From an optimization exercise on the open Yosys and OpenROAD flow, aimed at small area and a short achievable clock period; shortcuts taken in it are not production practice.
At most, simulation tests tie the RTL to the original design; equivalence was not proved.
Some runs may be left out. An edit can pass the tests and still lose a function that they never use.
For runs 4 to 9 and 12 to 14, only the layout was checked, not whether the RTL still works.
No activity file was given, so power comes from the tool's default toggle rates. The clock port is modelled as an ideal driver; clocking choices that lean on that would not hold on a real chip.

`constraint.sdc`:
```
create_clock -name core_clock -period 6.0 [get_ports {clock}]
set_input_delay 1.2000 -clock core_clock [delete_from_list [all_inputs] [get_ports {clock}]]
set_output_delay 1.2000 -clock core_clock [all_outputs]
set_load 0.01 [all_outputs]
```
`config.mk`:
```
export PLATFORM = sky130hd
export DESIGN_NAME = Scrambler
export DESIGN_NICKNAME = Scrambler
export VERILOG_FILES = /design/flow/design.v
export SDC_FILE = /design/flow/constraint.sdc
export NUM_CORES = 4
export LEC_CHECK = 0
export CAP_MARGIN = 20
export CORE_MARGIN = 2
export CORE_UTILIZATION = 40
export SLEW_MARGIN = 20
```
`design.v`:
```
module Scrambler(
  input         clock,
  input         reset,
  input  [63:0] io_in,
  output [63:0] io_out
);
  reg [63:0] c1;
  reg [63:0] c2;
  reg [63:0] c3;
  reg [63:0] c4;
  reg [63:0] c5;
  reg [63:0] c6;
  reg [63:0] c7;
  reg [63:0] c8;
  reg [63:0] c9;
  reg [63:0] c10;
  reg [63:0] c11;
  reg [63:0] c12;
  reg [63:0] c13;
  reg [63:0] c14;
  reg [63:0] c15;
  reg [63:0] c16;
  reg [63:0] c17;
  reg [63:0] c18;
  reg [63:0] c19;
  reg [63:0] c20;
  reg [63:0] c21;
  reg [63:0] c22;
  reg [63:0] c23;
  reg  [4:0] cnt;    
  reg        vb;     
  reg        va;     
  wire [63:0] c1m  = va ? c1  : 64'h0;
  wire [63:0] c19m = vb ? c19 : 64'h0;
  wire [63:0] s    = c1m + c19m;
  assign io_out = io_in + c1m;
  always @(posedge clock) begin
    c23 <= io_out;
    c22 <= c23;
    c21 <= c22;
    c20 <= c21;
    c19 <= c20;
    c18 <= io_in + s;
    c17 <= c18;
    c16 <= c17;
    c15 <= c16;
    c14 <= c15;
    c13 <= c14;
    c12 <= c13;
    c11 <= c12;
    c10 <= c11;
    c9 <= c10;
    c8 <= c9;
    c7 <= c8;
    c6 <= c7;
    c5 <= c6;
    c4 <= c5;
    c3 <= c4;
    c2 <= c3;
    c1 <= c2;
  end
  always @(posedge clock) begin
    if (reset) begin
      cnt <= 5'd0;
      va  <= 1'b0;
      vb  <= 1'b0;
    end else begin
      if (!va) cnt <= cnt + 5'd1;
      if (cnt == 5'd4)  vb <= 1'b1;
      if (cnt == 5'd17) va <= 1'b1;
    end
  end
endmodule
```
`run.sh`:
```
#!/bin/bash
# synth_recipe.tcl (not shown) runs the flow's synth.tcl, then flattens the netlist and writes it again
# the make line also repeats each setting of config.mk as NAME=value (left out here)
make -C /OpenROAD-flow-scripts/flow DESIGN_CONFIG=/design/flow/config.mk WORK_HOME=/design/flow/orfs CLKGATE_MAP_FILE= SYNTH_SCRIPT=/design/flow/synth_recipe.tcl finish
```
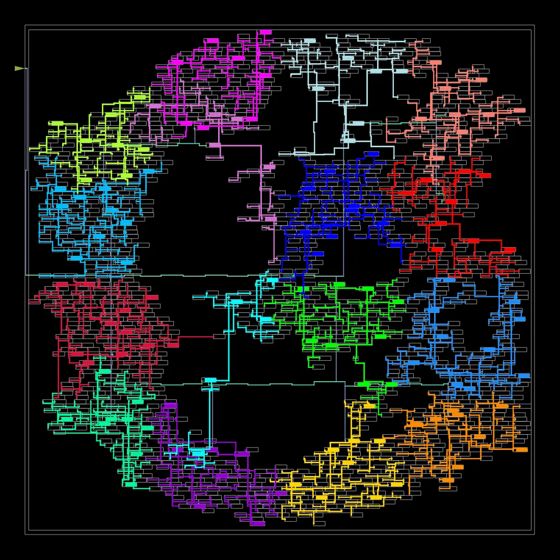
*Clock tree after CTS, run 1*
Seq Cell Count: 1479
root buffer cell: clkbuf_16
htree depth: 4
clk sink count: 1479

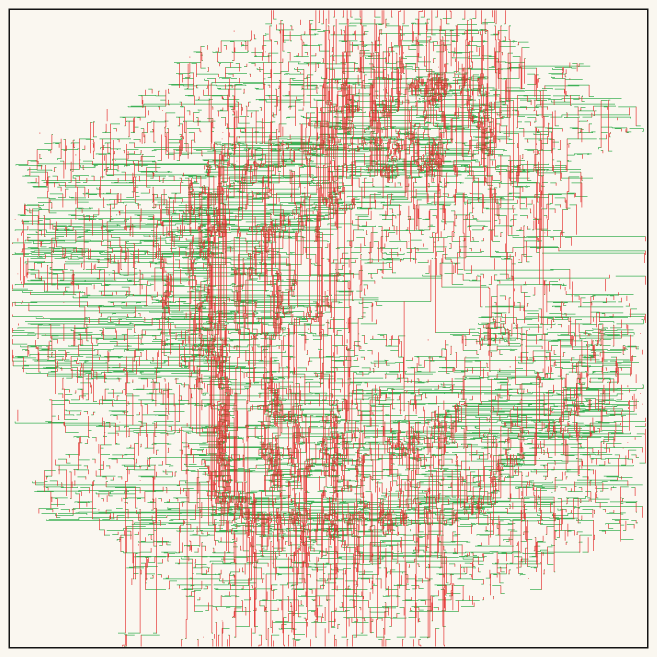
*Metal layers overlaid, run 1*
Scale: 2 px per um. Two of the layers only.
- met1: green (wire length 38.7 mm)
- met2: red (wire length 31.9 mm)
vias: 20998
Tot GR Track Use: 15.2%
Avg WL per Cell: 16.4 um
Post-Route WL: 76.9 mm

==> impl_metrics.py, run 1 <==
metrics = {
    "die": {
        "die_h_um": 319,
        "core_area_um2": 98300,
        "fp.dieW_um": 319,
        "taps": 1287,
        "pin_count": 130,
        "placementRows": 115,
        "die-area_um2": 101000,
        "initial_utilization_pct": 40.3,
    },
    "power_and_ir_drop": {
        "pwr_density_cell_nw_per_um2": 413,
        "p_seq_share_pct": 54.4,
        "power_leader": "registers",
        "power_mw": 20.3,
        "comb_cell_power_mw": 0.657,
        "p_sw_mw": 4.17,
        "clkPwrFrac_pct": 42.4,
        "switching_share_pct": 20.6,
        "p_comb_share_pct": 3.2,
        "p_clk_mw": 8.59,
        "powerSeq_mw": 11.0,
        "p_leak_nw": 21.4,
        "internal_power_mw": 16.1,
        "peakVddDrop_mv": 0.230,
    },
    "synth": {
        "synth_compound_area_share_pct": 7.41,
        "synth_edf_count": 0,
        "synthXorXnorAreaFrac_pct": 2.72,
        "synth_top_area_share_pct": 74.8,
        "synth_top_family_by_area": "compound AO/OA/AOI/OAI gates",
        "synthesis.area_um2": 39600,
        "synth_fa_ha_area_share_pct": 7.33,
        "synthSimpleGateAreaFrac_pct": 6.66,
        "synthTopCellsByCount": "dfxtp_1, a21oi_1, and2_1, ha_1, nand2_1",
        "ys_seq_area_share_pct": 74.8,
        "synth.avg_cell_area_um2": 13.9,
        "syn_inst": 2845,
        "synth.most_common_cell": "dfxtp_1",
        "synth_ff_type": "dfxtp_1",
        "synth-async-reset-ratio_pct": 0,
        "synth_warnings": 1,
        "synth_mux_area_share_pct": 0.0253,
        "yosysTopAreaCell": "dfxtp_1",
        "ys_ff_latch": 1479,
        "synth.distinct_cells": 82,
        "synth_area_leaders": "dfxtp_1, ha_1, fa_1, and2_1, a21oi_1",
        "syn_nets": 3104,
    },
    "clocking": {
        "hold_buffers": 0,
        "clock_path_buffers": 3,
        "clock_latency_ns": 0.73,
        "clkTransAtPathRegs_ns": 0.06,
        "cts_setup_buffers": 7,
        "cts_buffers": 138,
        "cts_tree": "built",
        "cts-resized-gates": 44,
    },
    "layout": {
        "seq_area_share_pct": 60.4,
        "seqCellArea_um2": 29600,
        "layout_commonest_cell": "dfxtp_1",
        "diodes": 9,
        "final-nonclk-buf-share_pct": 6.58,
        "instances_no_fill": 4699,
        "drive_gt1_share_pct": 16.3,
        "clk_share_pct": 9.39,
        "utilization_pct": 49.9,
        "layout_common_cells": "dfxtp_1, buf_4, clkbuf_16",
        "multi_input_area_share_pct": 20.1,
        "fin_nets": 3552,
        "stdcell_area_um2": 49000,
        "multi_input_area_um2": 9850,
        "multi_input_cells": 1263,
        "clkbuf_count": 191,
        "num-fill-cells": 8493,
        "largestClassByArea": "registers",
        "inverters": 31,
    },
    "critical_path": {
        "worst_path_max_delay_cell": "clkdlybuf4s50_1",
        "path_buf_inv": 5,
        "critPathCaptureType": "primary output",
        "crit_required_ns": 4.80,
        "cpMostUsedCell": "buf_4",
        "startpoint_type": "input port",
        "cp.depth": 14,
        "r2r_setup_slack_ns": 1.31,
        "path_cells": "clkdlybuf4s50_1 -> ha_1 -> nand3_1 -> nor2_2 -> o21ai_0 -> buf_4 -> a21o_1 -> o311a_4 -> buf_4 -> o21ai_2 -> a21oi_1 -> buf_4 -> xnor2_2 -> clkdlybuf4s50_1",
        "worstPathMaxFanout": 4,
        "criticalPathCategory": "in2out",
        "cp-startpoint": "io_in[2]",
        "crit_end": "io_out[33]",
        "timing.rr.end": "c18[41]",
        "crit_family": "buffers and inverters",
        "critPathArrivalTime_ns": 4.62,
        "r2r-start": "vb",
        "slowest_delay_ns": 0.59,
        "r2r_cells": 13,
    },
    "status": {
        "outcome": "no timing/DRC/antenna violations",
    },
    "place": {
        "pre_cts_slack_ns": -0.748,
        "gp_congestion": 0.855,
        "placedInstanceArea_um2": 44000,
        "placement.io_buffers": 129,
        "dp.cells": 4430,
        "hpwl_mm": 55.5,
    },
    "global_routing": {
        "gr-usage-met1_pct": 21.6,
        "grt_pass1_vias": 20582,
        "top_usage_layer": "met2",
        "grt_max_degree": 47,
        "grt_pass1_wl_mm": 117,
        "antenna_found_initial": 6,
        "met3_usage_pct": 3.33,
        "met2_usage_pct": 22.1,
        "gr-total-overflow": 0,
    },
    "timing": {
        "hold_viol": 0,
        "fin_crit_sh_pct": 97.1,
        "fin_skew_ns": 0.0207,
        "period_minus_slack_ns": 5.82,
        "worst_pin_slew_ns": 0.941,
        "fmax_ghz": 0.172,
        "slew_headroom_pct": 36.5,
        "rsz0062_at_grt": "yes",
        "finalSetupTns_ns": 0,
        "fin_hold_ws_ns": 0.306,
        "finalSetupViolCount": 0,
        "slew_violations": 0,
    },
    "detailed_routing": {
        "wl_met2_mm": 31.9,
        "drcViolationCount": 0,
        "drtPass1Iterations": 6,
        "routed.top_layer": "met5",
        "wl_met1_mm": 38.7,
        "wl_met3_mm": 3.81,
        "drt_iter0_markers": 1158,
        "final_antenna_net_count": 0,
        "via_per_inst": 4.47,
    },
    "worst_hold_path": {
        "hp-start": "c14[29]",
        "min_path_type": "reg2reg",
        "holdPathEnd": "c13[29]",
        "worstHoldPathCells": 0,
    },
    "job": {
        "drv_cap": 0,
    },
}
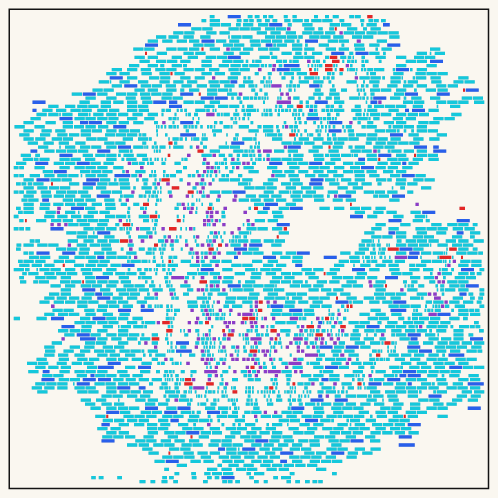
*Cell sizes after repair, run 1*
Scale: 1.5 px per um.
- drive 3 to 4: purple (cells 276; share 8.1%)
- drive 2: red (cells 86; share 2.5%)
- drive 6 and up: blue (cells 191; share 5.6%)
- drive 1 or less: cyan (cells 2850; share 84%)
Buffers, non-clock: 380
P&R area growth vs syn: 23.9%
final worst slack: 0.176 ns

==> inputs of run 2 (changes only) <==
--- a/config.mk
+++ b/config.mk
@@ -5,7 +5,9 @@
 export SDC_FILE = /design/flow/constraint.sdc
 export NUM_CORES = 4
 export LEC_CHECK = 0
+export ABC_CLOCK_PERIOD_IN_PS = 3000
 export CAP_MARGIN = 20
 export CORE_MARGIN = 2
 export CORE_UTILIZATION = 40
+export SETUP_SLACK_MARGIN = 2.2
 export SLEW_MARGIN = 20
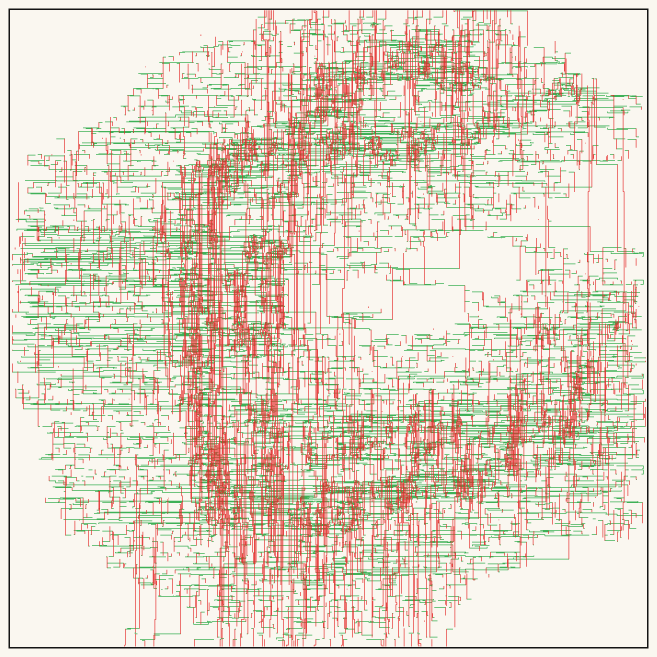
*Metal layers overlaid, run 2*
Scale: 2 px per um. Two of the layers only.
- met1: green (wire length 39.0 mm)
- met2: red (wire length 35.8 mm)
Tot GR Track Use: 15.5%
vias: 21298

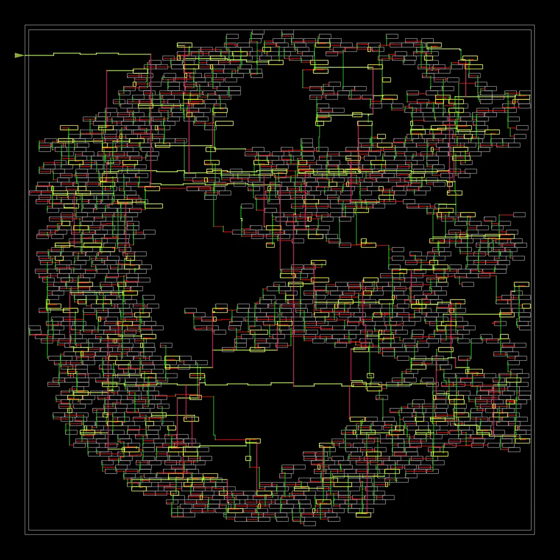
*The clock network, run 2*
Clk Latency, worst-skew pair: 0.73 ns
clock network power: 8.74 mW
CLK BUF: 207

==> impl_metrics.py, run 2 <==
metrics = {
    "power_and_ir_drop": {
        "power_mw": 20.5,
        "p_sw_mw": 4.13,
        "pwr_density_cell_nw_per_um2": 393,
        "clkPwrFrac_pct": 42.6,
        "internal_power_mw": 16.4,
        "p_seq_share_pct": 53.7,
        "p_leak_nw": 22.5,
        "p_comb_share_pct": 3.7,
    },
    "critical_path": {
        "worst_path_max_delay_cell": "fa_2",
        "crit_family": "compound AO/OA/AOI/OAI gates",
        "path_cells": "dlygate4sd2_1 -> ha_4 -> inv_2 -> fa_2 -> nand2b_4 -> a21oi_4 -> o21ai_4 -> a21oi_4 -> a211oi_4 -> o31a_1 -> buf_6 -> o41ai_4 -> buf_6 -> a31oi_4 -> xnor2_2 -> buf_2",
        "cp.depth": 16,
        "timing.rr.end": "c18[59]",
        "worstPathMaxFanout": 3,
        "r2r_setup_slack_ns": 1.85,
        "critPathArrivalTime_ns": 4.22,
    },
    "synth": {
        "synth_area_leaders": "dfxtp_1, ha_1, fa_1, and2_1, a21oi_1",
        "synth.distinct_cells": 82,
        "ys_seq_area_share_pct": 74.8,
        "synthTopCellsByCount": "dfxtp_1, a21oi_1, and2_1, ha_1, nand2_1",
        "synthSimpleGateAreaFrac_pct": 6.66,
        "synth-async-reset-ratio_pct": 0,
        "synth_top_area_share_pct": 74.8,
        "ys_ff_latch": 1479,
        "synth_edf_count": 0,
        "synth.most_common_cell": "dfxtp_1",
        "synth_top_family_by_area": "compound AO/OA/AOI/OAI gates",
    },
    "layout": {
        "clk_share_pct": 8.97,
        "stdcell_area_um2": 52100,
        "n_all_buffers": 413,
        "drive_gt1_share_pct": 27.7,
        "inverters": 31,
        "nFlopsAndLatches": 1479,
        "multi_input_cells": 1263,
        "seq_area_share_pct": 56.8,
        "seqCellArea_um2": 29600,
        "instances_no_fill": 4717,
    },
    "global_routing": {
        "top_usage_layer": "met2",
        "gr-total-overflow": 0,
        "grt_pass1_wl_mm": 120,
        "grt_max_degree": 40,
    },
    "die": {
        "taps": 1287,
        "core_area_um2": 98300,
        "placementRows": 115,
    },
    "status": {
        "outcome": "no timing/DRC/antenna violations",
    },
    "place": {
        "placedInstanceArea_um2": 44100,
        "hpwl_mm": 54.4,
    },
    "timing": {
        "hold_viol": 0,
        "worst_pin_slew_ns": 0.694,
        "fin_skew_ns": 0.0375,
        "setup_ws_ns": 0.577,
        "fin_hold_ws_ns": 0.290,
        "slew_headroom_pct": 53.3,
        "finalSetupTns_ns": 0,
        "fmax_ghz": 0.184,
    },
    "detailed_routing": {
        "via_per_inst": 4.52,
        "drcViolationCount": 0,
        "routed.top_layer": "met4",
        "wl_met3_mm": 3.66,
    },
    "worst_hold_path": {
        "holdPathEnd": "c1[26]",
    },
    "clocking": {
        "cts-resized-gates": 427,
        "hold_buffers": 0,
        "root_buffer": "clkbuf_16",
    },
}
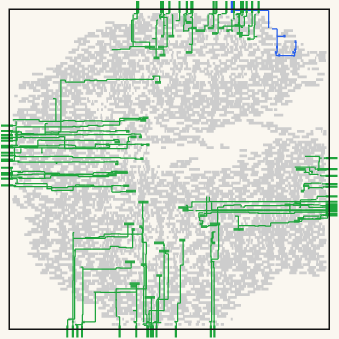
*Port wiring, run 2*
Scale: 1 px per um.
- io_out: green (direction output; edge 18 top, 16 left, 15 right, 15 bottom; end cells 64; buffers 80; wire 5880 um)
- reset: blue (direction input; edge top; end cells 7; buffers 1; wire 133 um)
io pins: 130
number of port buffers: 129

==> inputs of run 3 (changes only) <==
--- a/config.mk
+++ b/config.mk
@@ -8,6 +8,7 @@
 export ABC_CLOCK_PERIOD_IN_PS = 3000
 export CAP_MARGIN = 20
 export CORE_MARGIN = 2
-export CORE_UTILIZATION = 40
+export CORE_UTILIZATION = 55
+export CTS_BUF_LIST = sky130_fd_sc_hd__clkbuf_4 sky130_fd_sc_hd__clkbuf_8
 export SETUP_SLACK_MARGIN = 2.2
 export SLEW_MARGIN = 20
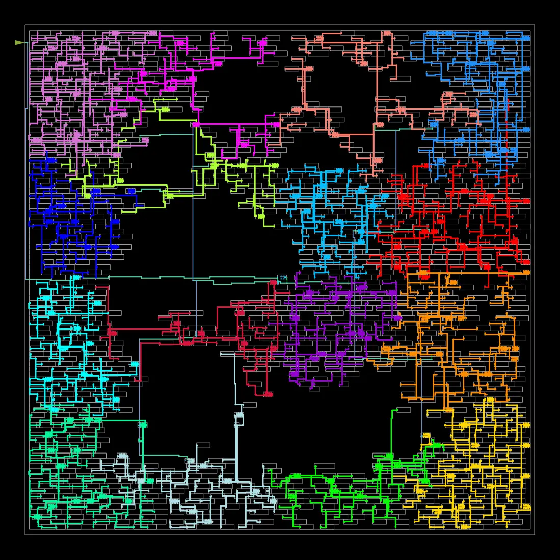
*Clock tree after CTS, run 3*
TritonCTS Buffers: 204
root buffer cell: clkbuf_8

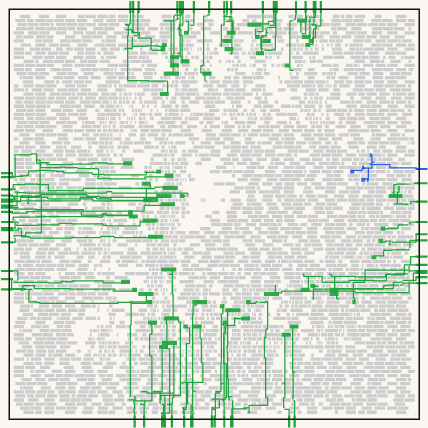
*Port wiring, run 3*
Scale: 1.5 px per um.
- reset: blue (direction input; edge right; end cells 7; buffers 1; wire 76.2 um)
- io_out: green (direction output; edge 21 top, 16 bottom, 16 left, 11 right; end cells 64; buffers 74; wire 4640 um)

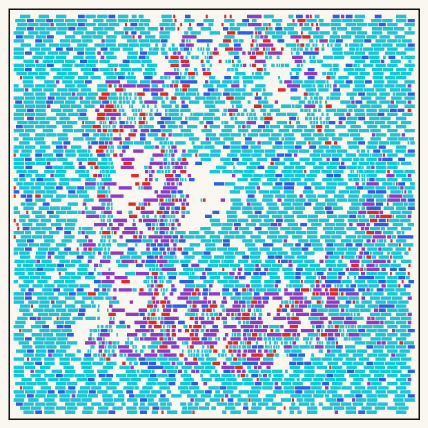
*Cell sizes after repair, run 3*
Scale: 1.5 px per um.
- drive 6 and up: blue (cells 368; share 10%)
- drive 2: red (cells 260; share 7.3%)
- drive 1 or less: cyan (cells 2430; share 68%)
- drive 3 to 4: purple (cells 506; share 14%)

==> impl_metrics.py, run 3 <==
metrics = {
    "layout": {
        "clk_share_pct": 9.02,
        "inverters": 31,
        "area_growth_pct": 31.5,
        "utilization_pct": 72.9,
        "nFlopsAndLatches": 1479,
        "multi_input_area_share_pct": 24.3,
        "instances_no_fill": 4516,
        "seqCellArea_um2": 29600,
        "clkbuf_count": 313,
        "num-fill-cells": 4617,
        "seq_area_share_pct": 56.9,
        "largestClassByArea": "registers",
        "stdcell_area_um2": 52000,
        "drive_gt1_share_pct": 31.8,
        "multi_input_area_um2": 12700,
        "multi_input_cells": 1263,
        "layout_commonest_cell": "dfxtp_1",
        "n_all_buffers": 418,
    },
    "critical_path": {
        "critPathCaptureType": "primary output",
        "crit_required_ns": 4.80,
        "crit_family": "compound AO/OA/AOI/OAI gates",
        "path_cells": "buf_12 -> buf_12 -> and2_4 -> ha_4 -> and3_4 -> nand4_1 -> buf_4 -> buf_6 -> o311a_4 -> buf_8 -> o21ai_4 -> a21oi_4 -> o21a_1 -> a311oi_4 -> buf_2",
        "critPathArrivalTime_ns": 4.27,
        "cp.depth": 15,
        "startpoint_type": "flop",
        "criticalPathCategory": "reg2out",
        "timing.rr.end": "c18[45]",
        "cpMostUsedCell": "buf_12",
        "r2r_setup_slack_ns": 1.97,
        "cp-startpoint": "va",
        "r2r_cells": 15,
        "worstPathMaxFanout": 5,
        "worst_path_max_delay_cell": "a311oi_4",
        "r2r-start": "va",
    },
    "synth": {
        "synth.avg_cell_area_um2": 13.9,
        "synthTopCellsByCount": "dfxtp_1, a21oi_1, and2_1, ha_1, nand2_1",
        "synth_warnings": 1,
        "synthesis.area_um2": 39600,
        "synthSimpleGateAreaFrac_pct": 6.66,
        "synth-async-reset-ratio_pct": 0,
        "synth_mux_area_share_pct": 0.0253,
        "synth.distinct_cells": 82,
        "ys_ff_latch": 1479,
        "syn_nets": 3104,
        "yosysTopAreaCell": "dfxtp_1",
        "syn_inst": 2845,
        "synthXorXnorAreaFrac_pct": 2.72,
        "synth_compound_area_share_pct": 7.41,
        "ys_seq_area_share_pct": 74.8,
        "synth_area_leaders": "dfxtp_1, ha_1, fa_1, and2_1, a21oi_1",
        "synth_top_area_share_pct": 74.8,
        "synth.most_common_cell": "dfxtp_1",
        "synth_top_family_by_area": "compound AO/OA/AOI/OAI gates",
        "synth_edf_count": 0,
    },
    "clocking": {
        "cts_setup_buffers": 46,
        "clock_latency_ns": 0.84,
        "clock_path_buffers": 3,
        "cts_tree": "built",
        "clkSinkCount": 1479,
        "hold_buffers": 0,
        "cts-resized-gates": 447,
    },
    "global_routing": {
        "grt_max_degree": 38,
        "top_usage_layer": "met2",
        "grt_pass1_vias": 22983,
        "gr-total-overflow": 0,
        "antenna_found_initial": 1,
        "grt_pass1_wl_mm": 125,
        "met3_usage_pct": 4.25,
        "gr-usage-met1_pct": 30.3,
        "grt_usage_pct": 22.0,
    },
    "detailed_routing": {
        "wl_met1_mm": 39.2,
        "wl_met2_mm": 38.7,
        "wire_per_inst_um": 18.6,
        "routed.top_layer": "met4",
        "wl_mm": 83.8,
        "drtPass1Iterations": 5,
        "wl_met3_mm": 3.61,
        "via_per_inst": 4.93,
        "final_antenna_net_count": 0,
        "drcViolationCount": 0,
        "vias": 22261,
    },
    "die": {
        "die-area_um2": 74100,
        "pin_count": 130,
        "fp.dieW_um": 272,
        "core_area_um2": 71400,
        "taps": 950,
        "die_h_um": 272,
        "placementRows": 98,
    },
    "timing": {
        "fin_skew_ns": 0.0377,
        "setup_ws_ns": 0.525,
        "slew_headroom_pct": 59.8,
        "hold_viol": 0,
        "rsz0062_at_grt": "yes",
        "worst_pin_slew_ns": 0.603,
        "slew_violations": 0,
        "fin_hold_ws_ns": 0.295,
        "finalSetupTns_ns": 0,
        "fmax_ghz": 0.183,
        "finalSetupViolCount": 0,
    },
    "power_and_ir_drop": {
        "p_sw_mw": 4.29,
        "comb_cell_power_mw": 0.764,
        "internal_power_mw": 15.9,
        "power_leader": "registers",
        "p_clk_mw": 8.41,
        "p_seq_share_pct": 54.7,
        "peakVddDrop_mv": 0.374,
        "switching_share_pct": 21.2,
        "power_mw": 20.2,
        "p_leak_nw": 22.7,
        "pwr_density_cell_nw_per_um2": 389,
        "p_comb_share_pct": 3.8,
        "powerSeq_mw": 11.1,
        "clkPwrFrac_pct": 41.6,
    },
    "place": {
        "hpwl_mm": 53.6,
        "placedInstanceArea_um2": 43600,
        "dp.cells": 4007,
        "gp_congestion": 0.904,
        "pre_cts_slack_ns": -0.365,
        "placement.io_buffers": 129,
    },
    "worst_hold_path": {
        "holdPathEnd": "c16[55]",
        "hp-start": "c17[55]",
        "min_path_type": "reg2reg",
    },
    "job": {
        "drv_cap": 0,
    },
    "status": {
        "outcome": "no timing/DRC/antenna violations",
    },
}
### Clock wires, drivers and flops, run 3

Scale: 2 px per um.
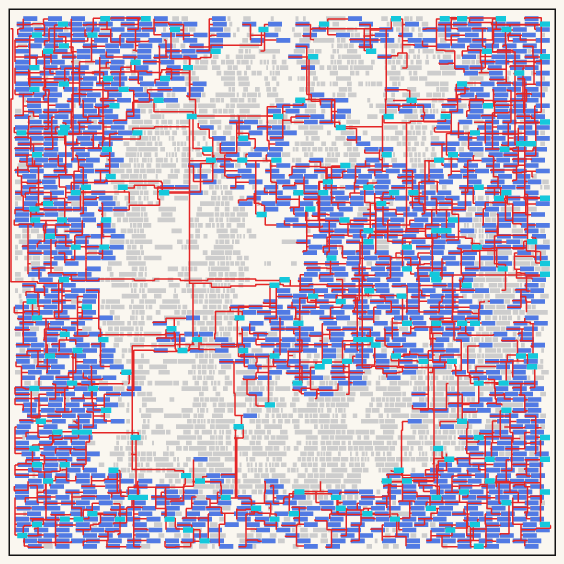

==> inputs of run 4 (changes only) <==
--- a/design.v
+++ b/design.v
@@ -30,16 +30,16 @@
   reg  [4:0] cnt;    
   reg        vb;     
   reg        va;     
-  wire [63:0] c1m  = va ? c1  : 64'h0;
-  wire [63:0] c19m = vb ? c19 : 64'h0;
-  wire [63:0] s    = c1m + c19m;
-  assign io_out = io_in + c1m;
+  wire vb_next = !reset && (vb || cnt == 5'd4);
+  wire va_next = !reset && (va || cnt == 5'd17);
+  wire [63:0] s = c1 + c19;
+  assign io_out = io_in + c1;
   always @(posedge clock) begin
     c23 <= io_out;
     c22 <= c23;
     c21 <= c22;
     c20 <= c21;
-    c19 <= c20;
+    c19 <= vb_next ? c20 : 64'h0;
     c18 <= io_in + s;
     c17 <= c18;
     c16 <= c17;
@@ -57,17 +57,15 @@
     c4 <= c5;
     c3 <= c4;
     c2 <= c3;
-    c1 <= c2;
+    c1  <= va_next ? c2 : 64'h0;
   end
   always @(posedge clock) begin
     if (reset) begin
       cnt <= 5'd0;
-      va  <= 1'b0;
-      vb  <= 1'b0;
-    end else begin
-      if (!va) cnt <= cnt + 5'd1;
-      if (cnt == 5'd4)  vb <= 1'b1;
-      if (cnt == 5'd17) va <= 1'b1;
+    end else if (!va) begin
+      cnt <= cnt + 5'd1;
     end
+    vb <= vb_next;
+    va <= va_next;
   end
 endmodule
--- a/config.mk
+++ b/config.mk
@@ -9,6 +9,5 @@
 export CAP_MARGIN = 20
 export CORE_MARGIN = 2
 export CORE_UTILIZATION = 55
-export CTS_BUF_LIST = sky130_fd_sc_hd__clkbuf_4 sky130_fd_sc_hd__clkbuf_8
-export SETUP_SLACK_MARGIN = 2.2
+export SETUP_SLACK_MARGIN = 2.0
 export SLEW_MARGIN = 20
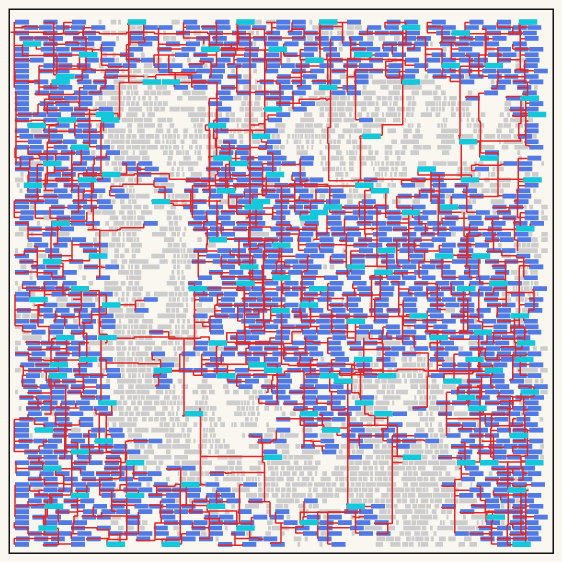
*Clock wires, drivers and flops, run 4*
Scale: 2 px per um.
- clock wires: red (length 14300 um)
- flip-flops: blue (count 1479)
- cells driving clock nets: cyan (count 135)
- flops lie: all over the die

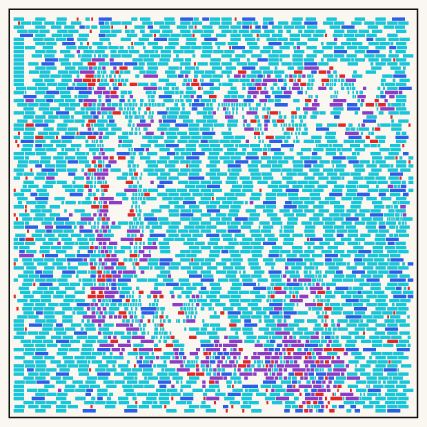
*Cell sizes after repair, run 4*
Scale: 1.5 px per um.
- drive 6 and up: blue (cells 277; share 8.3%)
- drive 3 to 4: purple (cells 345; share 10%)
- drive 1 or less: cyan (cells 2512; share 75%)
- drive 2: red (cells 217; share 6.5%)
final worst slack: 0.509 ns
P&R area growth vs syn: 28.4%
Design Area, Final: 50400 um2

==> impl_metrics.py, run 4 <==
metrics = {
    "status": {
        "outcome": "no timing/DRC/antenna violations",
    },
    "clocking": {
        "cts-resized-gates": 526,
        "clock_latency_ns": 0.72,
        "clock_path_buffers": 3,
        "clkSinkCount": 1479,
    },
    "layout": {
        "largestClassByArea": "registers",
        "clk_share_pct": 9.23,
        "seqCellArea_um2": 29600,
        "seq_area_share_pct": 58.7,
        "nFlopsAndLatches": 1479,
        "num-fill-cells": 4692,
        "multi_input_area_share_pct": 23.1,
        "multi_input_cells": 1217,
        "multi_input_area_um2": 11700,
        "instances_no_fill": 4293,
    },
    "timing": {
        "rsz0062_at_grt": "yes",
        "fin_hold_ws_ns": 0.311,
        "fmax_ghz": 0.182,
        "finalSetupTns_ns": 0,
        "fin_skew_ns": 0.0261,
        "slew_violations": 0,
        "finalSetupViolCount": 0,
    },
    "global_routing": {
        "top_usage_layer": "met2",
        "gr-total-overflow": 0,
        "met3_usage_pct": 3.78,
        "grt_pass1_wl_mm": 117,
        "antenna_found_initial": 2,
        "grt_pass1_vias": 21574,
    },
    "synth": {
        "synth_area_leaders": "dfxtp_1, ha_1, fa_1, and2_1, a21oi_1",
        "ys_seq_area_share_pct": 75.4,
        "synthXorXnorAreaFrac_pct": 2.63,
        "synth_edf_count": 0,
        "synth_warnings": 1,
        "synthTopCellsByCount": "dfxtp_1, and2_1, a21oi_1, ha_1, nor2_1",
        "yosysTopAreaCell": "dfxtp_1",
        "synth.most_common_cell": "dfxtp_1",
        "synth_top_area_share_pct": 75.4,
        "synthesis.area_um2": 39300,
        "ys_ff_latch": 1479,
        "synth_mux_area_share_pct": 0.0796,
        "synth.avg_cell_area_um2": 14.0,
        "synth.distinct_cells": 72,
        "syn_nets": 3058,
        "synth-async-reset-ratio_pct": 0,
    },
    "die": {
        "placementRows": 97,
        "taps": 940,
        "pin_count": 130,
        "core_area_um2": 70400,
    },
    "power_and_ir_drop": {
        "internal_power_mw": 16.0,
        "powerSeq_mw": 11.0,
        "pwr_density_cell_nw_per_um2": 402,
        "power_leader": "registers",
        "switching_share_pct": 21.1,
        "comb_cell_power_mw": 0.685,
        "p_seq_share_pct": 54.0,
        "p_leak_nw": 22.1,
    },
    "worst_hold_path": {
        "min_path_type": "reg2reg",
        "holdPathEnd": "c4[18]",
        "hp-start": "c5[18]",
    },
    "critical_path": {
        "cp-startpoint": "io_in[0]",
        "critPathArrivalTime_ns": 4.29,
        "path_cells": "buf_6 -> ha_4 -> inv_2 -> fa_2 -> nor2b_2 -> o31a_1 -> o31a_1 -> o21a_4 -> a21oi_4 -> buf_6 -> o21bai_4 -> a311o_2 -> a21bo_4 -> a21oi_4 -> xnor2_2 -> buf_2",
        "timing.rr.end": "c18[54]",
        "r2r-start": "c1[7]",
        "startpoint_type": "input port",
        "r2r_setup_slack_ns": 2.25,
        "criticalPathCategory": "in2out",
        "crit_family": "compound AO/OA/AOI/OAI gates",
        "critPathCaptureType": "primary output",
    },
    "detailed_routing": {
        "wl_met2_mm": 35.0,
        "wire_per_inst_um": 17.7,
        "vias": 21188,
        "wl_met3_mm": 3.10,
        "wl_mm": 75.8,
        "via_per_inst": 4.94,
        "routed.top_layer": "met4",
        "drcViolationCount": 0,
    },
    "job": {
        "drv_cap": 0,
    },
    "place": {
        "placement.io_buffers": 129,
        "placedInstanceArea_um2": 43100,
        "pre_cts_slack_ns": -0.393,
        "dp.cells": 3942,
    },
}
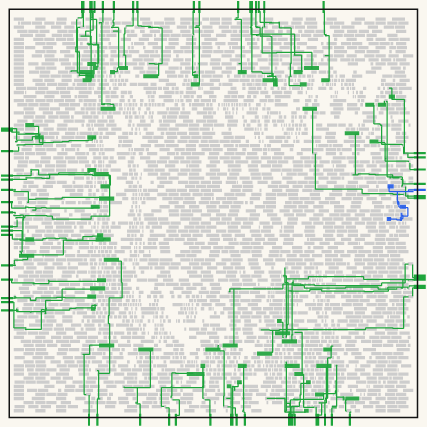
*Port wiring, run 4*
Scale: 1.5 px per um.
- io_out: green (direction output; edge 19 bottom, 18 top, 16 left, 11 right; end cells 64; buffers 70; wire 4310 um)
- reset: blue (direction input; edge right; end cells 7; buffers 1; wire 65.2 um)

### Clock tree after CTS, run 4

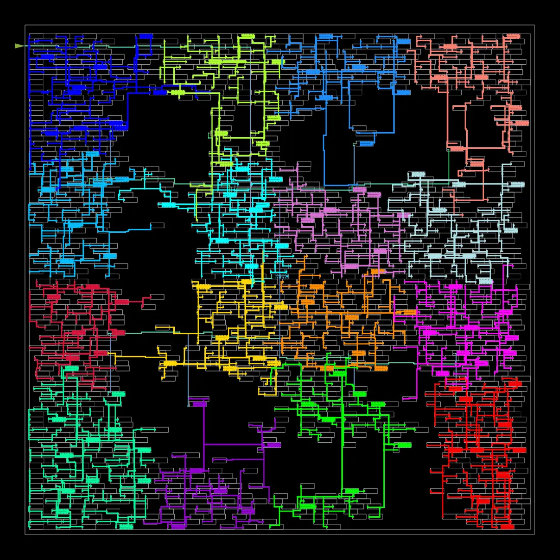

==> inputs of run 5 (changes only) <==
--- a/design.v
+++ b/design.v
@@ -1,3 +1,24 @@
+module add64_sk(input [63:0] a, input [63:0] b, output [63:0] s);
+  reg [63:0] g, p, gn, pn;
+  integer i, d;
+  always @* begin
+    g = a & b;
+    p = a ^ b;
+    for (d = 1; d < 64; d = d * 2) begin
+      gn = g;
+      pn = p;
+      for (i = 0; i < 64; i = i + 1) begin
+        if ((i / d) % 2 == 1) begin
+          gn[i] = g[i] | (p[i] & g[(i / d) * d - 1]);
+          pn[i] = p[i] & p[(i / d) * d - 1];
+        end
+      end
+      g = gn;
+      p = pn;
+    end
+  end
+  assign s = a ^ b ^ {g[62:0], 1'b0};
+endmodule
 module Scrambler(
   input         clock,
   input         reset,
@@ -33,7 +54,7 @@
   wire vb_next = !reset && (vb || cnt == 5'd4);
   wire va_next = !reset && (va || cnt == 5'd17);
   wire [63:0] s = c1 + c19;
-  assign io_out = io_in + c1;
+  add64_sk u_out (.a(io_in), .b(c1), .s(io_out));
   always @(posedge clock) begin
     c23 <= io_out;
     c22 <= c23;
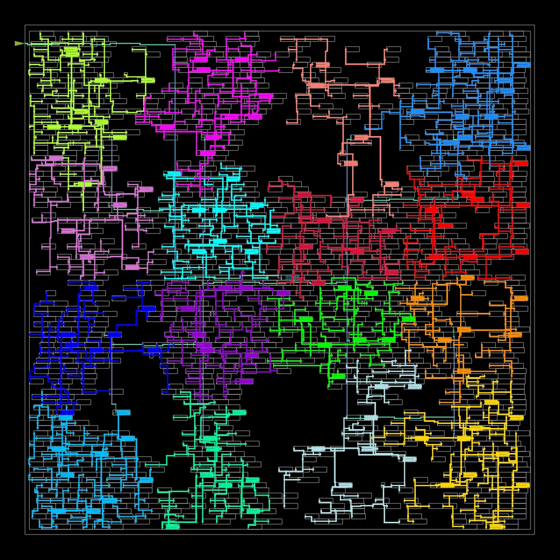
*Clock tree after CTS, run 5*
root buffer cell: clkbuf_16
TritonCTS Buffers: 137

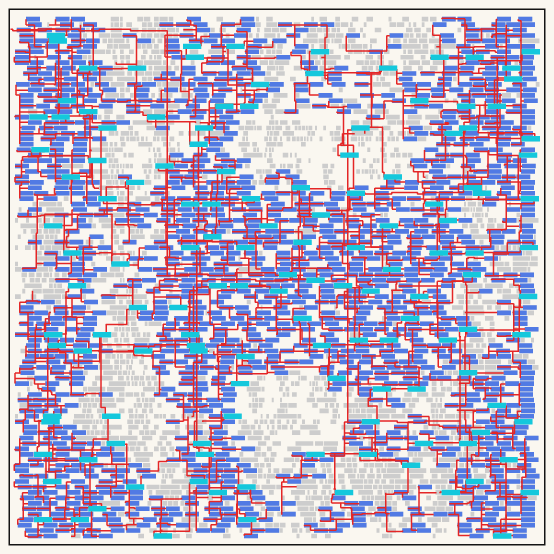
*Clock wires, drivers and flops, run 5*
Scale: 2 px per um.
- clock wires: red (length 14000 um)
- cells driving clock nets: cyan (count 137)
- flip-flops: blue (count 1479)
- flops lie: all over the die

==> impl_metrics.py, run 5 <==
metrics = {
    "status": {
        "outcome": "no timing/DRC/antenna violations",
    },
    "layout": {
        "num-fill-cells": 4673,
        "multi_input_area_share_pct": 20.6,
        "clk_share_pct": 9.70,
        "inverters": 37,
        "instances_no_fill": 4056,
        "utilization_pct": 70.6,
        "diodes": 1,
        "largestClassByArea": "registers",
        "layout_commonest_cell": "dfxtp_1",
        "seqCellArea_um2": 29600,
        "seq_area_share_pct": 61.2,
        "area_growth_pct": 27.1,
        "fin_nets": 3275,
        "drive_gt1_share_pct": 23.9,
        "multi_input_area_um2": 9980,
        "final-nonclk-buf-share_pct": 5.78,
        "multi_input_cells": 1008,
        "nFlopsAndLatches": 1479,
        "clkbuf_count": 192,
        "n_all_buffers": 349,
        "layout_common_cells": "dfxtp_1, buf_4, clkbuf_16",
    },
    "global_routing": {
        "top_usage_layer": "met2",
        "met3_usage_pct": 3.57,
        "met2_usage_pct": 29.4,
        "gr-total-overflow": 0,
        "gr-usage-met1_pct": 24.9,
        "grt_usage_pct": 18.5,
        "grt_pass1_wl_mm": 102,
        "grt_pass1_vias": 19480,
        "grt_max_degree": 54,
        "antenna_found_initial": 2,
    },
    "critical_path": {
        "r2r_setup_slack_ns": 0.78,
        "path_buf_inv": 6,
        "criticalPathCategory": "in2out",
        "crit_family": "compound AO/OA/AOI/OAI gates",
        "crit_end": "io_out[61]",
        "slowest_delay_ns": 0.33,
        "path_cells": "clkdlybuf4s15_1 -> ha_4 -> and4_4 -> and2_1 -> a221oi_2 -> buf_4 -> o22ai_4 -> a2111oi_4 -> o21ai_4 -> a31o_1 -> buf_4 -> buf_6 -> buf_6 -> o21a_1 -> nor2_2 -> xnor2_2 -> buf_2",
        "worst_path_max_delay_cell": "a2111oi_4",
        "r2r-start": "c1[0]",
        "crit_required_ns": 4.80,
        "worstPathMaxFanout": 3,
        "critPathArrivalTime_ns": 4.29,
        "startpoint_type": "input port",
        "r2r_cells": 33,
        "cp-startpoint": "io_in[30]",
        "timing.rr.end": "c23[47]",
        "cp.depth": 17,
        "critPathCaptureType": "primary output",
    },
    "power_and_ir_drop": {
        "p_leak_nw": 21.3,
        "p_seq_share_pct": 54.1,
        "p_comb_share_pct": 3.0,
        "internal_power_mw": 16.2,
        "power_mw": 20.3,
        "p_clk_mw": 8.70,
        "p_sw_mw": 4.11,
        "comb_cell_power_mw": 0.609,
        "power_leader": "registers",
        "peakVddDrop_mv": 0.344,
        "switching_share_pct": 20.2,
        "pwr_density_cell_nw_per_um2": 419,
        "clkPwrFrac_pct": 42.9,
        "powerSeq_mw": 11.0,
    },
    "synth": {
        "syn_nets": 2824,
        "synth_area_leaders": "dfxtp_1, ha_1, fa_1, and2_1, xnor2_1",
        "synth.avg_cell_area_um2": 14.9,
        "synth_fa_ha_area_share_pct": 7.86,
        "synthXorXnorAreaFrac_pct": 2.65,
        "synth.most_common_cell": "dfxtp_1",
        "synth_top_area_share_pct": 77.8,
        "synthSimpleGateAreaFrac_pct": 5.37,
        "synth_warnings": 2,
        "synth.distinct_cells": 62,
        "synth-async-reset-ratio_pct": 0,
        "synthTopCellsByCount": "dfxtp_1, and2_1, ha_1, a21oi_1, fa_1",
        "syn_inst": 2561,
        "synth_edf_count": 0,
        "synthesis.area_um2": 38100,
        "synth_ff_type": "dfxtp_1",
        "ys_seq_area_share_pct": 77.8,
        "synth_top_family_by_area": "adder cells",
        "synth_compound_area_share_pct": 5.55,
        "synth_mux_area_share_pct": 0.0526,
        "yosysTopAreaCell": "dfxtp_1",
        "ys_ff_latch": 1479,
    },
    "place": {
        "placedInstanceArea_um2": 41600,
        "pre_cts_slack_ns": -0.468,
        "hpwl_mm": 41.2,
        "gp_congestion": 0.852,
        "placement.io_buffers": 129,
        "dp.cells": 3705,
    },
    "timing": {
        "fin_crit_sh_pct": 91.4,
        "finalSetupViolCount": 0,
        "rsz0062_at_grt": "yes",
        "slew_violations": 0,
        "worst_pin_slew_ns": 1.03,
        "fmax_ghz": 0.182,
        "fin_skew_ns": 0.0193,
        "period_minus_slack_ns": 5.49,
        "slew_headroom_pct": 31.0,
        "hold_viol": 0,
        "fin_hold_ws_ns": 0.312,
        "finalSetupTns_ns": 0,
    },
    "detailed_routing": {
        "drtPass1Iterations": 4,
        "via_per_inst": 4.66,
        "vias": 18893,
        "wl_met3_mm": 2.04,
        "routed.top_layer": "met4",
        "drt_iter0_markers": 696,
        "wl_met2_mm": 31.0,
        "drcViolationCount": 0,
        "wl_met1_mm": 30.5,
        "final_antenna_net_count": 0,
        "wl_mm": 65.2,
        "wire_per_inst_um": 16.1,
    },
    "die": {
        "initial_utilization_pct": 55.5,
        "die-area_um2": 71300,
        "pin_count": 130,
        "placementRows": 96,
        "core_area_um2": 68600,
        "fp.dieW_um": 267,
        "taps": 931,
        "die_h_um": 267,
    },
    "clocking": {
        "clock_latency_ns": 0.71,
        "cts-resized-gates": 324,
        "htree_levels": 4,
        "clock_path_buffers": 3,
        "hold_buffers": 0,
        "clkTransAtPathRegs_ns": 0.06,
        "cts_tree": "built",
        "cts_setup_buffers": 43,
        "clkSinkCount": 1479,
    },
    "worst_hold_path": {
        "min_path_type": "reg2reg",
        "worstHoldPathCells": 0,
        "hp-start": "c22[13]",
        "holdPathEnd": "c21[13]",
    },
    "job": {
        "drv_cap": 0,
    },
}
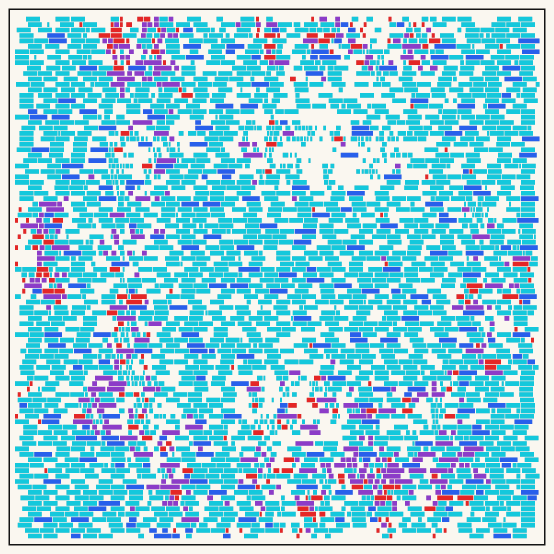
*Cell sizes after repair, run 5*
Scale: 2 px per um.
- drive 3 to 4: purple (cells 327; share 10%)
- drive 2: red (cells 196; share 6.3%)
- drive 1 or less: cyan (cells 2376; share 76%)
- drive 6 and up: blue (cells 225; share 7.2%)
final worst slack: 0.514 ns
Design Area, Final: 48400 um2

==> inputs of run 6 (changes only) <==
==> design.v (replaced) <==
module Scrambler(
  input         clock,
  input         reset,
  input  [63:0] io_in,
  output [63:0] io_out
);
  reg [63:0] z1;  
  reg [63:0] z2;  
  reg [63:0] z3;  
  reg [63:0] z4;  
  reg [63:0] z5;  
  reg [63:0] z6;  
  reg [63:0] z7;  
  reg [63:0] z8;  
  reg [63:0] z9;  
  reg [63:0] z10;  
  reg [63:0] z11;  
  reg [63:0] z12;  
  reg [63:0] z13;  
  reg [63:0] z14;  
  reg [63:0] z15;  
  reg [63:0] z16;  
  reg [63:0] z17;  
  reg [63:0] z18;  
  reg [63:0] z19;  
  reg [63:0] z20;  
  reg [63:0] z21;  
  reg [63:0] z22;  
  reg [63:0] z23;  
  wire [63:0] y0 = z18 + z23;  
  assign io_out = y0 + io_in;  
  always @(posedge clock) begin
    if (reset) begin
      z1 <= 64'h0;
      z2 <= 64'h0;
      z3 <= 64'h0;
      z4 <= 64'h0;
      z5 <= 64'h0;
      z6 <= 64'h0;
      z7 <= 64'h0;
      z8 <= 64'h0;
      z9 <= 64'h0;
      z10 <= 64'h0;
      z11 <= 64'h0;
      z12 <= 64'h0;
      z13 <= 64'h0;
      z14 <= 64'h0;
      z15 <= 64'h0;
      z16 <= 64'h0;
      z17 <= 64'h0;
      z18 <= 64'h0;
      z19 <= 64'h0;
      z20 <= 64'h0;
      z21 <= 64'h0;
      z22 <= 64'h0;
      z23 <= 64'h0;
    end else begin
      z1 <= io_out;  
      z2 <= z1;  
      z3 <= z2;  
      z4 <= z3;  
      z5 <= z4;  
      z6 <= z5;  
      z7 <= z6;  
      z8 <= z7;  
      z9 <= z8;  
      z10 <= z9;  
      z11 <= z10;  
      z12 <= z11;  
      z13 <= z12;  
      z14 <= z13;  
      z15 <= z14;  
      z16 <= z15;  
      z17 <= z16;  
      z18 <= z17;  
      z19 <= z18;  
      z20 <= z19;  
      z21 <= z20;  
      z22 <= z21;  
      z23 <= z22;  
    end
  end
endmodule
==> config.mk (replaced) <==
export PLATFORM = sky130hd
export DESIGN_NAME = Scrambler
export DESIGN_NICKNAME = Scrambler
export VERILOG_FILES = /design/flow/design.v
export SDC_FILE = /design/flow/constraint.sdc
export NUM_CORES = 4
export LEC_CHECK = 0
export CAP_MARGIN = 20
export CORE_MARGIN = 2
export CORE_UTILIZATION = 40
export SLEW_MARGIN = 20
==> impl_metrics.py, run 6 <==
metrics = {
    "status": {
        "outcome": "no timing/DRC/antenna violations",
    },
    "power_and_ir_drop": {
        "p_clk_mw": 8.84,
        "p_comb_share_pct": 3.0,
        "switching_share_pct": 21.0,
        "powerSeq_mw": 9.86,
        "pwr_density_cell_nw_per_um2": 355,
        "peakVddDrop_mv": 0.258,
        "p_leak_nw": 22.2,
        "clkPwrFrac_pct": 45.9,
    },
    "critical_path": {
        "critPathCaptureType": "primary output",
        "cp.depth": 17,
        "crit_end": "io_out[63]",
        "criticalPathCategory": "in2out",
        "path_cells": "dlygate4sd2_1 -> fa_1 -> ha_4 -> nand4_1 -> nor3_4 -> inv_1 -> o22a_1 -> a311o_1 -> buf_6 -> a21oi_4 -> buf_6 -> buf_4 -> a21oi_4 -> o211ai_1 -> o31ai_2 -> nor2_1 -> buf_2",
        "startpoint_type": "input port",
        "r2r_setup_slack_ns": 1.76,
        "crit_family": "compound AO/OA/AOI/OAI gates",
        "crit_required_ns": 4.80,
        "worst_path_max_delay_cell": "fa_1",
        "r2r-start": "z23[22]",
    },
    "place": {
        "hpwl_mm": 47.3,
        "placement.io_buffers": 129,
    },
    "detailed_routing": {
        "drtPass1Iterations": 6,
        "wl_mm": 74.9,
        "final_antenna_net_count": 0,
        "drcViolationCount": 0,
        "wl_met1_mm": 39.0,
        "vias": 23513,
        "wire_per_inst_um": 13.2,
        "wl_met3_mm": 3.20,
    },
    "worst_hold_path": {
        "holdPathEnd": "z5[39]",
        "hp-start": "z4[39]",
        "worstHoldPathCells": 1,
    },
    "synth": {
        "synth_top_family_by_area": "simple AND/OR/NAND/NOR gates",
        "synth.most_common_cell": "dfxtp_1",
        "synth_top_area_share_pct": 66.2,
        "synthXorXnorAreaFrac_pct": 1.24,
        "synth_ff_type": "dfxtp_1",
        "syn_nets": 3916,
        "yosysTopAreaCell": "dfxtp_1",
        "ys_seq_area_share_pct": 66.2,
        "synth.avg_cell_area_um2": 12.0,
        "synth.distinct_cells": 69,
        "ys_ff_latch": 1472,
    },
    "global_routing": {
        "grt_pass1_vias": 21819,
        "met2_usage_pct": 18.2,
        "grt_usage_pct": 13.1,
        "met3_usage_pct": 3.16,
        "grt_pass1_wl_mm": 117,
        "top_usage_layer": "met1",
        "gr-total-overflow": 0,
        "antenna_found_initial": 11,
    },
    "layout": {
        "multi_input_cells": 2035,
        "fin_nets": 4260,
        "layout_commonest_cell": "dfxtp_1",
        "diodes": 5,
        "largestClassByArea": "registers",
        "drive_gt1_share_pct": 14.8,
        "num-fill-cells": 9832,
        "inverters": 21,
        "n_all_buffers": 393,
        "clkbuf_count": 212,
        "utilization_pct": 49.1,
        "seq_area_share_pct": 54.3,
        "multi_input_area_um2": 14700,
    },
    "die": {
        "initial_utilization_pct": 40.3,
        "fp.dieW_um": 338,
        "placementRows": 122,
        "die-area_um2": 114000,
    },
    "clocking": {
        "cts-resized-gates": 130,
        "cts_tree": "built",
        "hold_buffers": 0,
        "clock_latency_ns": 0.73,
        "cts_setup_buffers": 13,
    },
    "timing": {
        "finalSetupViolCount": 0,
        "slew_violations": 0,
        "fin_hold_ws_ns": 0.422,
        "hold_viol": 0,
        "fin_crit_sh_pct": 98.7,
        "period_minus_slack_ns": 5.92,
        "worst_pin_slew_ns": 0.936,
    },
    "job": {
        "drv_cap": 0,
    },
}
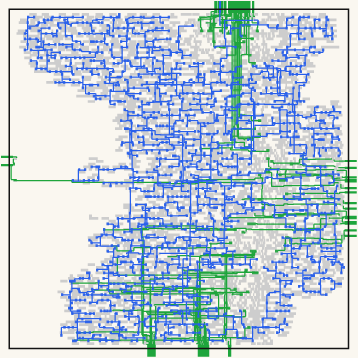
*Port wiring, run 6*
Scale: 1 px per um.
- reset: blue (direction input; edge top; end cells 1474; buffers 17; wire 11600 um)
- io_out: green (direction output; edge 27 top, 20 bottom, 15 right, 2 left; end cells 64; buffers 92; wire 7310 um)

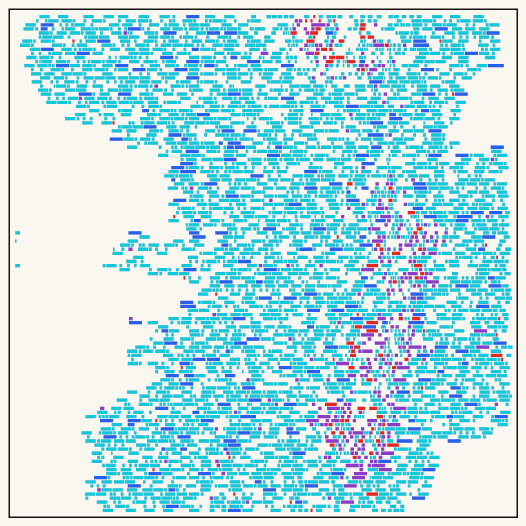
*Cell sizes after repair, run 6*
Scale: 1.5 px per um.
- drive 2: red (cells 98; share 2.3%)
- drive 1 or less: cyan (cells 3562; share 85%)
- drive 3 to 4: purple (cells 312; share 7.5%)
- drive 6 and up: blue (cells 207; share 5.0%)
Design Area, Final: 54300 um2
final worst slack: 0.0793 ns

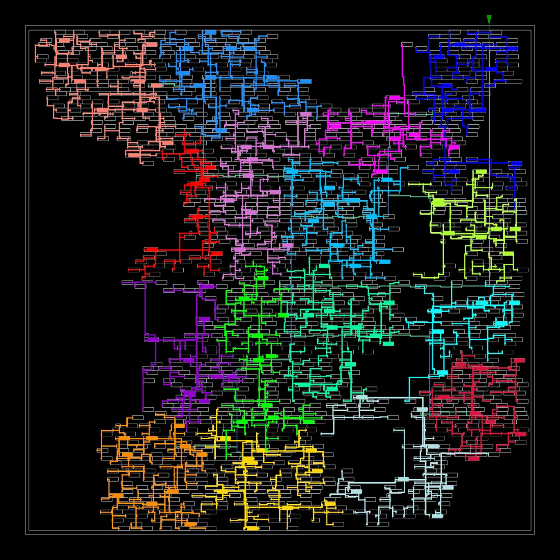
*Clock tree after CTS, run 6*
Seq Cell Count: 1472
clk sink count: 1472
TritonCTS Buffers: 145

## Run 7: large edit since run 6, in outline
design.v: 83 -> 1588 lines; modules unchanged: 0
  sg_nand2: new, 1 lines
  sg_nor2: new, 1 lines
  sg_inv: new, 1 lines
  sg_xor2: new, 1 lines
  sg_xnor2: new, 1 lines
  sg_aoi21: new, 1 lines
  sg_oai21: new, 1 lines
  add64_ks: new, 1512 lines
  Scrambler: edited, 83 -> 69 lines
==> module sg_inv as of run 7 <==
module sg_inv(input a, output y);             assign y = ~a; endmodule
==> module Scrambler as of run 7 <==
module Scrambler(
  input         clock,
  input         reset,
  input  [63:0] io_in,
  output [63:0] io_out
);
  reg [63:0] p1;
  reg [63:0] p2;
  reg [63:0] p3;
  reg [63:0] p4;
  reg [63:0] p5;
  reg [63:0] p6;
  reg [63:0] q1;
  reg [63:0] q2;
  reg [63:0] q3;
  reg [63:0] q4;
  reg [63:0] q5;
  reg [63:0] q6;
  reg [63:0] q7;
  reg [63:0] q8;
  reg [63:0] q9;
  reg [63:0] q10;
  reg [63:0] q11;
  reg [63:0] q12;
  reg [63:0] q13;
  reg [63:0] q14;
  reg [63:0] q15;
  reg [63:0] q16;
  reg [63:0] q17;
  reg  [4:0] cnt;    
  reg        m6;     
  reg        m18;    
  wire m18_next = !reset && (m18 || cnt == 5'd17);
  add64_ks u_out (.a(io_in), .b(q17), .s(io_out));
  always @(posedge clock) begin
    p1  <= io_out;
    p2  <= p1;
    p3  <= p2;
    p4  <= p3;
    p5  <= p4;
    p6  <= p5;
    q1  <= p1 + (m6 ? p6 : 64'h0);
    q2 <= q1;
    q3 <= q2;
    q4 <= q3;
    q5 <= q4;
    q6 <= q5;
    q7 <= q6;
    q8 <= q7;
    q9 <= q8;
    q10 <= q9;
    q11 <= q10;
    q12 <= q11;
    q13 <= q12;
    q14 <= q13;
    q15 <= q14;
    q16 <= q15;
    q17 <= m18_next ? q16 : 64'h0;
  end
  always @(posedge clock) begin
    if (reset) begin
      cnt <= 5'd0;
    end else if (!m18) begin
      cnt <= cnt + 5'd1;
    end
    m6  <= !reset && (m6 || cnt == 5'd5);
    m18 <= m18_next;
  end
endmodule
==> module sg_oai21 as of run 7 <==
module sg_oai21(input a1, input a2, input b1, output y); assign y = ~((a1 | a2) & b1); endmodule
==> module sg_aoi21 as of run 7 <==
module sg_aoi21(input a1, input a2, input b1, output y); assign y = ~((a1 & a2) | b1); endmodule
==> module sg_nor2 as of run 7 <==
module sg_nor2(input a, input b, output y);   assign y = ~(a | b); endmodule
==> module sg_xnor2 as of run 7 <==
module sg_xnor2(input a, input b, output y);  assign y = ~(a ^ b); endmodule
==> module sg_nand2 as of run 7 <==
module sg_nand2(input a, input b, output y);  assign y = ~(a & b); endmodule
==> module sg_xor2 as of run 7 <==
module sg_xor2(input a, input b, output y);   assign y = a ^ b; endmodule
--- a/config.mk
+++ b/config.mk
@@ -8,4 +8,10 @@
 export CAP_MARGIN = 20
 export CORE_MARGIN = 2
-export CORE_UTILIZATION = 40
+export CORE_UTILIZATION = 65
+export CTS_CLUSTER_DIAMETER = 60
+export CTS_CLUSTER_SIZE = 24
+export SETUP_SLACK_MARGIN = 2.5
 export SLEW_MARGIN = 20
+export SYNTH_HIERARCHICAL = 1
+export SYNTH_MINIMUM_KEEP_SIZE = 0
+export TNS_END_PERCENT = 5
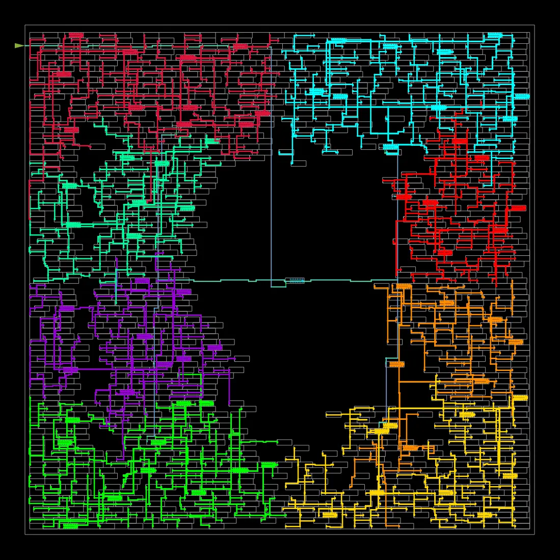
*Clock tree after CTS, run 7*
Seq Cell Count: 1479
htree depth: 3
clk sink count: 1479
TritonCTS Buffers: 73

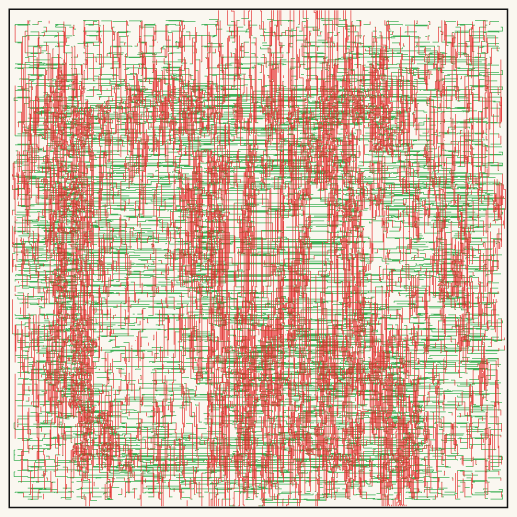
*Metal layers overlaid, run 7*
Scale: 2 px per um. Two of the layers only.
- met2: red (wire length 47.7 mm)
- met1: green (wire length 40.0 mm)

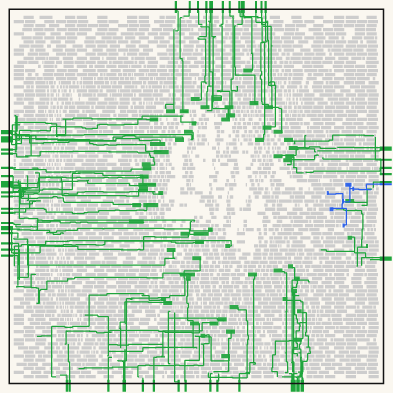
*Port wiring, run 7*
Scale: 1.5 px per um.
- reset: blue (direction input; edge right; end cells 7; buffers 1; wire 91.5 um)
- io_out: green (direction output; edge 23 left, 19 bottom, 14 top, 8 right; end cells 64; buffers 84; wire 6840 um)

==> impl_metrics.py, run 7 <==
metrics = {
    "critical_path": {
        "path_cells": "and2_1 -> ha_1 -> nand2_1 -> o21a_1 -> o21ai_0 -> o21ai_0 -> a21oi_1 -> o21ai_1 -> buf_4 -> o31ai_1 -> a21oi_1 -> xnor2_1",
        "timing.rr.end": "q1[63]",
        "r2r-start": "m6",
        "worstPathMaxFanout": 31,
        "startpoint_type": "flop",
        "slowest_delay_ns": 0.79,
        "critPathCaptureType": "flop",
        "r2r_setup_slack_ns": 1.49,
        "worst_path_max_delay_cell": "dfxtp_2",
        "crit_end": "q1[63]",
        "cp-startpoint": "m6",
        "crit_family": "compound AO/OA/AOI/OAI gates",
        "cp.depth": 12,
        "r2r_cells": 12,
        "path_buf_inv": 1,
        "criticalPathCategory": "reg2reg",
        "crit_required_ns": 6.52,
        "critPathArrivalTime_ns": 5.03,
    },
    "synth": {
        "synth-async-reset-ratio_pct": 0,
        "synth_mux_area_share_pct": 0,
        "synthSimpleGateAreaFrac_pct": 7.14,
        "synth_fa_ha_area_share_pct": 2.15,
        "syn_inst": 2957,
        "synth.distinct_cells": 63,
        "synth.avg_cell_area_um2": 13.1,
        "synth.most_common_cell": "dfxtp_1",
        "synth_edf_count": 0,
        "synthTopCellsByCount": "dfxtp_1, nand2_1, nor2_1, o21ai_1, a21oi_2",
        "yosysTopAreaCell": "dfxtp_1",
        "ys_ff_latch": 1479,
        "synth_warnings": 7,
        "synthXorXnorAreaFrac_pct": 4.35,
        "syn_nets": 3089,
        "ys_seq_area_share_pct": 76.2,
        "synth_top_family_by_area": "compound AO/OA/AOI/OAI gates",
        "synth_compound_area_share_pct": 9.39,
        "synth_top_area_share_pct": 76.2,
        "synth_area_leaders": "dfxtp_1, a21oi_2, xnor2_1, o21ai_1, nand2_1",
        "synth_ff_type": "dfxtp_1",
        "synthesis.area_um2": 38800,
    },
    "clocking": {
        "clock_latency_ns": 0.64,
        "hold_buffers": 0,
        "clock_path_buffers": 3,
        "root_buffer": "clkbuf_16",
        "cts_setup_buffers": 206,
        "cts_tree": "built",
        "clkTransAtPathRegs_ns": 0.09,
        "cts-resized-gates": 961,
    },
    "place": {
        "hpwl_mm": 61.5,
        "pre_cts_slack_ns": 0.339,
        "dp.cells": 3851,
        "gp_congestion": 0.981,
        "placedInstanceArea_um2": 41600,
        "placement.io_buffers": 129,
    },
    "power_and_ir_drop": {
        "power_leader": "registers",
        "p_clk_mw": 5.25,
        "pwr_density_cell_nw_per_um2": 341,
        "powerSeq_mw": 10.8,
        "p_leak_nw": 19.9,
        "peakVddDrop_mv": 0.397,
        "p_sw_mw": 3.52,
        "clkPwrFrac_pct": 31.5,
        "switching_share_pct": 21.1,
        "comb_cell_power_mw": 0.664,
        "p_seq_share_pct": 64.5,
        "internal_power_mw": 13.1,
        "power_mw": 16.7,
        "p_comb_share_pct": 4.0,
    },
    "detailed_routing": {
        "routed.top_layer": "met4",
        "drtPass1Iterations": 7,
        "drcViolationCount": 0,
        "wl_met2_mm": 47.7,
        "wl_met1_mm": 40.0,
        "drt_iter0_markers": 1620,
        "vias": 23027,
        "wl_met3_mm": 5.08,
        "final_antenna_net_count": 0,
        "wl_mm": 97.2,
        "via_per_inst": 5.50,
        "wire_per_inst_um": 23.2,
    },
    "worst_hold_path": {
        "min_path_type": "reg2reg",
        "worstHoldPathCells": 0,
        "hp-start": "q3[35]",
        "holdPathEnd": "q4[35]",
    },
    "timing": {
        "fin_hold_ws_ns": 0.317,
        "worst_pin_slew_ns": 0.966,
        "fin_skew_ns": 0.0229,
        "rsz0062_at_grt": "yes",
        "finalSetupViolCount": 0,
        "fmax_ghz": 0.222,
        "slew_headroom_pct": 34.9,
        "fin_crit_sh_pct": 75.2,
        "setup_ws_ns": 1.49,
        "finalSetupTns_ns": 0,
        "hold_viol": 0,
        "period_minus_slack_ns": 4.51,
        "slew_violations": 0,
    },
    "die": {
        "die-area_um2": 61700,
        "initial_utilization_pct": 65.8,
        "placementRows": 89,
        "die_h_um": 248,
        "core_area_um2": 59000,
        "taps": 773,
        "fp.dieW_um": 248,
        "pin_count": 130,
    },
    "layout": {
        "clk_share_pct": 4.16,
        "largestClassByArea": "registers",
        "inverters": 34,
        "final-nonclk-buf-share_pct": 7.02,
        "stdcell_area_um2": 48900,
        "layout_commonest_cell": "dfxtp_1",
        "num-fill-cells": 2884,
        "drive_gt1_share_pct": 31.1,
        "fin_nets": 3528,
        "area_growth_pct": 26.0,
        "instances_no_fill": 4183,
        "layout_common_cells": "dfxtp_1, buf_4, nand2_1",
        "seq_area_share_pct": 60.5,
        "diodes": 2,
        "utilization_pct": 82.9,
        "clkbuf_count": 75,
        "seqCellArea_um2": 29600,
        "multi_input_area_share_pct": 26.0,
        "multi_input_area_um2": 12700,
        "n_all_buffers": 403,
        "multi_input_cells": 1405,
    },
    "global_routing": {
        "grt_pass1_vias": 24103,
        "top_usage_layer": "met2",
        "met3_usage_pct": 4.40,
        "grt_max_degree": 39,
        "gr-total-overflow": 0,
        "met2_usage_pct": 51.8,
        "grt_usage_pct": 30.5,
        "grt_pass1_wl_mm": 142,
        "antenna_found_initial": 4,
        "gr-usage-met1_pct": 39.0,
    },
    "job": {
        "drv_cap": 0,
    },
    "status": {
        "outcome": "no timing/DRC/antenna violations",
    },
}
==> run 8: too many edits to list; what changed since run 7 <==
design.v: 1588 -> 1718 lines; modules unchanged: 7
  add64_ks: edited, 1512 -> 1640 lines
  Scrambler: edited, 69 -> 71 lines
==> module Scrambler as of run 8 <==
module Scrambler(
  input         clock,
  input         reset,
  input  [63:0] io_in,
  output [63:0] io_out
);
  reg [63:0] p1;
  reg [63:0] p2;
  reg [63:0] p3;
  reg [63:0] p4;
  reg [63:0] p5;
  reg [63:0] p6;
  reg [63:0] q1;
  reg [63:0] q2;
  reg [63:0] q3;
  reg [63:0] q4;
  reg [63:0] q5;
  reg [63:0] q6;
  reg [63:0] q7;
  reg [63:0] q8;
  reg [63:0] q9;
  reg [63:0] q10;
  reg [63:0] q11;
  reg [63:0] q12;
  reg [63:0] q13;
  reg [63:0] q14;
  reg [63:0] q15;
  reg [63:0] q16;
  reg [63:0] q17;
  reg  [4:0] cnt;    
  reg        m1;     
  reg        m6;     
  reg        m17;    
  wire m17_next = !reset && (m17 || cnt == 5'd16);
  add64_ks u_out (.a(io_in), .b(q17), .s(io_out));
  always @(posedge clock) begin
    p1  <= io_out;
    p2  <= p1;
    p3  <= p2;
    p4  <= p3;
    p5  <= p4;
    p6  <= p5;
    q1  <= (m1 ? p1 : 64'h0) + (m6 ? p6 : 64'h0);
    q2 <= q1;
    q3 <= q2;
    q4 <= q3;
    q5 <= q4;
    q6 <= q5;
    q7 <= q6;
    q8 <= q7;
    q9 <= q8;
    q10 <= q9;
    q11 <= q10;
    q12 <= q11;
    q13 <= q12;
    q14 <= q13;
    q15 <= q14;
    q16 <= q15;
    q17 <= m17_next ? q16 : 64'h0;
  end
  always @(posedge clock) begin
    if (reset) begin
      cnt <= 5'd0;
    end else if (!m17) begin
      cnt <= cnt + 5'd1;
    end
    m1  <= !reset;
    m6  <= !reset && (m6 || cnt == 5'd5);
    m17 <= m17_next;
  end
endmodule
--- a/config.mk
+++ b/config.mk
@@ -8,10 +8,7 @@
 export CAP_MARGIN = 20
 export CORE_MARGIN = 2
-export CORE_UTILIZATION = 65
-export CTS_CLUSTER_DIAMETER = 60
-export CTS_CLUSTER_SIZE = 24
+export CORE_UTILIZATION = 55
 export SETUP_SLACK_MARGIN = 2.5
 export SLEW_MARGIN = 20
 export SYNTH_HIERARCHICAL = 1
 export SYNTH_MINIMUM_KEEP_SIZE = 0
-export TNS_END_PERCENT = 5
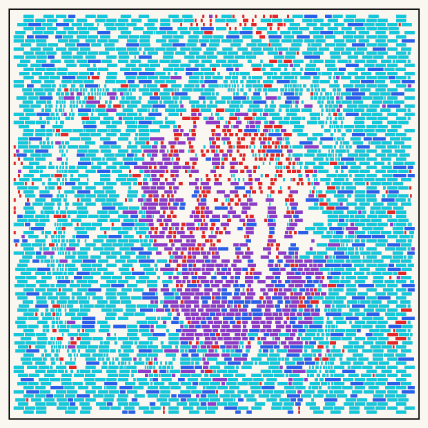
*Cell sizes after repair, run 8*
Scale: 1.5 px per um.
- drive 2: red (cells 417; share 11%)
- drive 1 or less: cyan (cells 2375; share 65%)
- drive 6 and up: blue (cells 353; share 9.6%)
- drive 3 to 4: purple (cells 526; share 14%)
Buffers, non-clock: 353
P&R area growth vs syn: 35.0%
Design Area, Final: 53400 um2

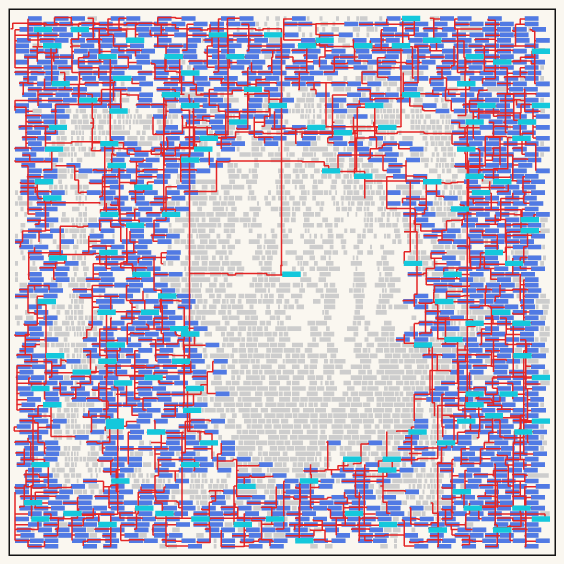
*Clock wires, drivers and flops, run 8*
Scale: 2 px per um.
- cells driving clock nets: cyan (count 134)
- flip-flops: blue (count 1480)
- clock wires: red (length 14000 um)
- routed clock nets: 135
clk_skew: 0.0325 ns
clock share of power: 43.5%
clock network power: 8.69 mW

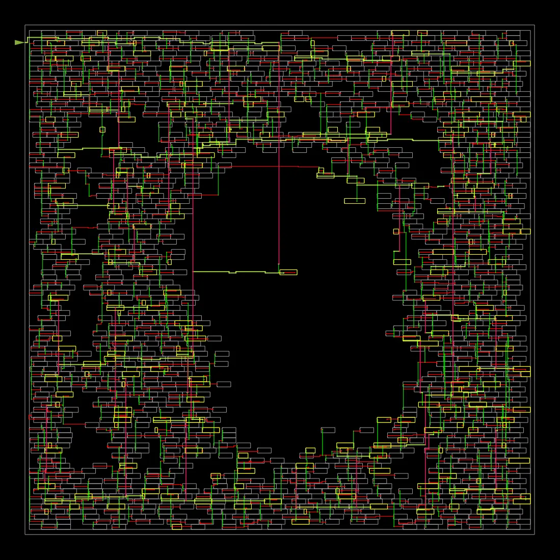
*The clock network, run 8*
CLK BUF: 185
clk sink count: 1480
Seq Cell Count: 1480
TritonCTS Buffers: 134

==> impl_metrics.py, run 8 <==
metrics = {
    "worst_hold_path": {
        "worstHoldPathCells": 0,
        "holdPathEnd": "q3[7]",
        "min_path_type": "reg2reg",
        "hp-start": "q2[7]",
    },
    "place": {
        "pre_cts_slack_ns": 0.384,
        "placement.io_buffers": 129,
        "placedInstanceArea_um2": 42400,
        "dp.cells": 4164,
        "hpwl_mm": 60.9,
        "gp_congestion": 0.952,
    },
    "global_routing": {
        "gr-usage-met1_pct": 32.4,
        "top_usage_layer": "met2",
        "grt_pass1_vias": 23930,
        "grt_max_degree": 43,
        "grt_usage_pct": 24.8,
        "gr-total-overflow": 0,
        "grt_pass1_wl_mm": 138,
        "met3_usage_pct": 4.12,
        "met2_usage_pct": 41.3,
        "antenna_found_initial": 8,
    },
    "synth": {
        "synth_fa_ha_area_share_pct": 2.14,
        "synth_compound_area_share_pct": 8.92,
        "synthXorXnorAreaFrac_pct": 4.21,
        "syn_nets": 3250,
        "synth_top_family_by_area": "simple AND/OR/NAND/NOR gates",
        "synthTopCellsByCount": "dfxtp_1, nor2_1, nand2_1, and2_1, o21ai_1",
        "synth-async-reset-ratio_pct": 0,
        "syn_inst": 3117,
        "synthSimpleGateAreaFrac_pct": 9.02,
        "synth.avg_cell_area_um2": 12.7,
        "synth.distinct_cells": 64,
        "ys_seq_area_share_pct": 74.9,
        "synth.most_common_cell": "dfxtp_1",
        "synth_ff_type": "dfxtp_1",
        "synth_warnings": 7,
        "yosysTopAreaCell": "dfxtp_1",
        "synth_area_leaders": "dfxtp_1, a21oi_2, and2_1, xor2_1, o21ai_1",
        "synthesis.area_um2": 39600,
        "synth_mux_area_share_pct": 0.0253,
        "ys_ff_latch": 1480,
        "synth_edf_count": 0,
        "synth_top_area_share_pct": 74.9,
    },
    "critical_path": {
        "criticalPathCategory": "in2out",
        "startpoint_type": "input port",
        "crit_end": "io_out[62]",
        "timing.rr.end": "q1[55]",
        "critPathCaptureType": "primary output",
        "r2r-start": "m1",
        "cp.depth": 12,
        "slowest_delay_ns": 0.26,
        "r2r_cells": 13,
        "cp-startpoint": "io_in[9]",
        "worst_path_max_delay_cell": "a21oi_4",
        "r2r_setup_slack_ns": 2.53,
        "critPathArrivalTime_ns": 3.09,
        "worstPathMaxFanout": 3,
        "crit_required_ns": 4.80,
        "path_buf_inv": 4,
        "path_cells": "buf_8 -> nor2_4 -> buf_6 -> nor2_4 -> a21oi_4 -> o21ai_4 -> a21oi_4 -> o21ai_4 -> buf_6 -> a21oi_4 -> xnor2_2 -> buf_2",
        "crit_family": "compound AO/OA/AOI/OAI gates",
        "cpMostUsedCell": "a21oi_4",
    },
    "layout": {
        "utilization_pct": 74.8,
        "clk_share_pct": 8.73,
        "layout_common_cells": "dfxtp_1, and2_1, nand2_1",
        "multi_input_cells": 1555,
        "inverters": 42,
        "seq_area_share_pct": 55.5,
        "diodes": 2,
        "instances_no_fill": 4623,
        "num-fill-cells": 4512,
        "layout_commonest_cell": "dfxtp_1",
        "seqCellArea_um2": 29600,
        "multi_input_area_share_pct": 26.7,
        "fin_nets": 3699,
        "multi_input_area_um2": 14300,
        "final-nonclk-buf-share_pct": 6.47,
        "largestClassByArea": "registers",
        "drive_gt1_share_pct": 35.3,
    },
    "die": {
        "fp.dieW_um": 272,
        "taps": 950,
        "die_h_um": 272,
        "core_area_um2": 71400,
        "die-area_um2": 74100,
        "placementRows": 98,
        "initial_utilization_pct": 55.4,
        "pin_count": 130,
    },
    "timing": {
        "setup_ws_ns": 1.71,
        "slew_headroom_pct": 32.5,
        "worst_pin_slew_ns": 1.00,
        "finalSetupTns_ns": 0,
        "fin_crit_sh_pct": 71.5,
        "hold_viol": 0,
        "finalSetupViolCount": 0,
        "slew_violations": 0,
        "fin_hold_ws_ns": 0.298,
        "rsz0062_at_grt": "yes",
        "period_minus_slack_ns": 4.29,
        "fmax_ghz": 0.233,
    },
    "clocking": {
        "cts_setup_buffers": 170,
        "clock_path_buffers": 3,
        "hold_buffers": 0,
        "cts_tree": "built",
        "clock_latency_ns": 0.73,
        "clkTransAtPathRegs_ns": 0.06,
        "cts-resized-gates": 1410,
        "root_buffer": "clkbuf_16",
        "htree_levels": 4,
    },
    "detailed_routing": {
        "wl_mm": 92.0,
        "drt_iter0_markers": 1254,
        "wire_per_inst_um": 19.9,
        "vias": 23064,
        "via_per_inst": 4.99,
        "final_antenna_net_count": 0,
        "drtPass1Iterations": 5,
        "wl_met2_mm": 43.9,
        "wl_met3_mm": 3.75,
        "wl_met1_mm": 40.6,
        "drcViolationCount": 0,
        "routed.top_layer": "met5",
    },
    "power_and_ir_drop": {
        "power_mw": 20.0,
        "powerSeq_mw": 10.7,
        "peakVddDrop_mv": 0.336,
        "p_leak_nw": 21.9,
        "p_comb_share_pct": 3.0,
        "comb_cell_power_mw": 0.609,
        "power_leader": "registers",
        "p_sw_mw": 4.17,
        "pwr_density_cell_nw_per_um2": 374,
        "p_seq_share_pct": 53.4,
        "internal_power_mw": 15.8,
        "switching_share_pct": 20.9,
    },
    "status": {
        "outcome": "no timing/DRC/antenna violations",
    },
    "job": {
        "drv_cap": 0,
    },
}
==> inputs of run 9 (changes only) <==
--- a/config.mk
+++ b/config.mk
@@ -7,7 +7,9 @@
 export LEC_CHECK = 0
 export CAP_MARGIN = 20
 export CORE_MARGIN = 2
-export CORE_UTILIZATION = 55
+export CORE_UTILIZATION = 65
+export CTS_CLUSTER_DIAMETER = 60
+export CTS_CLUSTER_SIZE = 24
 export SETUP_SLACK_MARGIN = 2.5
 export SLEW_MARGIN = 20
 export SYNTH_HIERARCHICAL = 1
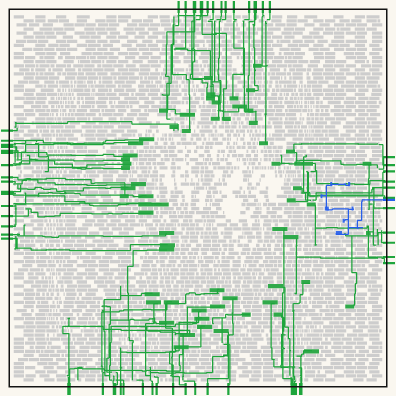
*Port wiring, run 9*
Scale: 1.5 px per um.
- reset: blue (direction input; edge right; end cells 8; buffers 1; wire 135 um)
- io_out: green (direction output; edge 21 bottom, 16 left, 16 top, 11 right; end cells 64; buffers 65; wire 5900 um)

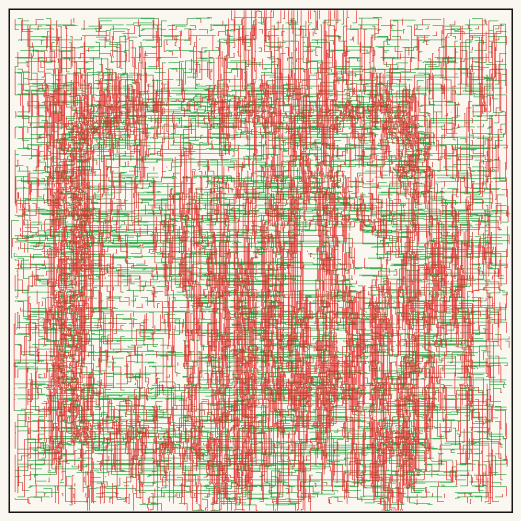
*Metal layers overlaid, run 9*
Scale: 2 px per um. Two of the layers only.
- met2: red (wire length 49.6 mm)
- met1: green (wire length 39.5 mm)
Tot GR Track Use: 30.2%
Post-Route WL: 101 mm
vias: 23645
Avg WL per Cell: 23.5 um

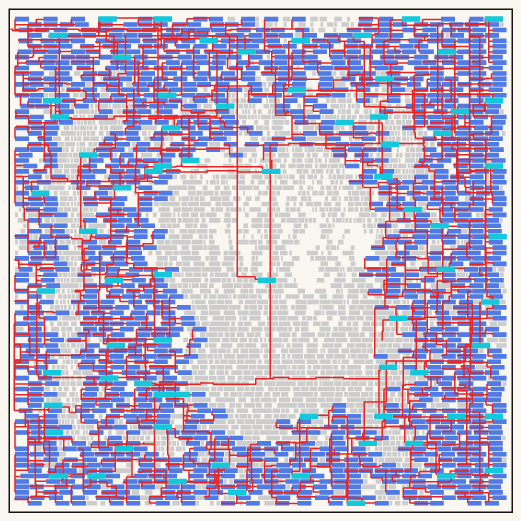
*Clock wires, drivers and flops, run 9*
Scale: 2 px per um.
- cells driving clock nets: cyan (count 73)
- flip-flops: blue (count 1480)
- clock wires: red (length 12600 um)
- routed clock nets: 74
clock share of power: 31.9%
clock network power: 5.31 mW
clk_skew: 0.0416 ns

==> impl_metrics.py, run 9 <==
metrics = {
    "synth": {
        "synth_area_leaders": "dfxtp_1, a21oi_2, and2_1, xor2_1, o21ai_1",
        "synth_warnings": 7,
        "synthSimpleGateAreaFrac_pct": 9.02,
        "synth_fa_ha_area_share_pct": 2.14,
        "synth_mux_area_share_pct": 0.0253,
        "syn_nets": 3250,
        "synth_edf_count": 0,
        "synth.most_common_cell": "dfxtp_1",
        "synth_top_area_share_pct": 74.9,
        "yosysTopAreaCell": "dfxtp_1",
        "synth_compound_area_share_pct": 8.92,
        "syn_inst": 3117,
        "synth_top_family_by_area": "simple AND/OR/NAND/NOR gates",
    },
    "power_and_ir_drop": {
        "power_leader": "registers",
        "peakVddDrop_mv": 0.286,
        "p_comb_share_pct": 3.8,
        "comb_cell_power_mw": 0.637,
    },
    "layout": {
        "area_growth_pct": 28.0,
        "layout_commonest_cell": "dfxtp_1",
        "stdcell_area_um2": 50600,
        "largestClassByArea": "registers",
        "layout_common_cells": "dfxtp_1, and2_1, nand2_1",
        "final-nonclk-buf-share_pct": 6.60,
        "utilization_pct": 84.0,
        "nFlopsAndLatches": 1480,
        "inverters": 42,
        "fin_nets": 3628,
        "n_all_buffers": 343,
    },
    "critical_path": {
        "cp.depth": 12,
        "path_buf_inv": 4,
        "cp-startpoint": "io_in[10]",
        "crit_end": "io_out[35]",
        "criticalPathCategory": "in2out",
        "slowest_delay_ns": 0.24,
        "r2r_cells": 14,
        "crit_required_ns": 4.80,
        "worst_path_max_delay_cell": "a21oi_2",
    },
    "status": {
        "outcome": "no timing/DRC/antenna violations",
    },
    "worst_hold_path": {
        "min_path_type": "reg2reg",
        "hp-start": "p5[46]",
        "worstHoldPathCells": 0,
    },
    "die": {
        "die_h_um": 251,
        "taps": 782,
        "pin_count": 130,
        "die-area_um2": 62900,
        "initial_utilization_pct": 65.7,
        "fp.dieW_um": 251,
    },
    "place": {
        "gp_congestion": 0.976,
    },
    "clocking": {
        "htree_levels": 3,
        "clkSinkCount": 1480,
        "cts-resized-gates": 1337,
        "cts_tree": "built",
        "clock_path_buffers": 3,
    },
    "global_routing": {
        "gr-total-overflow": 0,
        "top_usage_layer": "met2",
    },
    "detailed_routing": {
        "via_per_inst": 5.51,
        "wl_met3_mm": 6.39,
        "drt_iter0_markers": 1704,
        "wl_met1_mm": 39.5,
    },
    "timing": {
        "fin_crit_sh_pct": 72.5,
        "hold_viol": 0,
        "slew_violations": 0,
    },
}
==> inputs of run 10 (changes only) <==
--- a/design.v
+++ b/design.v
@@ -1675,10 +1675,9 @@
   reg [63:0] q16;
   reg [63:0] q17;
   reg  [4:0] cnt;    
-  reg        m1;     
   reg        m6;     
-  reg        m17;    
-  wire m17_next = !reset && (m17 || cnt == 5'd16);
+  reg        m18;    
+  wire m18_next = !reset && (m18 || cnt == 5'd17);
   add64_ks u_out (.a(io_in), .b(q17), .s(io_out));
   always @(posedge clock) begin
     p1  <= io_out;
@@ -1687,7 +1686,7 @@
     p4  <= p3;
     p5  <= p4;
     p6  <= p5;
-    q1  <= (m1 ? p1 : 64'h0) + (m6 ? p6 : 64'h0);
+    q1  <= p1 + (m6 ? p6 : 64'h0);
     q2 <= q1;
     q3 <= q2;
     q4 <= q3;
@@ -1703,16 +1702,15 @@
     q14 <= q13;
     q15 <= q14;
     q16 <= q15;
-    q17 <= m17_next ? q16 : 64'h0;
+    q17 <= m18_next ? q16 : 64'h0;
   end
   always @(posedge clock) begin
     if (reset) begin
       cnt <= 5'd0;
-    end else if (!m17) begin
+    end else if (!m18) begin
       cnt <= cnt + 5'd1;
     end
-    m1  <= !reset;
     m6  <= !reset && (m6 || cnt == 5'd5);
-    m17 <= m17_next;
+    m18 <= m18_next;
   end
 endmodule
--- a/config.mk
+++ b/config.mk
@@ -10,7 +10,7 @@
 export CORE_UTILIZATION = 65
 export CTS_CLUSTER_DIAMETER = 60
 export CTS_CLUSTER_SIZE = 24
-export SETUP_SLACK_MARGIN = 2.5
+export SETUP_SLACK_MARGIN = 2.0
 export SLEW_MARGIN = 20
 export SYNTH_HIERARCHICAL = 1
 export SYNTH_MINIMUM_KEEP_SIZE = 0
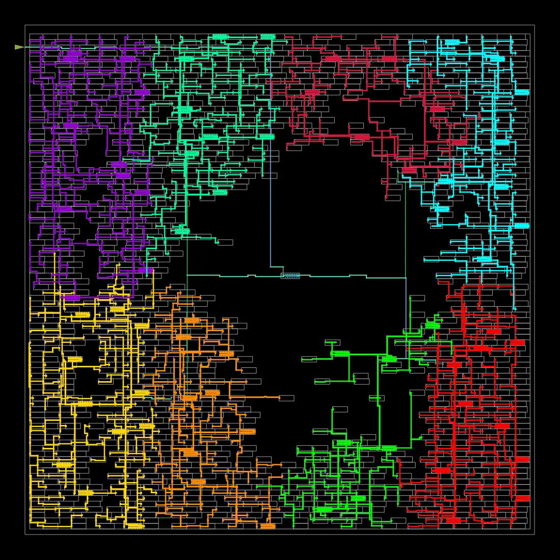
*Clock tree after CTS, run 10*
Seq Cell Count: 1479
TritonCTS Buffers: 74
clk sink count: 1479

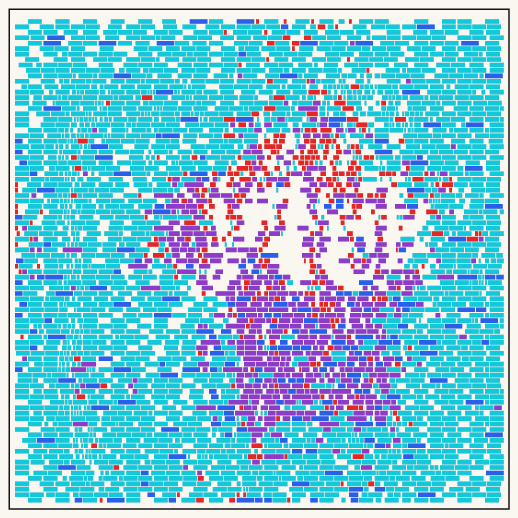
*Cell sizes after repair, run 10*
Scale: 2 px per um.
- drive 2: red (cells 337; share 9.9%)
- drive 1 or less: cyan (cells 2321; share 68%)
- drive 3 to 4: purple (cells 520; share 15%)
- drive 6 and up: blue (cells 213; share 6.3%)
Buffers, non-clock: 323
final worst slack: 1.62 ns
Design Area, Final: 49300 um2
P&R area growth vs syn: 26.1%

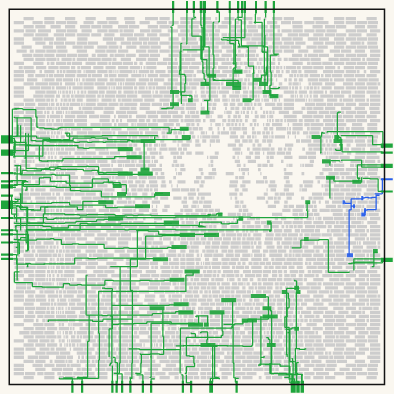
*Port wiring, run 10*
Scale: 1.5 px per um.
- io_out: green (direction output; edge 22 left, 20 bottom, 14 top, 8 right; end cells 64; buffers 74; wire 6510 um)
- reset: blue (direction input; edge right; end cells 7; buffers 1; wire 106 um)

==> impl_metrics.py, run 10 <==
metrics = {
    "power_and_ir_drop": {
        "p_clk_mw": 5.33,
        "switching_share_pct": 21.6,
        "p_leak_nw": 20.2,
        "p_sw_mw": 3.61,
        "comb_cell_power_mw": 0.636,
        "pwr_density_cell_nw_per_um2": 340,
        "p_seq_share_pct": 64.3,
        "internal_power_mw": 13.1,
        "power_mw": 16.7,
        "powerSeq_mw": 10.8,
        "power_leader": "registers",
        "peakVddDrop_mv": 0.448,
        "clkPwrFrac_pct": 31.9,
        "p_comb_share_pct": 3.8,
    },
    "synth": {
        "syn_inst": 3019,
        "synth_edf_count": 0,
        "synthesis.area_um2": 39100,
        "synth.avg_cell_area_um2": 12.9,
        "syn_nets": 3151,
        "synth.distinct_cells": 64,
        "synth-async-reset-ratio_pct": 0,
        "synthXorXnorAreaFrac_pct": 4.33,
        "synth_fa_ha_area_share_pct": 2.13,
        "synth_ff_type": "dfxtp_1",
        "synth_warnings": 7,
        "synth_mux_area_share_pct": 0,
        "synth_compound_area_share_pct": 9.33,
        "synthSimpleGateAreaFrac_pct": 7.69,
        "synth.most_common_cell": "dfxtp_1",
        "synth_top_area_share_pct": 75.8,
        "synth_area_leaders": "dfxtp_1, a21oi_2, xor2_1, nor2_1, o21ai_1",
        "yosysTopAreaCell": "dfxtp_1",
        "synth_top_family_by_area": "compound AO/OA/AOI/OAI gates",
    },
    "global_routing": {
        "top_usage_layer": "met2",
        "grt_usage_pct": 31.5,
        "antenna_found_initial": 5,
        "grt_pass1_wl_mm": 147,
        "gr-total-overflow": 0,
        "met3_usage_pct": 5.36,
        "met2_usage_pct": 53.5,
    },
    "critical_path": {
        "path_cells": "buf_8 -> nand2_1 -> o21ai_4 -> a21oi_4 -> buf_4 -> o21ai_4 -> a21oi_4 -> o21ai_4 -> a21oi_4 -> xnor2_2 -> buf_2",
        "slowest_delay_ns": 0.26,
        "path_buf_inv": 3,
        "critPathCaptureType": "primary output",
        "worstPathMaxFanout": 3,
        "cp.depth": 11,
        "critPathArrivalTime_ns": 3.18,
        "crit_end": "io_out[54]",
        "criticalPathCategory": "in2out",
        "r2r_cells": 13,
        "cp-startpoint": "io_in[11]",
        "crit_required_ns": 4.80,
        "crit_family": "compound AO/OA/AOI/OAI gates",
        "worst_path_max_delay_cell": "a21oi_4",
        "timing.rr.end": "q1[63]",
    },
    "worst_hold_path": {
        "worstHoldPathCells": 0,
        "min_path_type": "reg2reg",
        "hp-start": "q6[18]",
    },
    "layout": {
        "utilization_pct": 83.2,
        "final-nonclk-buf-share_pct": 6.24,
        "fin_nets": 3510,
        "diodes": 3,
        "largestClassByArea": "registers",
        "layout_commonest_cell": "dfxtp_1",
        "clk_share_pct": 4.19,
        "inverters": 33,
        "multi_input_cells": 1467,
        "layout_common_cells": "dfxtp_1, nor2_4, and2_1",
        "seqCellArea_um2": 29600,
    },
    "place": {
        "dp.cells": 3902,
        "placement.io_buffers": 129,
        "gp_congestion": 0.970,
        "hpwl_mm": 63.0,
        "placedInstanceArea_um2": 41300,
        "pre_cts_slack_ns": 0.304,
    },
    "timing": {
        "fin_crit_sh_pct": 72.9,
        "slew_headroom_pct": 31.2,
        "slew_violations": 0,
        "fin_skew_ns": 0.0256,
        "hold_viol": 0,
        "worst_pin_slew_ns": 1.03,
    },
    "die": {
        "taps": 773,
        "initial_utilization_pct": 65.9,
        "die_h_um": 249,
        "die-area_um2": 62100,
        "pin_count": 130,
        "fp.dieW_um": 249,
    },
    "detailed_routing": {
        "drtPass1Iterations": 5,
        "wl_met1_mm": 41.5,
        "vias": 23430,
        "wl_met2_mm": 49.8,
        "wl_met3_mm": 6.34,
        "wire_per_inst_um": 24.7,
        "routed.top_layer": "met5",
        "final_antenna_net_count": 0,
        "wl_mm": 103,
        "drt_iter0_markers": 1636,
        "via_per_inst": 5.62,
    },
    "clocking": {
        "clock_path_buffers": 3,
        "cts-resized-gates": 1418,
        "cts_tree": "built",
        "htree_levels": 3,
    },
    "status": {
        "outcome": "no timing/DRC/antenna violations",
    },
}
==> inputs of run 11 (changes only) <==
--- a/config.mk
+++ b/config.mk
@@ -10,7 +10,8 @@
 export CORE_UTILIZATION = 65
 export CTS_CLUSTER_DIAMETER = 60
 export CTS_CLUSTER_SIZE = 24
-export SETUP_SLACK_MARGIN = 2.0
+export SETUP_SLACK_MARGIN = 2.5
 export SLEW_MARGIN = 20
 export SYNTH_HIERARCHICAL = 1
 export SYNTH_MINIMUM_KEEP_SIZE = 0
+export TNS_END_PERCENT = 5
==> impl_metrics.py, run 11 <==
metrics = {
    "critical_path": {
        "timing.rr.end": "q1[63]",
        "worstPathMaxFanout": 4,
        "r2r-start": "m6",
        "crit_end": "io_out[62]",
        "path_cells": "buf_6 -> nor2_4 -> o21ai_4 -> inv_2 -> o21ai_4 -> buf_6 -> a21oi_4 -> buf_12 -> o21ai_4 -> a21oi_4 -> xnor2_2 -> buf_2",
        "critPathCaptureType": "primary output",
        "slowest_delay_ns": 0.29,
        "worst_path_max_delay_cell": "o21ai_4",
        "crit_family": "compound AO/OA/AOI/OAI gates",
        "path_buf_inv": 5,
        "critPathArrivalTime_ns": 3.08,
        "cp.depth": 12,
        "criticalPathCategory": "in2out",
        "cp-startpoint": "io_in[1]",
        "r2r_cells": 14,
        "r2r_setup_slack_ns": 1.99,
        "crit_required_ns": 4.80,
    },
    "power_and_ir_drop": {
        "clkPwrFrac_pct": 31.9,
        "power_leader": "registers",
        "p_seq_share_pct": 64.7,
        "internal_power_mw": 13.1,
        "peakVddDrop_mv": 0.386,
        "p_sw_mw": 3.50,
        "p_leak_nw": 19.8,
        "power_mw": 16.6,
        "pwr_density_cell_nw_per_um2": 344,
        "switching_share_pct": 21.0,
        "powerSeq_mw": 10.7,
        "comb_cell_power_mw": 0.573,
        "p_comb_share_pct": 3.4,
    },
    "synth": {
        "synthTopCellsByCount": "dfxtp_1, nor2_1, nand2_1, o21ai_1, a21oi_2",
        "synthesis.area_um2": 39100,
        "synth.distinct_cells": 64,
        "synth_compound_area_share_pct": 9.33,
        "synth_top_family_by_area": "compound AO/OA/AOI/OAI gates",
        "synth_area_leaders": "dfxtp_1, a21oi_2, xor2_1, nor2_1, o21ai_1",
        "synth_fa_ha_area_share_pct": 2.13,
        "ys_seq_area_share_pct": 75.8,
        "synth.avg_cell_area_um2": 12.9,
        "synth_top_area_share_pct": 75.8,
        "syn_nets": 3151,
        "synth_warnings": 7,
        "synth-async-reset-ratio_pct": 0,
        "synthSimpleGateAreaFrac_pct": 7.69,
        "synthXorXnorAreaFrac_pct": 4.33,
        "synth.most_common_cell": "dfxtp_1",
        "synth_mux_area_share_pct": 0,
        "synth_ff_type": "dfxtp_1",
        "syn_inst": 3019,
        "yosysTopAreaCell": "dfxtp_1",
        "synth_edf_count": 0,
    },
    "clocking": {
        "clock_path_buffers": 3,
        "cts-resized-gates": 1046,
        "cts_tree": "built",
        "htree_levels": 3,
        "clkSinkCount": 1479,
        "clkTransAtPathRegs_ns": 0.10,
    },
    "detailed_routing": {
        "drtPass1Iterations": 5,
        "via_per_inst": 5.41,
        "wire_per_inst_um": 22.7,
        "wl_met2_mm": 46.1,
        "drt_iter0_markers": 1360,
        "wl_met1_mm": 38.5,
        "wl_met3_mm": 5.02,
        "routed.top_layer": "met5",
        "vias": 22320,
        "final_antenna_net_count": 0,
        "wl_mm": 93.4,
    },
    "global_routing": {
        "met3_usage_pct": 5.21,
        "grt_pass1_wl_mm": 137,
        "antenna_found_initial": 5,
        "top_usage_layer": "met2",
        "gr-total-overflow": 0,
        "grt_usage_pct": 29.1,
        "met2_usage_pct": 49.6,
    },
    "layout": {
        "final-nonclk-buf-share_pct": 5.13,
        "multi_input_cells": 1467,
        "layout_common_cells": "dfxtp_1, nor2_4, nand2_1",
        "stdcell_area_um2": 48300,
        "n_all_buffers": 284,
        "inverters": 33,
        "clk_share_pct": 4.27,
        "seqCellArea_um2": 29600,
        "fin_nets": 3470,
        "largestClassByArea": "registers",
        "nFlopsAndLatches": 1479,
        "diodes": 1,
        "utilization_pct": 81.6,
        "layout_commonest_cell": "dfxtp_1",
        "area_growth_pct": 23.7,
        "multi_input_area_share_pct": 27.1,
    },
    "status": {
        "outcome": "no timing/DRC/antenna violations",
    },
    "timing": {
        "fmax_ghz": 0.233,
        "setup_ws_ns": 1.72,
        "worst_pin_slew_ns": 0.916,
        "slew_headroom_pct": 38.3,
        "finalSetupTns_ns": 0,
        "rsz0062_at_grt": "yes",
        "fin_crit_sh_pct": 71.4,
        "slew_violations": 0,
        "hold_viol": 0,
    },
    "worst_hold_path": {
        "min_path_type": "reg2reg",
        "worstHoldPathCells": 0,
        "hp-start": "q1[35]",
    },
    "die": {
        "fp.dieW_um": 249,
        "die-area_um2": 62100,
        "die_h_um": 249,
        "initial_utilization_pct": 65.9,
        "taps": 773,
        "pin_count": 130,
    },
    "place": {
        "placedInstanceArea_um2": 41500,
        "placement.io_buffers": 129,
        "gp_congestion": 0.933,
        "hpwl_mm": 59.6,
        "dp.cells": 3887,
        "pre_cts_slack_ns": 0.442,
    },
}
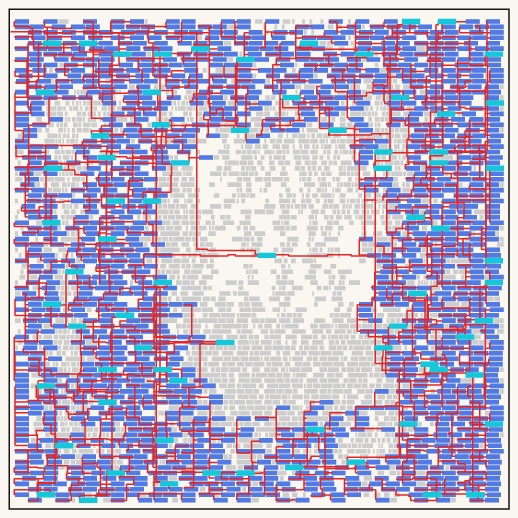
*Clock wires, drivers and flops, run 11*
Scale: 2 px per um.
- cells driving clock nets: cyan (count 73)
- flip-flops: blue (count 1479)
- clock wires: red (length 12300 um)
- routed clock nets: 74
Clk Latency, worst-skew pair: 0.65 ns
clock network power: 5.30 mW
clk_skew: 0.0286 ns

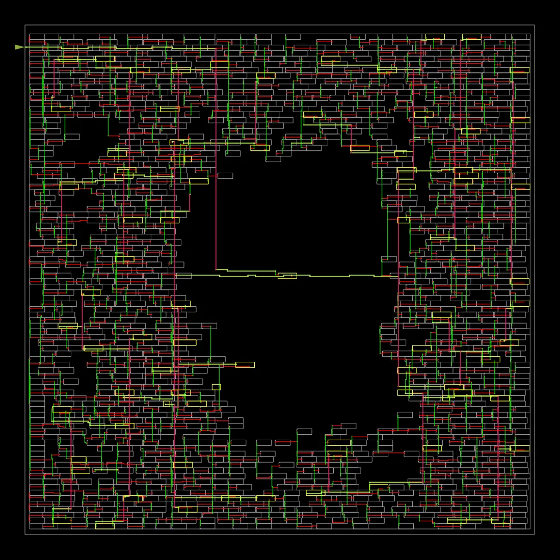
*The clock network, run 11*
TritonCTS Buffers: 73
CLK BUF: 75

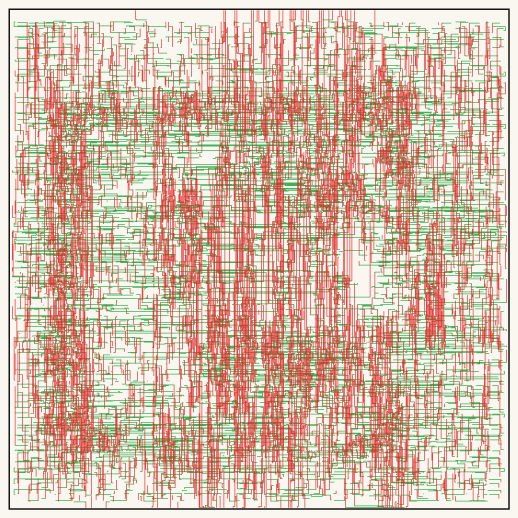
*Metal layers overlaid, run 11*
Scale: 2 px per um. Two of the layers only.
- met2: red (wire length 46.1 mm)
- met1: green (wire length 38.5 mm)

## Run 12: large edit since run 11, in outline
design.v: 1716 -> 2557 lines; modules unchanged: 7
  sg_nand3: new, 1 lines
  sg_nor2b: new, 1 lines
  add_out: new, 1640 lines
  add_q: new, 836 lines
  Scrambler: edited, 69 -> 72 lines
  removed: add64_ks
==> module sg_nor2b as of run 12 <==
module sg_nor2b(input a, input b_n, output y); assign y = ~(a | ~b_n); endmodule
==> module Scrambler as of run 12 <==
module Scrambler(
  input         clock,
  input         reset,
  input  [63:0] io_in,
  output [63:0] io_out
);
  reg [63:0] p1;
  reg [63:0] p2;
  reg [63:0] p3;
  reg [63:0] p4;
  reg [63:0] p5;
  reg [63:0] p6;
  reg [63:0] q1;
  reg [63:0] q2;
  reg [63:0] q3;
  reg [63:0] q4;
  reg [63:0] q5;
  reg [63:0] q6;
  reg [63:0] q7;
  reg [63:0] q8;
  reg [63:0] q9;
  reg [63:0] q10;
  reg [63:0] q11;
  reg [63:0] q12;
  reg [63:0] q13;
  reg [63:0] q14;
  reg [63:0] q15;
  reg [63:0] q16;
  reg [63:0] q17;
  reg  [4:0] cnt;    
  reg        m6;     
  reg        m18;    
  wire m18_next = !reset && (m18 || cnt == 5'd17);
  wire m6_next  = !reset && (m6 || cnt == 5'd5);
  add_out u_out (.a(io_in), .b(q17), .s(io_out));
  wire [63:0] q1_next;   
  add_q u_q (.a(p1), .b(p6), .s(q1_next));
  always @(posedge clock) begin
    p1  <= io_out;
    p2  <= p1;
    p3  <= p2;
    p4  <= p3;
    p5  <= p4;
    p6  <= m6_next ? p5 : 64'h0;
    q1  <= q1_next;
    q2 <= q1;
    q3 <= q2;
    q4 <= q3;
    q5 <= q4;
    q6 <= q5;
    q7 <= q6;
    q8 <= q7;
    q9 <= q8;
    q10 <= q9;
    q11 <= q10;
    q12 <= q11;
    q13 <= q12;
    q14 <= q13;
    q15 <= q14;
    q16 <= q15;
    q17 <= m18_next ? q16 : 64'h0;
  end
  always @(posedge clock) begin
    if (reset) begin
      cnt <= 5'd0;
    end else if (!m18) begin
      cnt <= cnt + 5'd1;
    end
    m6  <= m6_next;
    m18 <= m18_next;
  end
endmodule
==> module sg_nand3 as of run 12 <==
module sg_nand3(input a, input b, input c, output y);  assign y = ~(a & b & c); endmodule
==> flow/run.sh (new file) <==
#!/bin/bash
# Layout flow: the standard flow (standard.sh, the ORFS make targets), run
# in two steps.  Synthesis is the standard one, unchanged.  The rest of the
# layout differs from the standard flow in these settings only:
#  - the pins are placed by flow/io.tcl (ORFS IO_CONSTRAINTS): io_in[i] and
#    io_out[i] side by side along the bottom edge in bit order, so that the
#    adder between them can be placed compactly;
#  - the port buffers that buffer_ports inserts are plain buffers (buf_2)
#    rather than the delay cell it would pick on its own;
#  - the resizer may swap a cell for one of another footprint
#    (MATCH_CELL_FOOTPRINT=0; sky130hd's platform config sets it to 1).
# Each step's full output goes to its own log file in the work folder.
set -euo pipefail
here=$(pwd)
bash standard.sh synth > run_synth.log 2>&1
bash standard.sh "IO_CONSTRAINTS=$here/flow/io.tcl" IO_PIN_STEP=2 \
  "BUFFER_PORTS_ARGS=-buffer_cell sky130_fd_sc_hd__buf_2" \
  MATCH_CELL_FOOTPRINT=0 finish > run_layout.log 2>&1
==> flow/io.tcl (new file) <==
# Pin placement, sourced at the end of floorplanning (ORFS IO_CONSTRAINTS).
# io_in[i] and io_out[i] sit side by side along the bottom edge, in bit order
# (bit 0 at the left), so that the io_in -> io_out adder can be placed as a
# compact strip next to its pins.  clock and reset go on the left edge.
set die [ord::get_die_area]
set W [expr {[lindex $die 2] - [lindex $die 0]}]
set H [expr {[lindex $die 3] - [lindex $die 1]}]
set pitch 0.46
set offset 0.23
set step $::env(IO_PIN_STEP)
set n 128
set span [expr {($n - 1) * $step * $pitch}]
set k [expr {int((($W - $span) / 2.0 - $offset) / $pitch)}]
for {set i 0} {$i < 64} {incr i} {
  foreach p [list "io_in\[$i\]" "io_out\[$i\]"] {
    place_pin -pin_name $p -layer met2 \
      -location [list [expr {$offset + $k * $pitch}] 0.242] -force_to_die_boundary
    incr k $step
  }
}
# the left edge's horizontal pins use met3 on a 0.68 um pitch (offset 0.34)
set row [expr {int(($H / 2.0 - 0.34) / 0.68)}]
place_pin -pin_name clock -layer met3 \
  -location [list 0.4 [expr {0.34 + $row * 0.68}]] -force_to_die_boundary
place_pin -pin_name reset -layer met3 \
  -location [list 0.4 [expr {0.34 + ($row + 8) * 0.68}]] -force_to_die_boundary
==> standard.sh (new file) <==
#!/bin/bash
# synth_recipe.tcl (not shown) runs the flow's synth.tcl, then flattens the netlist and writes it again
# the make line also repeats each setting of config.mk as NAME=value (left out here)
make -C /OpenROAD-flow-scripts/flow DESIGN_CONFIG=/design/flow/config.mk WORK_HOME=/design/flow/orfs CLKGATE_MAP_FILE= SYNTH_SCRIPT=/design/flow/synth_recipe.tcl "${@:-finish}"
--- a/config.mk
+++ b/config.mk
@@ -9,6 +9,6 @@
 export CORE_MARGIN = 2
 export CORE_UTILIZATION = 65
-export CTS_CLUSTER_DIAMETER = 60
-export CTS_CLUSTER_SIZE = 24
+export CTS_CLUSTER_DIAMETER = 80
+export CTS_CLUSTER_SIZE = 32
 export SETUP_SLACK_MARGIN = 2.5
 export SLEW_MARGIN = 20
removed: run.sh
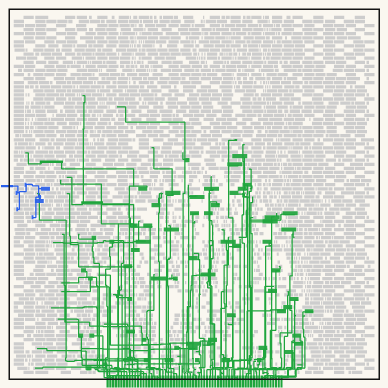
*Port wiring, run 12*
Scale: 1.5 px per um.
- reset: blue (direction input; edge left; end cells 7; buffers 1; wire 71.0 um)
- io_out: green (direction output; edge bottom; end cells 64; buffers 72; wire 7170 um)
io pins: 0

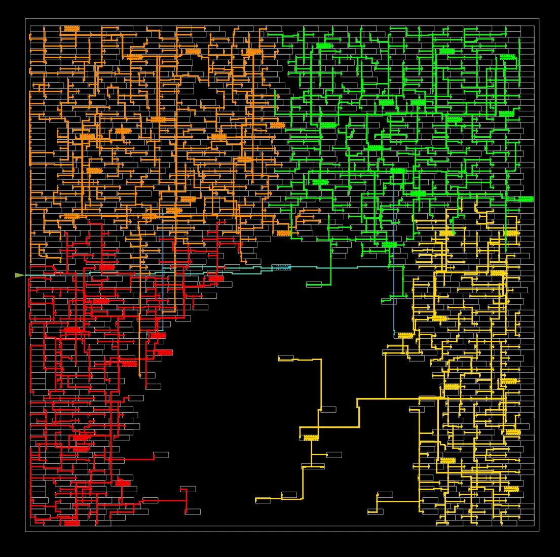
*Clock tree after CTS, run 12*
htree depth: 2
TritonCTS Buffers: 53

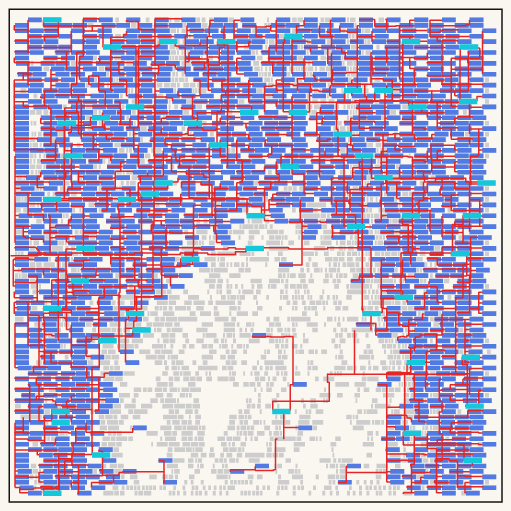
*Clock wires, drivers and flops, run 12*
Scale: 2 px per um.
- cells driving clock nets: cyan (count 53)
- flip-flops: blue (count 1479)
- clock wires: red (length 11800 um)
- routed clock nets: 54

==> impl_metrics.py, run 12 <==
metrics = {
    "worst_hold_path": {
        "worstHoldPathCells": 0,
        "min_path_type": "reg2reg",
        "hp-start": "q5[2]",
    },
    "critical_path": {
        "worst_path_max_delay_cell": "xor2_1",
        "critPathArrivalTime_ns": 3.05,
        "criticalPathCategory": "in2out",
        "worstPathMaxFanout": 3,
        "slowest_delay_ns": 0.35,
        "path_cells": "buf_2 -> nor2_4 -> nor2_2 -> nand2_2 -> nor2_4 -> nand2_1 -> o21ai_4 -> xor2_1 -> buf_2",
        "critPathCaptureType": "primary output",
        "crit_required_ns": 4.80,
        "path_buf_inv": 2,
        "r2r_cells": 13,
        "r2r_setup_slack_ns": 1.99,
        "timing.rr.end": "q1[63]",
        "crit_family": "simple AND/OR/NAND/NOR gates",
        "cp.depth": 9,
        "crit_end": "io_out[19]",
        "cp-startpoint": "io_in[11]",
    },
    "synth": {
        "synth_warnings": 7,
        "synth_edf_count": 0,
        "synth.avg_cell_area_um2": 13.0,
        "synthTopCellsByCount": "dfxtp_1, nor2_1, nand2_1, o21ai_1, xor2_1",
        "synth.distinct_cells": 17,
        "synth_ff_type": "dfxtp_1",
        "synthesis.area_um2": 38000,
        "synth.most_common_cell": "dfxtp_1",
        "ys_ff_latch": 1479,
        "synthXorXnorAreaFrac_pct": 5.95,
        "synth_top_area_share_pct": 78.0,
        "syn_nets": 2984,
        "yosysTopAreaCell": "dfxtp_1",
        "synth_compound_area_share_pct": 7.51,
        "synth_top_family_by_area": "simple AND/OR/NAND/NOR gates",
        "syn_inst": 2916,
        "ys_seq_area_share_pct": 78.0,
        "synth_mux_area_share_pct": 0,
        "synthSimpleGateAreaFrac_pct": 7.78,
        "synth_fa_ha_area_share_pct": 0.0659,
    },
    "layout": {
        "seqCellArea_um2": 29600,
        "diodes": 9,
        "final-nonclk-buf-share_pct": 3.17,
        "layout_commonest_cell": "dfxtp_1",
        "clk_share_pct": 3.35,
        "clkbuf_count": 54,
        "multi_input_area_share_pct": 23.4,
        "stdcell_area_um2": 43800,
        "area_growth_pct": 15.4,
        "multi_input_cells": 1386,
        "nFlopsAndLatches": 1479,
        "inverters": 35,
        "n_all_buffers": 207,
        "layout_common_cells": "dfxtp_1, nand2_1, xor2_1",
        "fin_nets": 3230,
        "utilization_pct": 75.9,
    },
    "power_and_ir_drop": {
        "internal_power_mw": 12.3,
        "p_comb_share_pct": 2.8,
        "clkPwrFrac_pct": 28.4,
        "power_leader": "registers",
        "powerSeq_mw": 10.8,
        "p_clk_mw": 4.45,
        "pwr_density_cell_nw_per_um2": 358,
        "p_seq_share_pct": 68.8,
        "peakVddDrop_mv": 0.381,
        "switching_share_pct": 21.4,
        "power_mw": 15.7,
        "p_sw_mw": 3.36,
        "comb_cell_power_mw": 0.447,
        "p_leak_nw": 17.9,
    },
    "detailed_routing": {
        "wire_per_inst_um": 24.6,
        "wl_met1_mm": 34.8,
        "drtPass1Iterations": 8,
        "routed.top_layer": "met5",
        "drt_iter0_markers": 1280,
        "final_antenna_net_count": 0,
        "wl_met3_mm": 3.33,
        "wl_mm": 97.0,
        "via_per_inst": 5.28,
        "wl_met2_mm": 50.9,
        "vias": 20792,
    },
    "global_routing": {
        "top_usage_layer": "met2",
        "met3_usage_pct": 3.82,
        "grt_pass1_wl_mm": 140,
        "grt_usage_pct": 32.1,
        "gr-total-overflow": 0,
        "antenna_found_initial": 15,
        "met2_usage_pct": 59.2,
    },
    "timing": {
        "setup_ws_ns": 1.75,
        "rsz0062_at_grt": "yes",
        "slew_violations": 0,
        "fin_skew_ns": 0.0310,
        "fin_crit_sh_pct": 70.8,
        "fmax_ghz": 0.235,
        "finalSetupTns_ns": 0,
        "fin_hold_ws_ns": 0.296,
        "worst_pin_slew_ns": 0.847,
        "hold_viol": 0,
        "slew_headroom_pct": 43.5,
    },
    "place": {
        "dp.cells": 3805,
        "gp_congestion": 1.09,
        "pre_cts_slack_ns": 1.23,
        "placement.io_buffers": 129,
        "placedInstanceArea_um2": 39800,
        "hpwl_mm": 68.7,
    },
    "die": {
        "fp.dieW_um": 246,
        "taps": 765,
        "die_h_um": 246,
        "initial_utilization_pct": 65.8,
        "die-area_um2": 60300,
    },
    "status": {
        "outcome": "no timing/DRC/antenna violations",
    },
    "clocking": {
        "clock_latency_ns": 0.64,
        "clock_path_buffers": 3,
        "clkSinkCount": 1479,
        "cts_tree": "built",
        "clkTransAtPathRegs_ns": 0.11,
        "cts-resized-gates": 271,
    },
}
### Metal layers overlaid, run 12

Scale: 2 px per um. Two of the layers only.
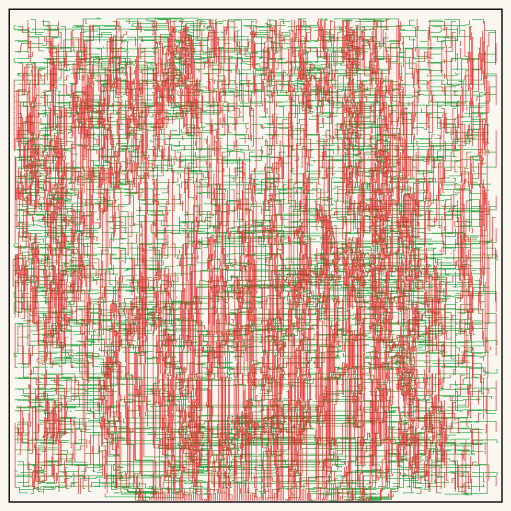

==> run 13: too many edits to list; what changed since run 12 <==
design.v: 2557 -> 2041 lines; modules unchanged: 11
  add_out: edited, 1640 -> 1124 lines
==> flow/run.sh (replaced) <==
#!/bin/bash
# Layout flow: the standard flow (standard.sh, the ORFS make targets), run
# in two steps.  Synthesis is the standard one, unchanged.  The rest of the
# layout differs from the standard flow in two settings only:
#  - the port buffers that buffer_ports inserts are plain buffers (buf_2)
#    rather than the delay cell it would pick on its own, and
#  - the resizer may swap a cell for one of another footprint
#    (MATCH_CELL_FOOTPRINT=0; sky130hd's platform config sets it to 1).
# Each step's full output goes to its own log file in the work folder.
set -euo pipefail
bash standard.sh synth > run_synth.log 2>&1
bash standard.sh "BUFFER_PORTS_ARGS=-buffer_cell sky130_fd_sc_hd__buf_2" \
  MATCH_CELL_FOOTPRINT=0 finish > run_layout.log 2>&1
removed: flow/io.tcl
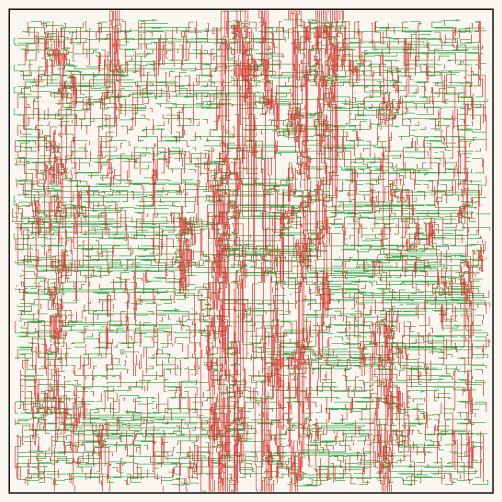
*Metal layers overlaid, run 13*
Scale: 2 px per um. Two of the layers only.
- met2: red (wire length 26.9 mm)
- met1: green (wire length 27.0 mm)

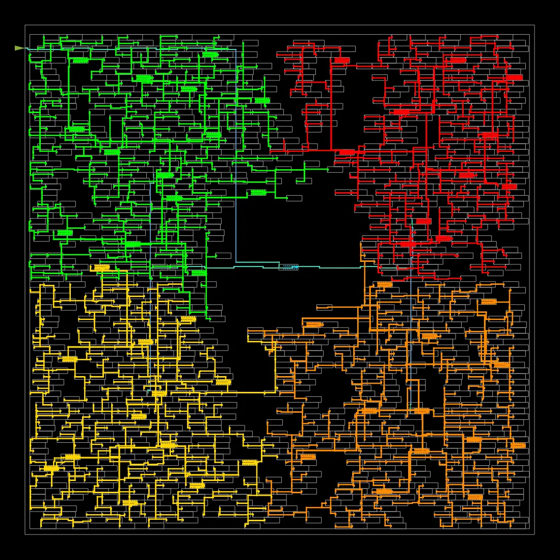
*Clock tree after CTS, run 13*
TritonCTS Buffers: 52

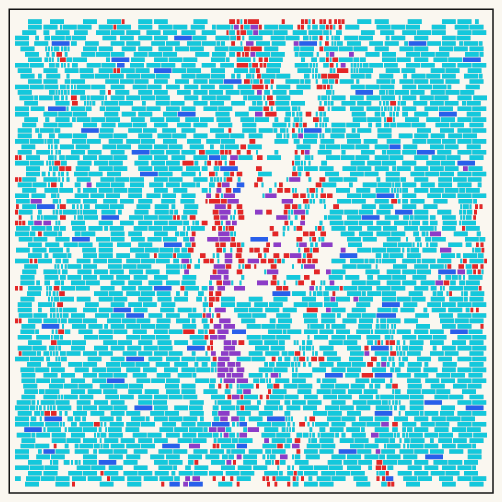
*Cell sizes after repair, run 13*
Scale: 2 px per um.
- drive 1 or less: cyan (cells 2344; share 82%)
- drive 6 and up: blue (cells 67; share 2.3%)
- drive 2: red (cells 339; share 12%)
- drive 3 to 4: purple (cells 122; share 4.2%)

==> impl_metrics.py, run 13 <==
metrics = {
    "critical_path": {
        "path_buf_inv": 4,
        "cp.depth": 12,
        "crit_family": "compound AO/OA/AOI/OAI gates",
        "critPathArrivalTime_ns": 3.13,
        "critPathCaptureType": "primary output",
        "worstPathMaxFanout": 4,
        "r2r_setup_slack_ns": 2.13,
        "timing.rr.end": "q1[63]",
        "cp-startpoint": "io_in[4]",
        "r2r_cells": 14,
        "path_cells": "buf_2 -> nand2_1 -> o21ai_4 -> a21oi_4 -> o21ai_4 -> a21oi_4 -> o21ai_4 -> inv_1 -> o21ai_1 -> xor2_1 -> buf_4 -> buf_2",
        "slowest_delay_ns": 0.27,
        "crit_required_ns": 4.80,
        "criticalPathCategory": "in2out",
        "worst_path_max_delay_cell": "o21ai_4",
        "crit_end": "io_out[29]",
    },
    "layout": {
        "multi_input_area_share_pct": 19.0,
        "fin_nets": 2937,
        "clkbuf_count": 54,
        "clk_share_pct": 3.42,
        "n_all_buffers": 173,
        "diodes": 6,
        "seqCellArea_um2": 29600,
        "multi_input_cells": 1128,
        "layout_commonest_cell": "dfxtp_1",
        "multi_input_area_um2": 7770,
        "utilization_pct": 74.0,
        "inverters": 35,
        "layout_common_cells": "dfxtp_1, xor2_1, nand2_1",
        "area_growth_pct": 12.0,
        "nFlopsAndLatches": 1479,
        "final-nonclk-buf-share_pct": 2.59,
        "stdcell_area_um2": 40900,
    },
    "global_routing": {
        "top_usage_layer": "met2",
        "grt_usage_pct": 20.0,
        "met2_usage_pct": 32.9,
        "met3_usage_pct": 3.58,
        "gr-total-overflow": 0,
        "grt_pass1_wl_mm": 88.1,
        "antenna_found_initial": 14,
    },
    "detailed_routing": {
        "wl_met2_mm": 26.9,
        "drt_iter0_markers": 578,
        "via_per_inst": 4.75,
        "drtPass1Iterations": 4,
        "final_antenna_net_count": 0,
        "wl_met1_mm": 27.0,
        "vias": 17235,
        "routed.top_layer": "met5",
        "wire_per_inst_um": 16.0,
        "wl_met3_mm": 2.08,
        "wl_mm": 58.2,
    },
    "power_and_ir_drop": {
        "comb_cell_power_mw": 0.315,
        "powerSeq_mw": 10.7,
        "pwr_density_cell_nw_per_um2": 374,
        "power_leader": "registers",
        "clkPwrFrac_pct": 27.9,
        "p_sw_mw": 3.02,
        "internal_power_mw": 12.3,
        "p_leak_nw": 17.1,
        "p_clk_mw": 4.28,
        "p_seq_share_pct": 70.0,
        "p_comb_share_pct": 2.1,
        "power_mw": 15.3,
        "peakVddDrop_mv": 0.352,
        "switching_share_pct": 19.7,
    },
    "place": {
        "gp_congestion": 0.855,
        "placedInstanceArea_um2": 38200,
        "hpwl_mm": 39.4,
        "pre_cts_slack_ns": 1.29,
        "placement.io_buffers": 129,
        "dp.cells": 3523,
    },
    "die": {
        "die_h_um": 241,
        "pin_count": 130,
        "initial_utilization_pct": 66.1,
        "fp.dieW_um": 241,
        "die-area_um2": 58100,
        "taps": 748,
    },
    "clocking": {
        "cts-resized-gates": 165,
        "htree_levels": 2,
        "hold_buffers": 0,
        "clock_latency_ns": 0.64,
        "clock_path_buffers": 3,
        "clkTransAtPathRegs_ns": 0.11,
        "cts_tree": "built",
        "clkSinkCount": 1479,
    },
    "synth": {
        "synth_fa_ha_area_share_pct": 0.0685,
        "synthTopCellsByCount": "dfxtp_1, nor2_1, xor2_1, nand2_1, o21ai_1",
        "syn_nets": 2726,
        "synthXorXnorAreaFrac_pct": 6.18,
        "synth.most_common_cell": "dfxtp_1",
        "syn_inst": 2658,
        "synth_top_area_share_pct": 81.0,
        "synth_top_family_by_area": "simple AND/OR/NAND/NOR gates",
        "synth.avg_cell_area_um2": 13.8,
        "synth_edf_count": 0,
        "synth_mux_area_share_pct": 0,
        "synth_warnings": 7,
        "ys_seq_area_share_pct": 81.0,
        "synth_ff_type": "dfxtp_1",
        "ys_ff_latch": 1479,
        "synth.distinct_cells": 17,
        "synthSimpleGateAreaFrac_pct": 6.75,
        "synth_compound_area_share_pct": 5.26,
        "yosysTopAreaCell": "dfxtp_1",
    },
    "timing": {
        "slew_violations": 0,
        "fin_hold_ws_ns": 0.322,
        "fin_skew_ns": 0.0289,
        "fmax_ghz": 0.231,
        "slew_headroom_pct": 54.5,
        "hold_viol": 0,
        "worst_pin_slew_ns": 0.678,
        "finalSetupTns_ns": 0,
        "setup_ws_ns": 1.67,
        "rsz0062_at_grt": "yes",
        "fin_crit_sh_pct": 72.2,
    },
    "worst_hold_path": {
        "min_path_type": "reg2reg",
        "hp-start": "q3[48]",
        "worstHoldPathCells": 0,
    },
    "status": {
        "outcome": "no timing/DRC/antenna violations",
    },
}
==> inputs of run 14 (changes only) <==
==> flow/run.sh (replaced) <==
#!/bin/bash
# Layout flow: the standard flow (standard.sh, the ORFS make targets), run
# in two steps.
#  - Synthesis is the standard one, with ABC told that each gate drives a
#    1 fF load (ABC_LOAD_IN_FF=1; sky130hd's default is 5).  The design's
#    adders are written as one-gate modules that synthesis maps one at a
#    time, and with the default load ABC maps each to a larger drive
#    strength (a21oi_2 for an and-or-invert gate) than most of them need;
#    the resizer later upsizes the gates that timing needs.  The registers
#    are the same as the standard synthesis's.
#  - The port buffers that buffer_ports inserts are plain buffers (buf_2)
#    rather than the delay cell it would pick on its own.
#  - The resizer may swap a cell for one of another footprint
#    (MATCH_CELL_FOOTPRINT=0; sky130hd's platform config sets it to 1).
# Each step's full output goes to its own log file in the work folder.
set -euo pipefail
bash standard.sh ABC_LOAD_IN_FF=1 synth > run_synth.log 2>&1
bash standard.sh "BUFFER_PORTS_ARGS=-buffer_cell sky130_fd_sc_hd__buf_2" \
  MATCH_CELL_FOOTPRINT=0 finish > run_layout.log 2>&1
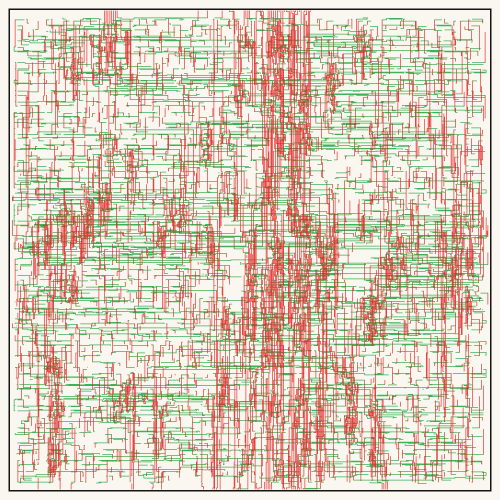
*Metal layers overlaid, run 14*
Scale: 2 px per um. Two of the layers only.
- met1: green (wire length 29.1 mm)
- met2: red (wire length 28.9 mm)
Avg WL per Cell: 17.0 um
Tot GR Track Use: 21.3%
Post-Route WL: 62.0 mm
vias: 17581

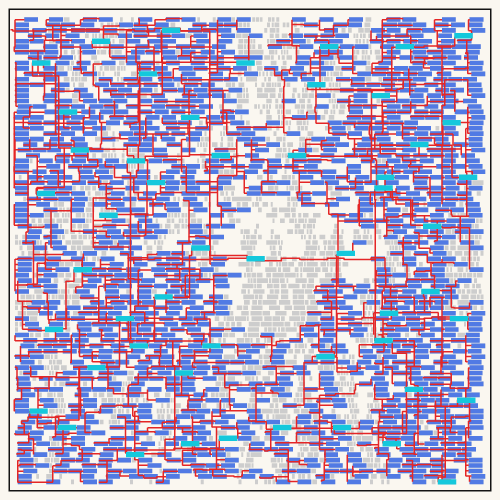
*Clock wires, drivers and flops, run 14*
Scale: 2 px per um.
- clock wires: red (length 11600 um)
- flip-flops: blue (count 1479)
- cells driving clock nets: cyan (count 52)
- flops lie: all over the die
- routed clock nets: 53
clock share of power: 27.8%
Clk Latency, worst-skew pair: 0.64 ns
clock network power: 4.26 mW
clk_skew: 0.0232 ns

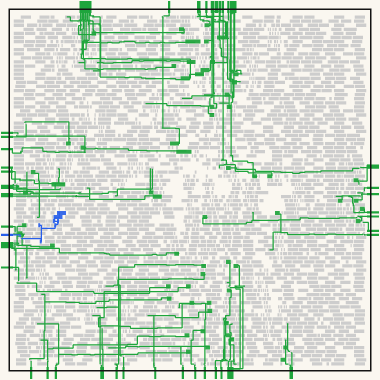
*Port wiring, run 14*
Scale: 1.5 px per um.
- reset: blue (direction input; edge left; end cells 7; buffers 1; wire 61.7 um)
- io_out: green (direction output; edge 23 top, 19 bottom, 14 left, 8 right; end cells 64; buffers 66; wire 4940 um)
io pins: 130

==> impl_metrics.py, run 14 <==
metrics = {
    "worst_hold_path": {
        "min_path_type": "reg2reg",
    },
    "clocking": {
        "hold_buffers": 0,
        "clkTransAtPathRegs_ns": 0.11,
        "cts-resized-gates": 224,
        "clock_path_buffers": 3,
        "cts_tree": "built",
        "htree_levels": 2,
        "clkSinkCount": 1479,
    },
    "detailed_routing": {
        "wl_met3_mm": 2.02,
        "wl_met2_mm": 28.9,
        "drt_iter0_markers": 1072,
        "drtPass1Iterations": 5,
        "routed.top_layer": "met5",
    },
    "layout": {
        "nFlopsAndLatches": 1479,
        "layout_commonest_cell": "dfxtp_1",
        "multi_input_cells": 1128,
        "multi_input_area_um2": 7860,
        "multi_input_area_share_pct": 19.1,
        "inverters": 35,
        "final-nonclk-buf-share_pct": 2.80,
        "layout_common_cells": "dfxtp_1, xor2_1, nand2_1",
        "fin_nets": 2953,
        "diodes": 2,
        "clk_share_pct": 3.37,
        "utilization_pct": 74.6,
        "clkbuf_count": 55,
    },
    "synth": {
        "syn_nets": 2726,
        "synth.avg_cell_area_um2": 13.6,
        "synthXorXnorAreaFrac_pct": 6.24,
        "synth_warnings": 7,
        "synth_compound_area_share_pct": 4.21,
        "yosysTopAreaCell": "dfxtp_1",
        "ys_ff_latch": 1479,
        "synthTopCellsByCount": "dfxtp_1, nor2_1, xor2_1, nand2_1, o21ai_1",
        "synthSimpleGateAreaFrac_pct": 6.85,
        "synth_fa_ha_area_share_pct": 0.0691,
        "synth_top_area_share_pct": 81.8,
        "synth_ff_type": "dfxtp_1",
        "synth_edf_count": 0,
    },
    "place": {
        "dp.cells": 3521,
        "placedInstanceArea_um2": 37800,
        "placement.io_buffers": 129,
        "gp_congestion": 0.853,
    },
    "timing": {
        "worst_pin_slew_ns": 1.05,
        "fin_hold_ws_ns": 0.324,
        "setup_ws_ns": 1.69,
        "slew_violations": 0,
        "finalSetupTns_ns": 0,
        "slew_headroom_pct": 30.1,
        "hold_viol": 0,
    },
    "die": {
        "taps": 748,
        "initial_utilization_pct": 65.7,
        "die_h_um": 240,
        "fp.dieW_um": 240,
    },
    "critical_path": {
        "worst_path_max_delay_cell": "xor2_1",
        "critPathCaptureType": "primary output",
        "r2r_cells": 13,
        "crit_end": "io_out[30]",
        "path_cells": "buf_2 -> nor2_4 -> nor2_4 -> nand2_2 -> nor2_2 -> nand2_1 -> o21ai_4 -> buf_4 -> xor2_1 -> buf_2",
        "r2r_setup_slack_ns": 2.02,
        "crit_required_ns": 4.80,
        "critPathArrivalTime_ns": 3.11,
        "path_buf_inv": 3,
        "criticalPathCategory": "in2out",
    },
    "power_and_ir_drop": {
        "switching_share_pct": 19.9,
        "p_seq_share_pct": 70.1,
        "powerSeq_mw": 10.7,
        "power_mw": 15.3,
        "p_leak_nw": 17.1,
    },
    "global_routing": {
        "met3_usage_pct": 3.34,
        "gr-total-overflow": 0,
        "antenna_found_initial": 6,
        "top_usage_layer": "met2",
    },
    "status": {
        "outcome": "no timing/DRC/antenna violations",
    },
}

afterwards: timing with drivers on the ports:
Ports are ideal in the flow. The routed layouts listed here were re-timed in OpenROAD. Step 1 (the two cells are an assumption about what drives the block):
set clk [get_ports {clock}]
set_driving_cell -lib_cell sky130_fd_sc_hd__clkbuf_16 $clk
set_driving_cell -lib_cell sky130_fd_sc_hd__buf_2 [delete_from_list [all_inputs] $clk]
Step 2 moves the port delays by t, midway between the first and last clock arrival at a register: inputs arrive t later, outputs are due t later. That takes back most of the time a late clock gives input paths. a / b / c = ideal ports / drivers / drivers and shift; a / b = the first two.
run	t (ns)	slack for setup (ns)	worst setup path after step 2	slew at the worst register clock pin (ns)	worst data-port slew with drivers (ns)
run 1	0.784	0.176 / 0.146 / 0.146	input to output	0.07 / 0.07	0.07
run 2	0.775	0.577 / 0.534 / 0.553	input to output	0.08 / 0.08	0.08
run 3	0.887	0.525 / 0.463 / 0.568	input to output	0.08 / 0.08	0.05
run 4	0.768	0.509 / 0.477 / 0.477	input to output	0.07 / 0.07	0.06
run 5	0.762	0.514 / 0.485 / -0.212	input to register	0.07 / 0.07	0.06
run 6	0.787	0.079 / 0.061 / 0.061	input to output	0.06 / 0.06	0.09
run 7	0.694	1.489 / 1.433 / 1.433	input to output	0.10 / 0.10	0.09
run 8	0.782	1.712 / 1.655 / 1.655	input to output	0.07 / 0.07	0.12
run 9	0.695	1.652 / 1.605 / 1.605	input to output	0.09 / 0.09	0.11
run 10	0.690	1.624 / 1.543 / 1.543	input to output	0.10 / 0.10	0.12
run 11	0.693	1.715 / 1.663 / 1.663	input to output	0.10 / 0.10	0.09
run 12	0.683	1.751 / 1.679 / 1.679	input to output	0.12 / 0.12	0.13
run 13	0.690	1.667 / 1.611 / 1.611	input to output	0.11 / 0.11	0.09
run 14	0.686	1.690 / 1.635 / 1.635	input to output	0.12 / 0.12	0.10
With both steps, setup timing fails in run 5, where it was met with ideal ports. For run 5, which loses most, drivers alone change the setup slack by -0.029 ns; drivers and shift together by -0.726 ns.
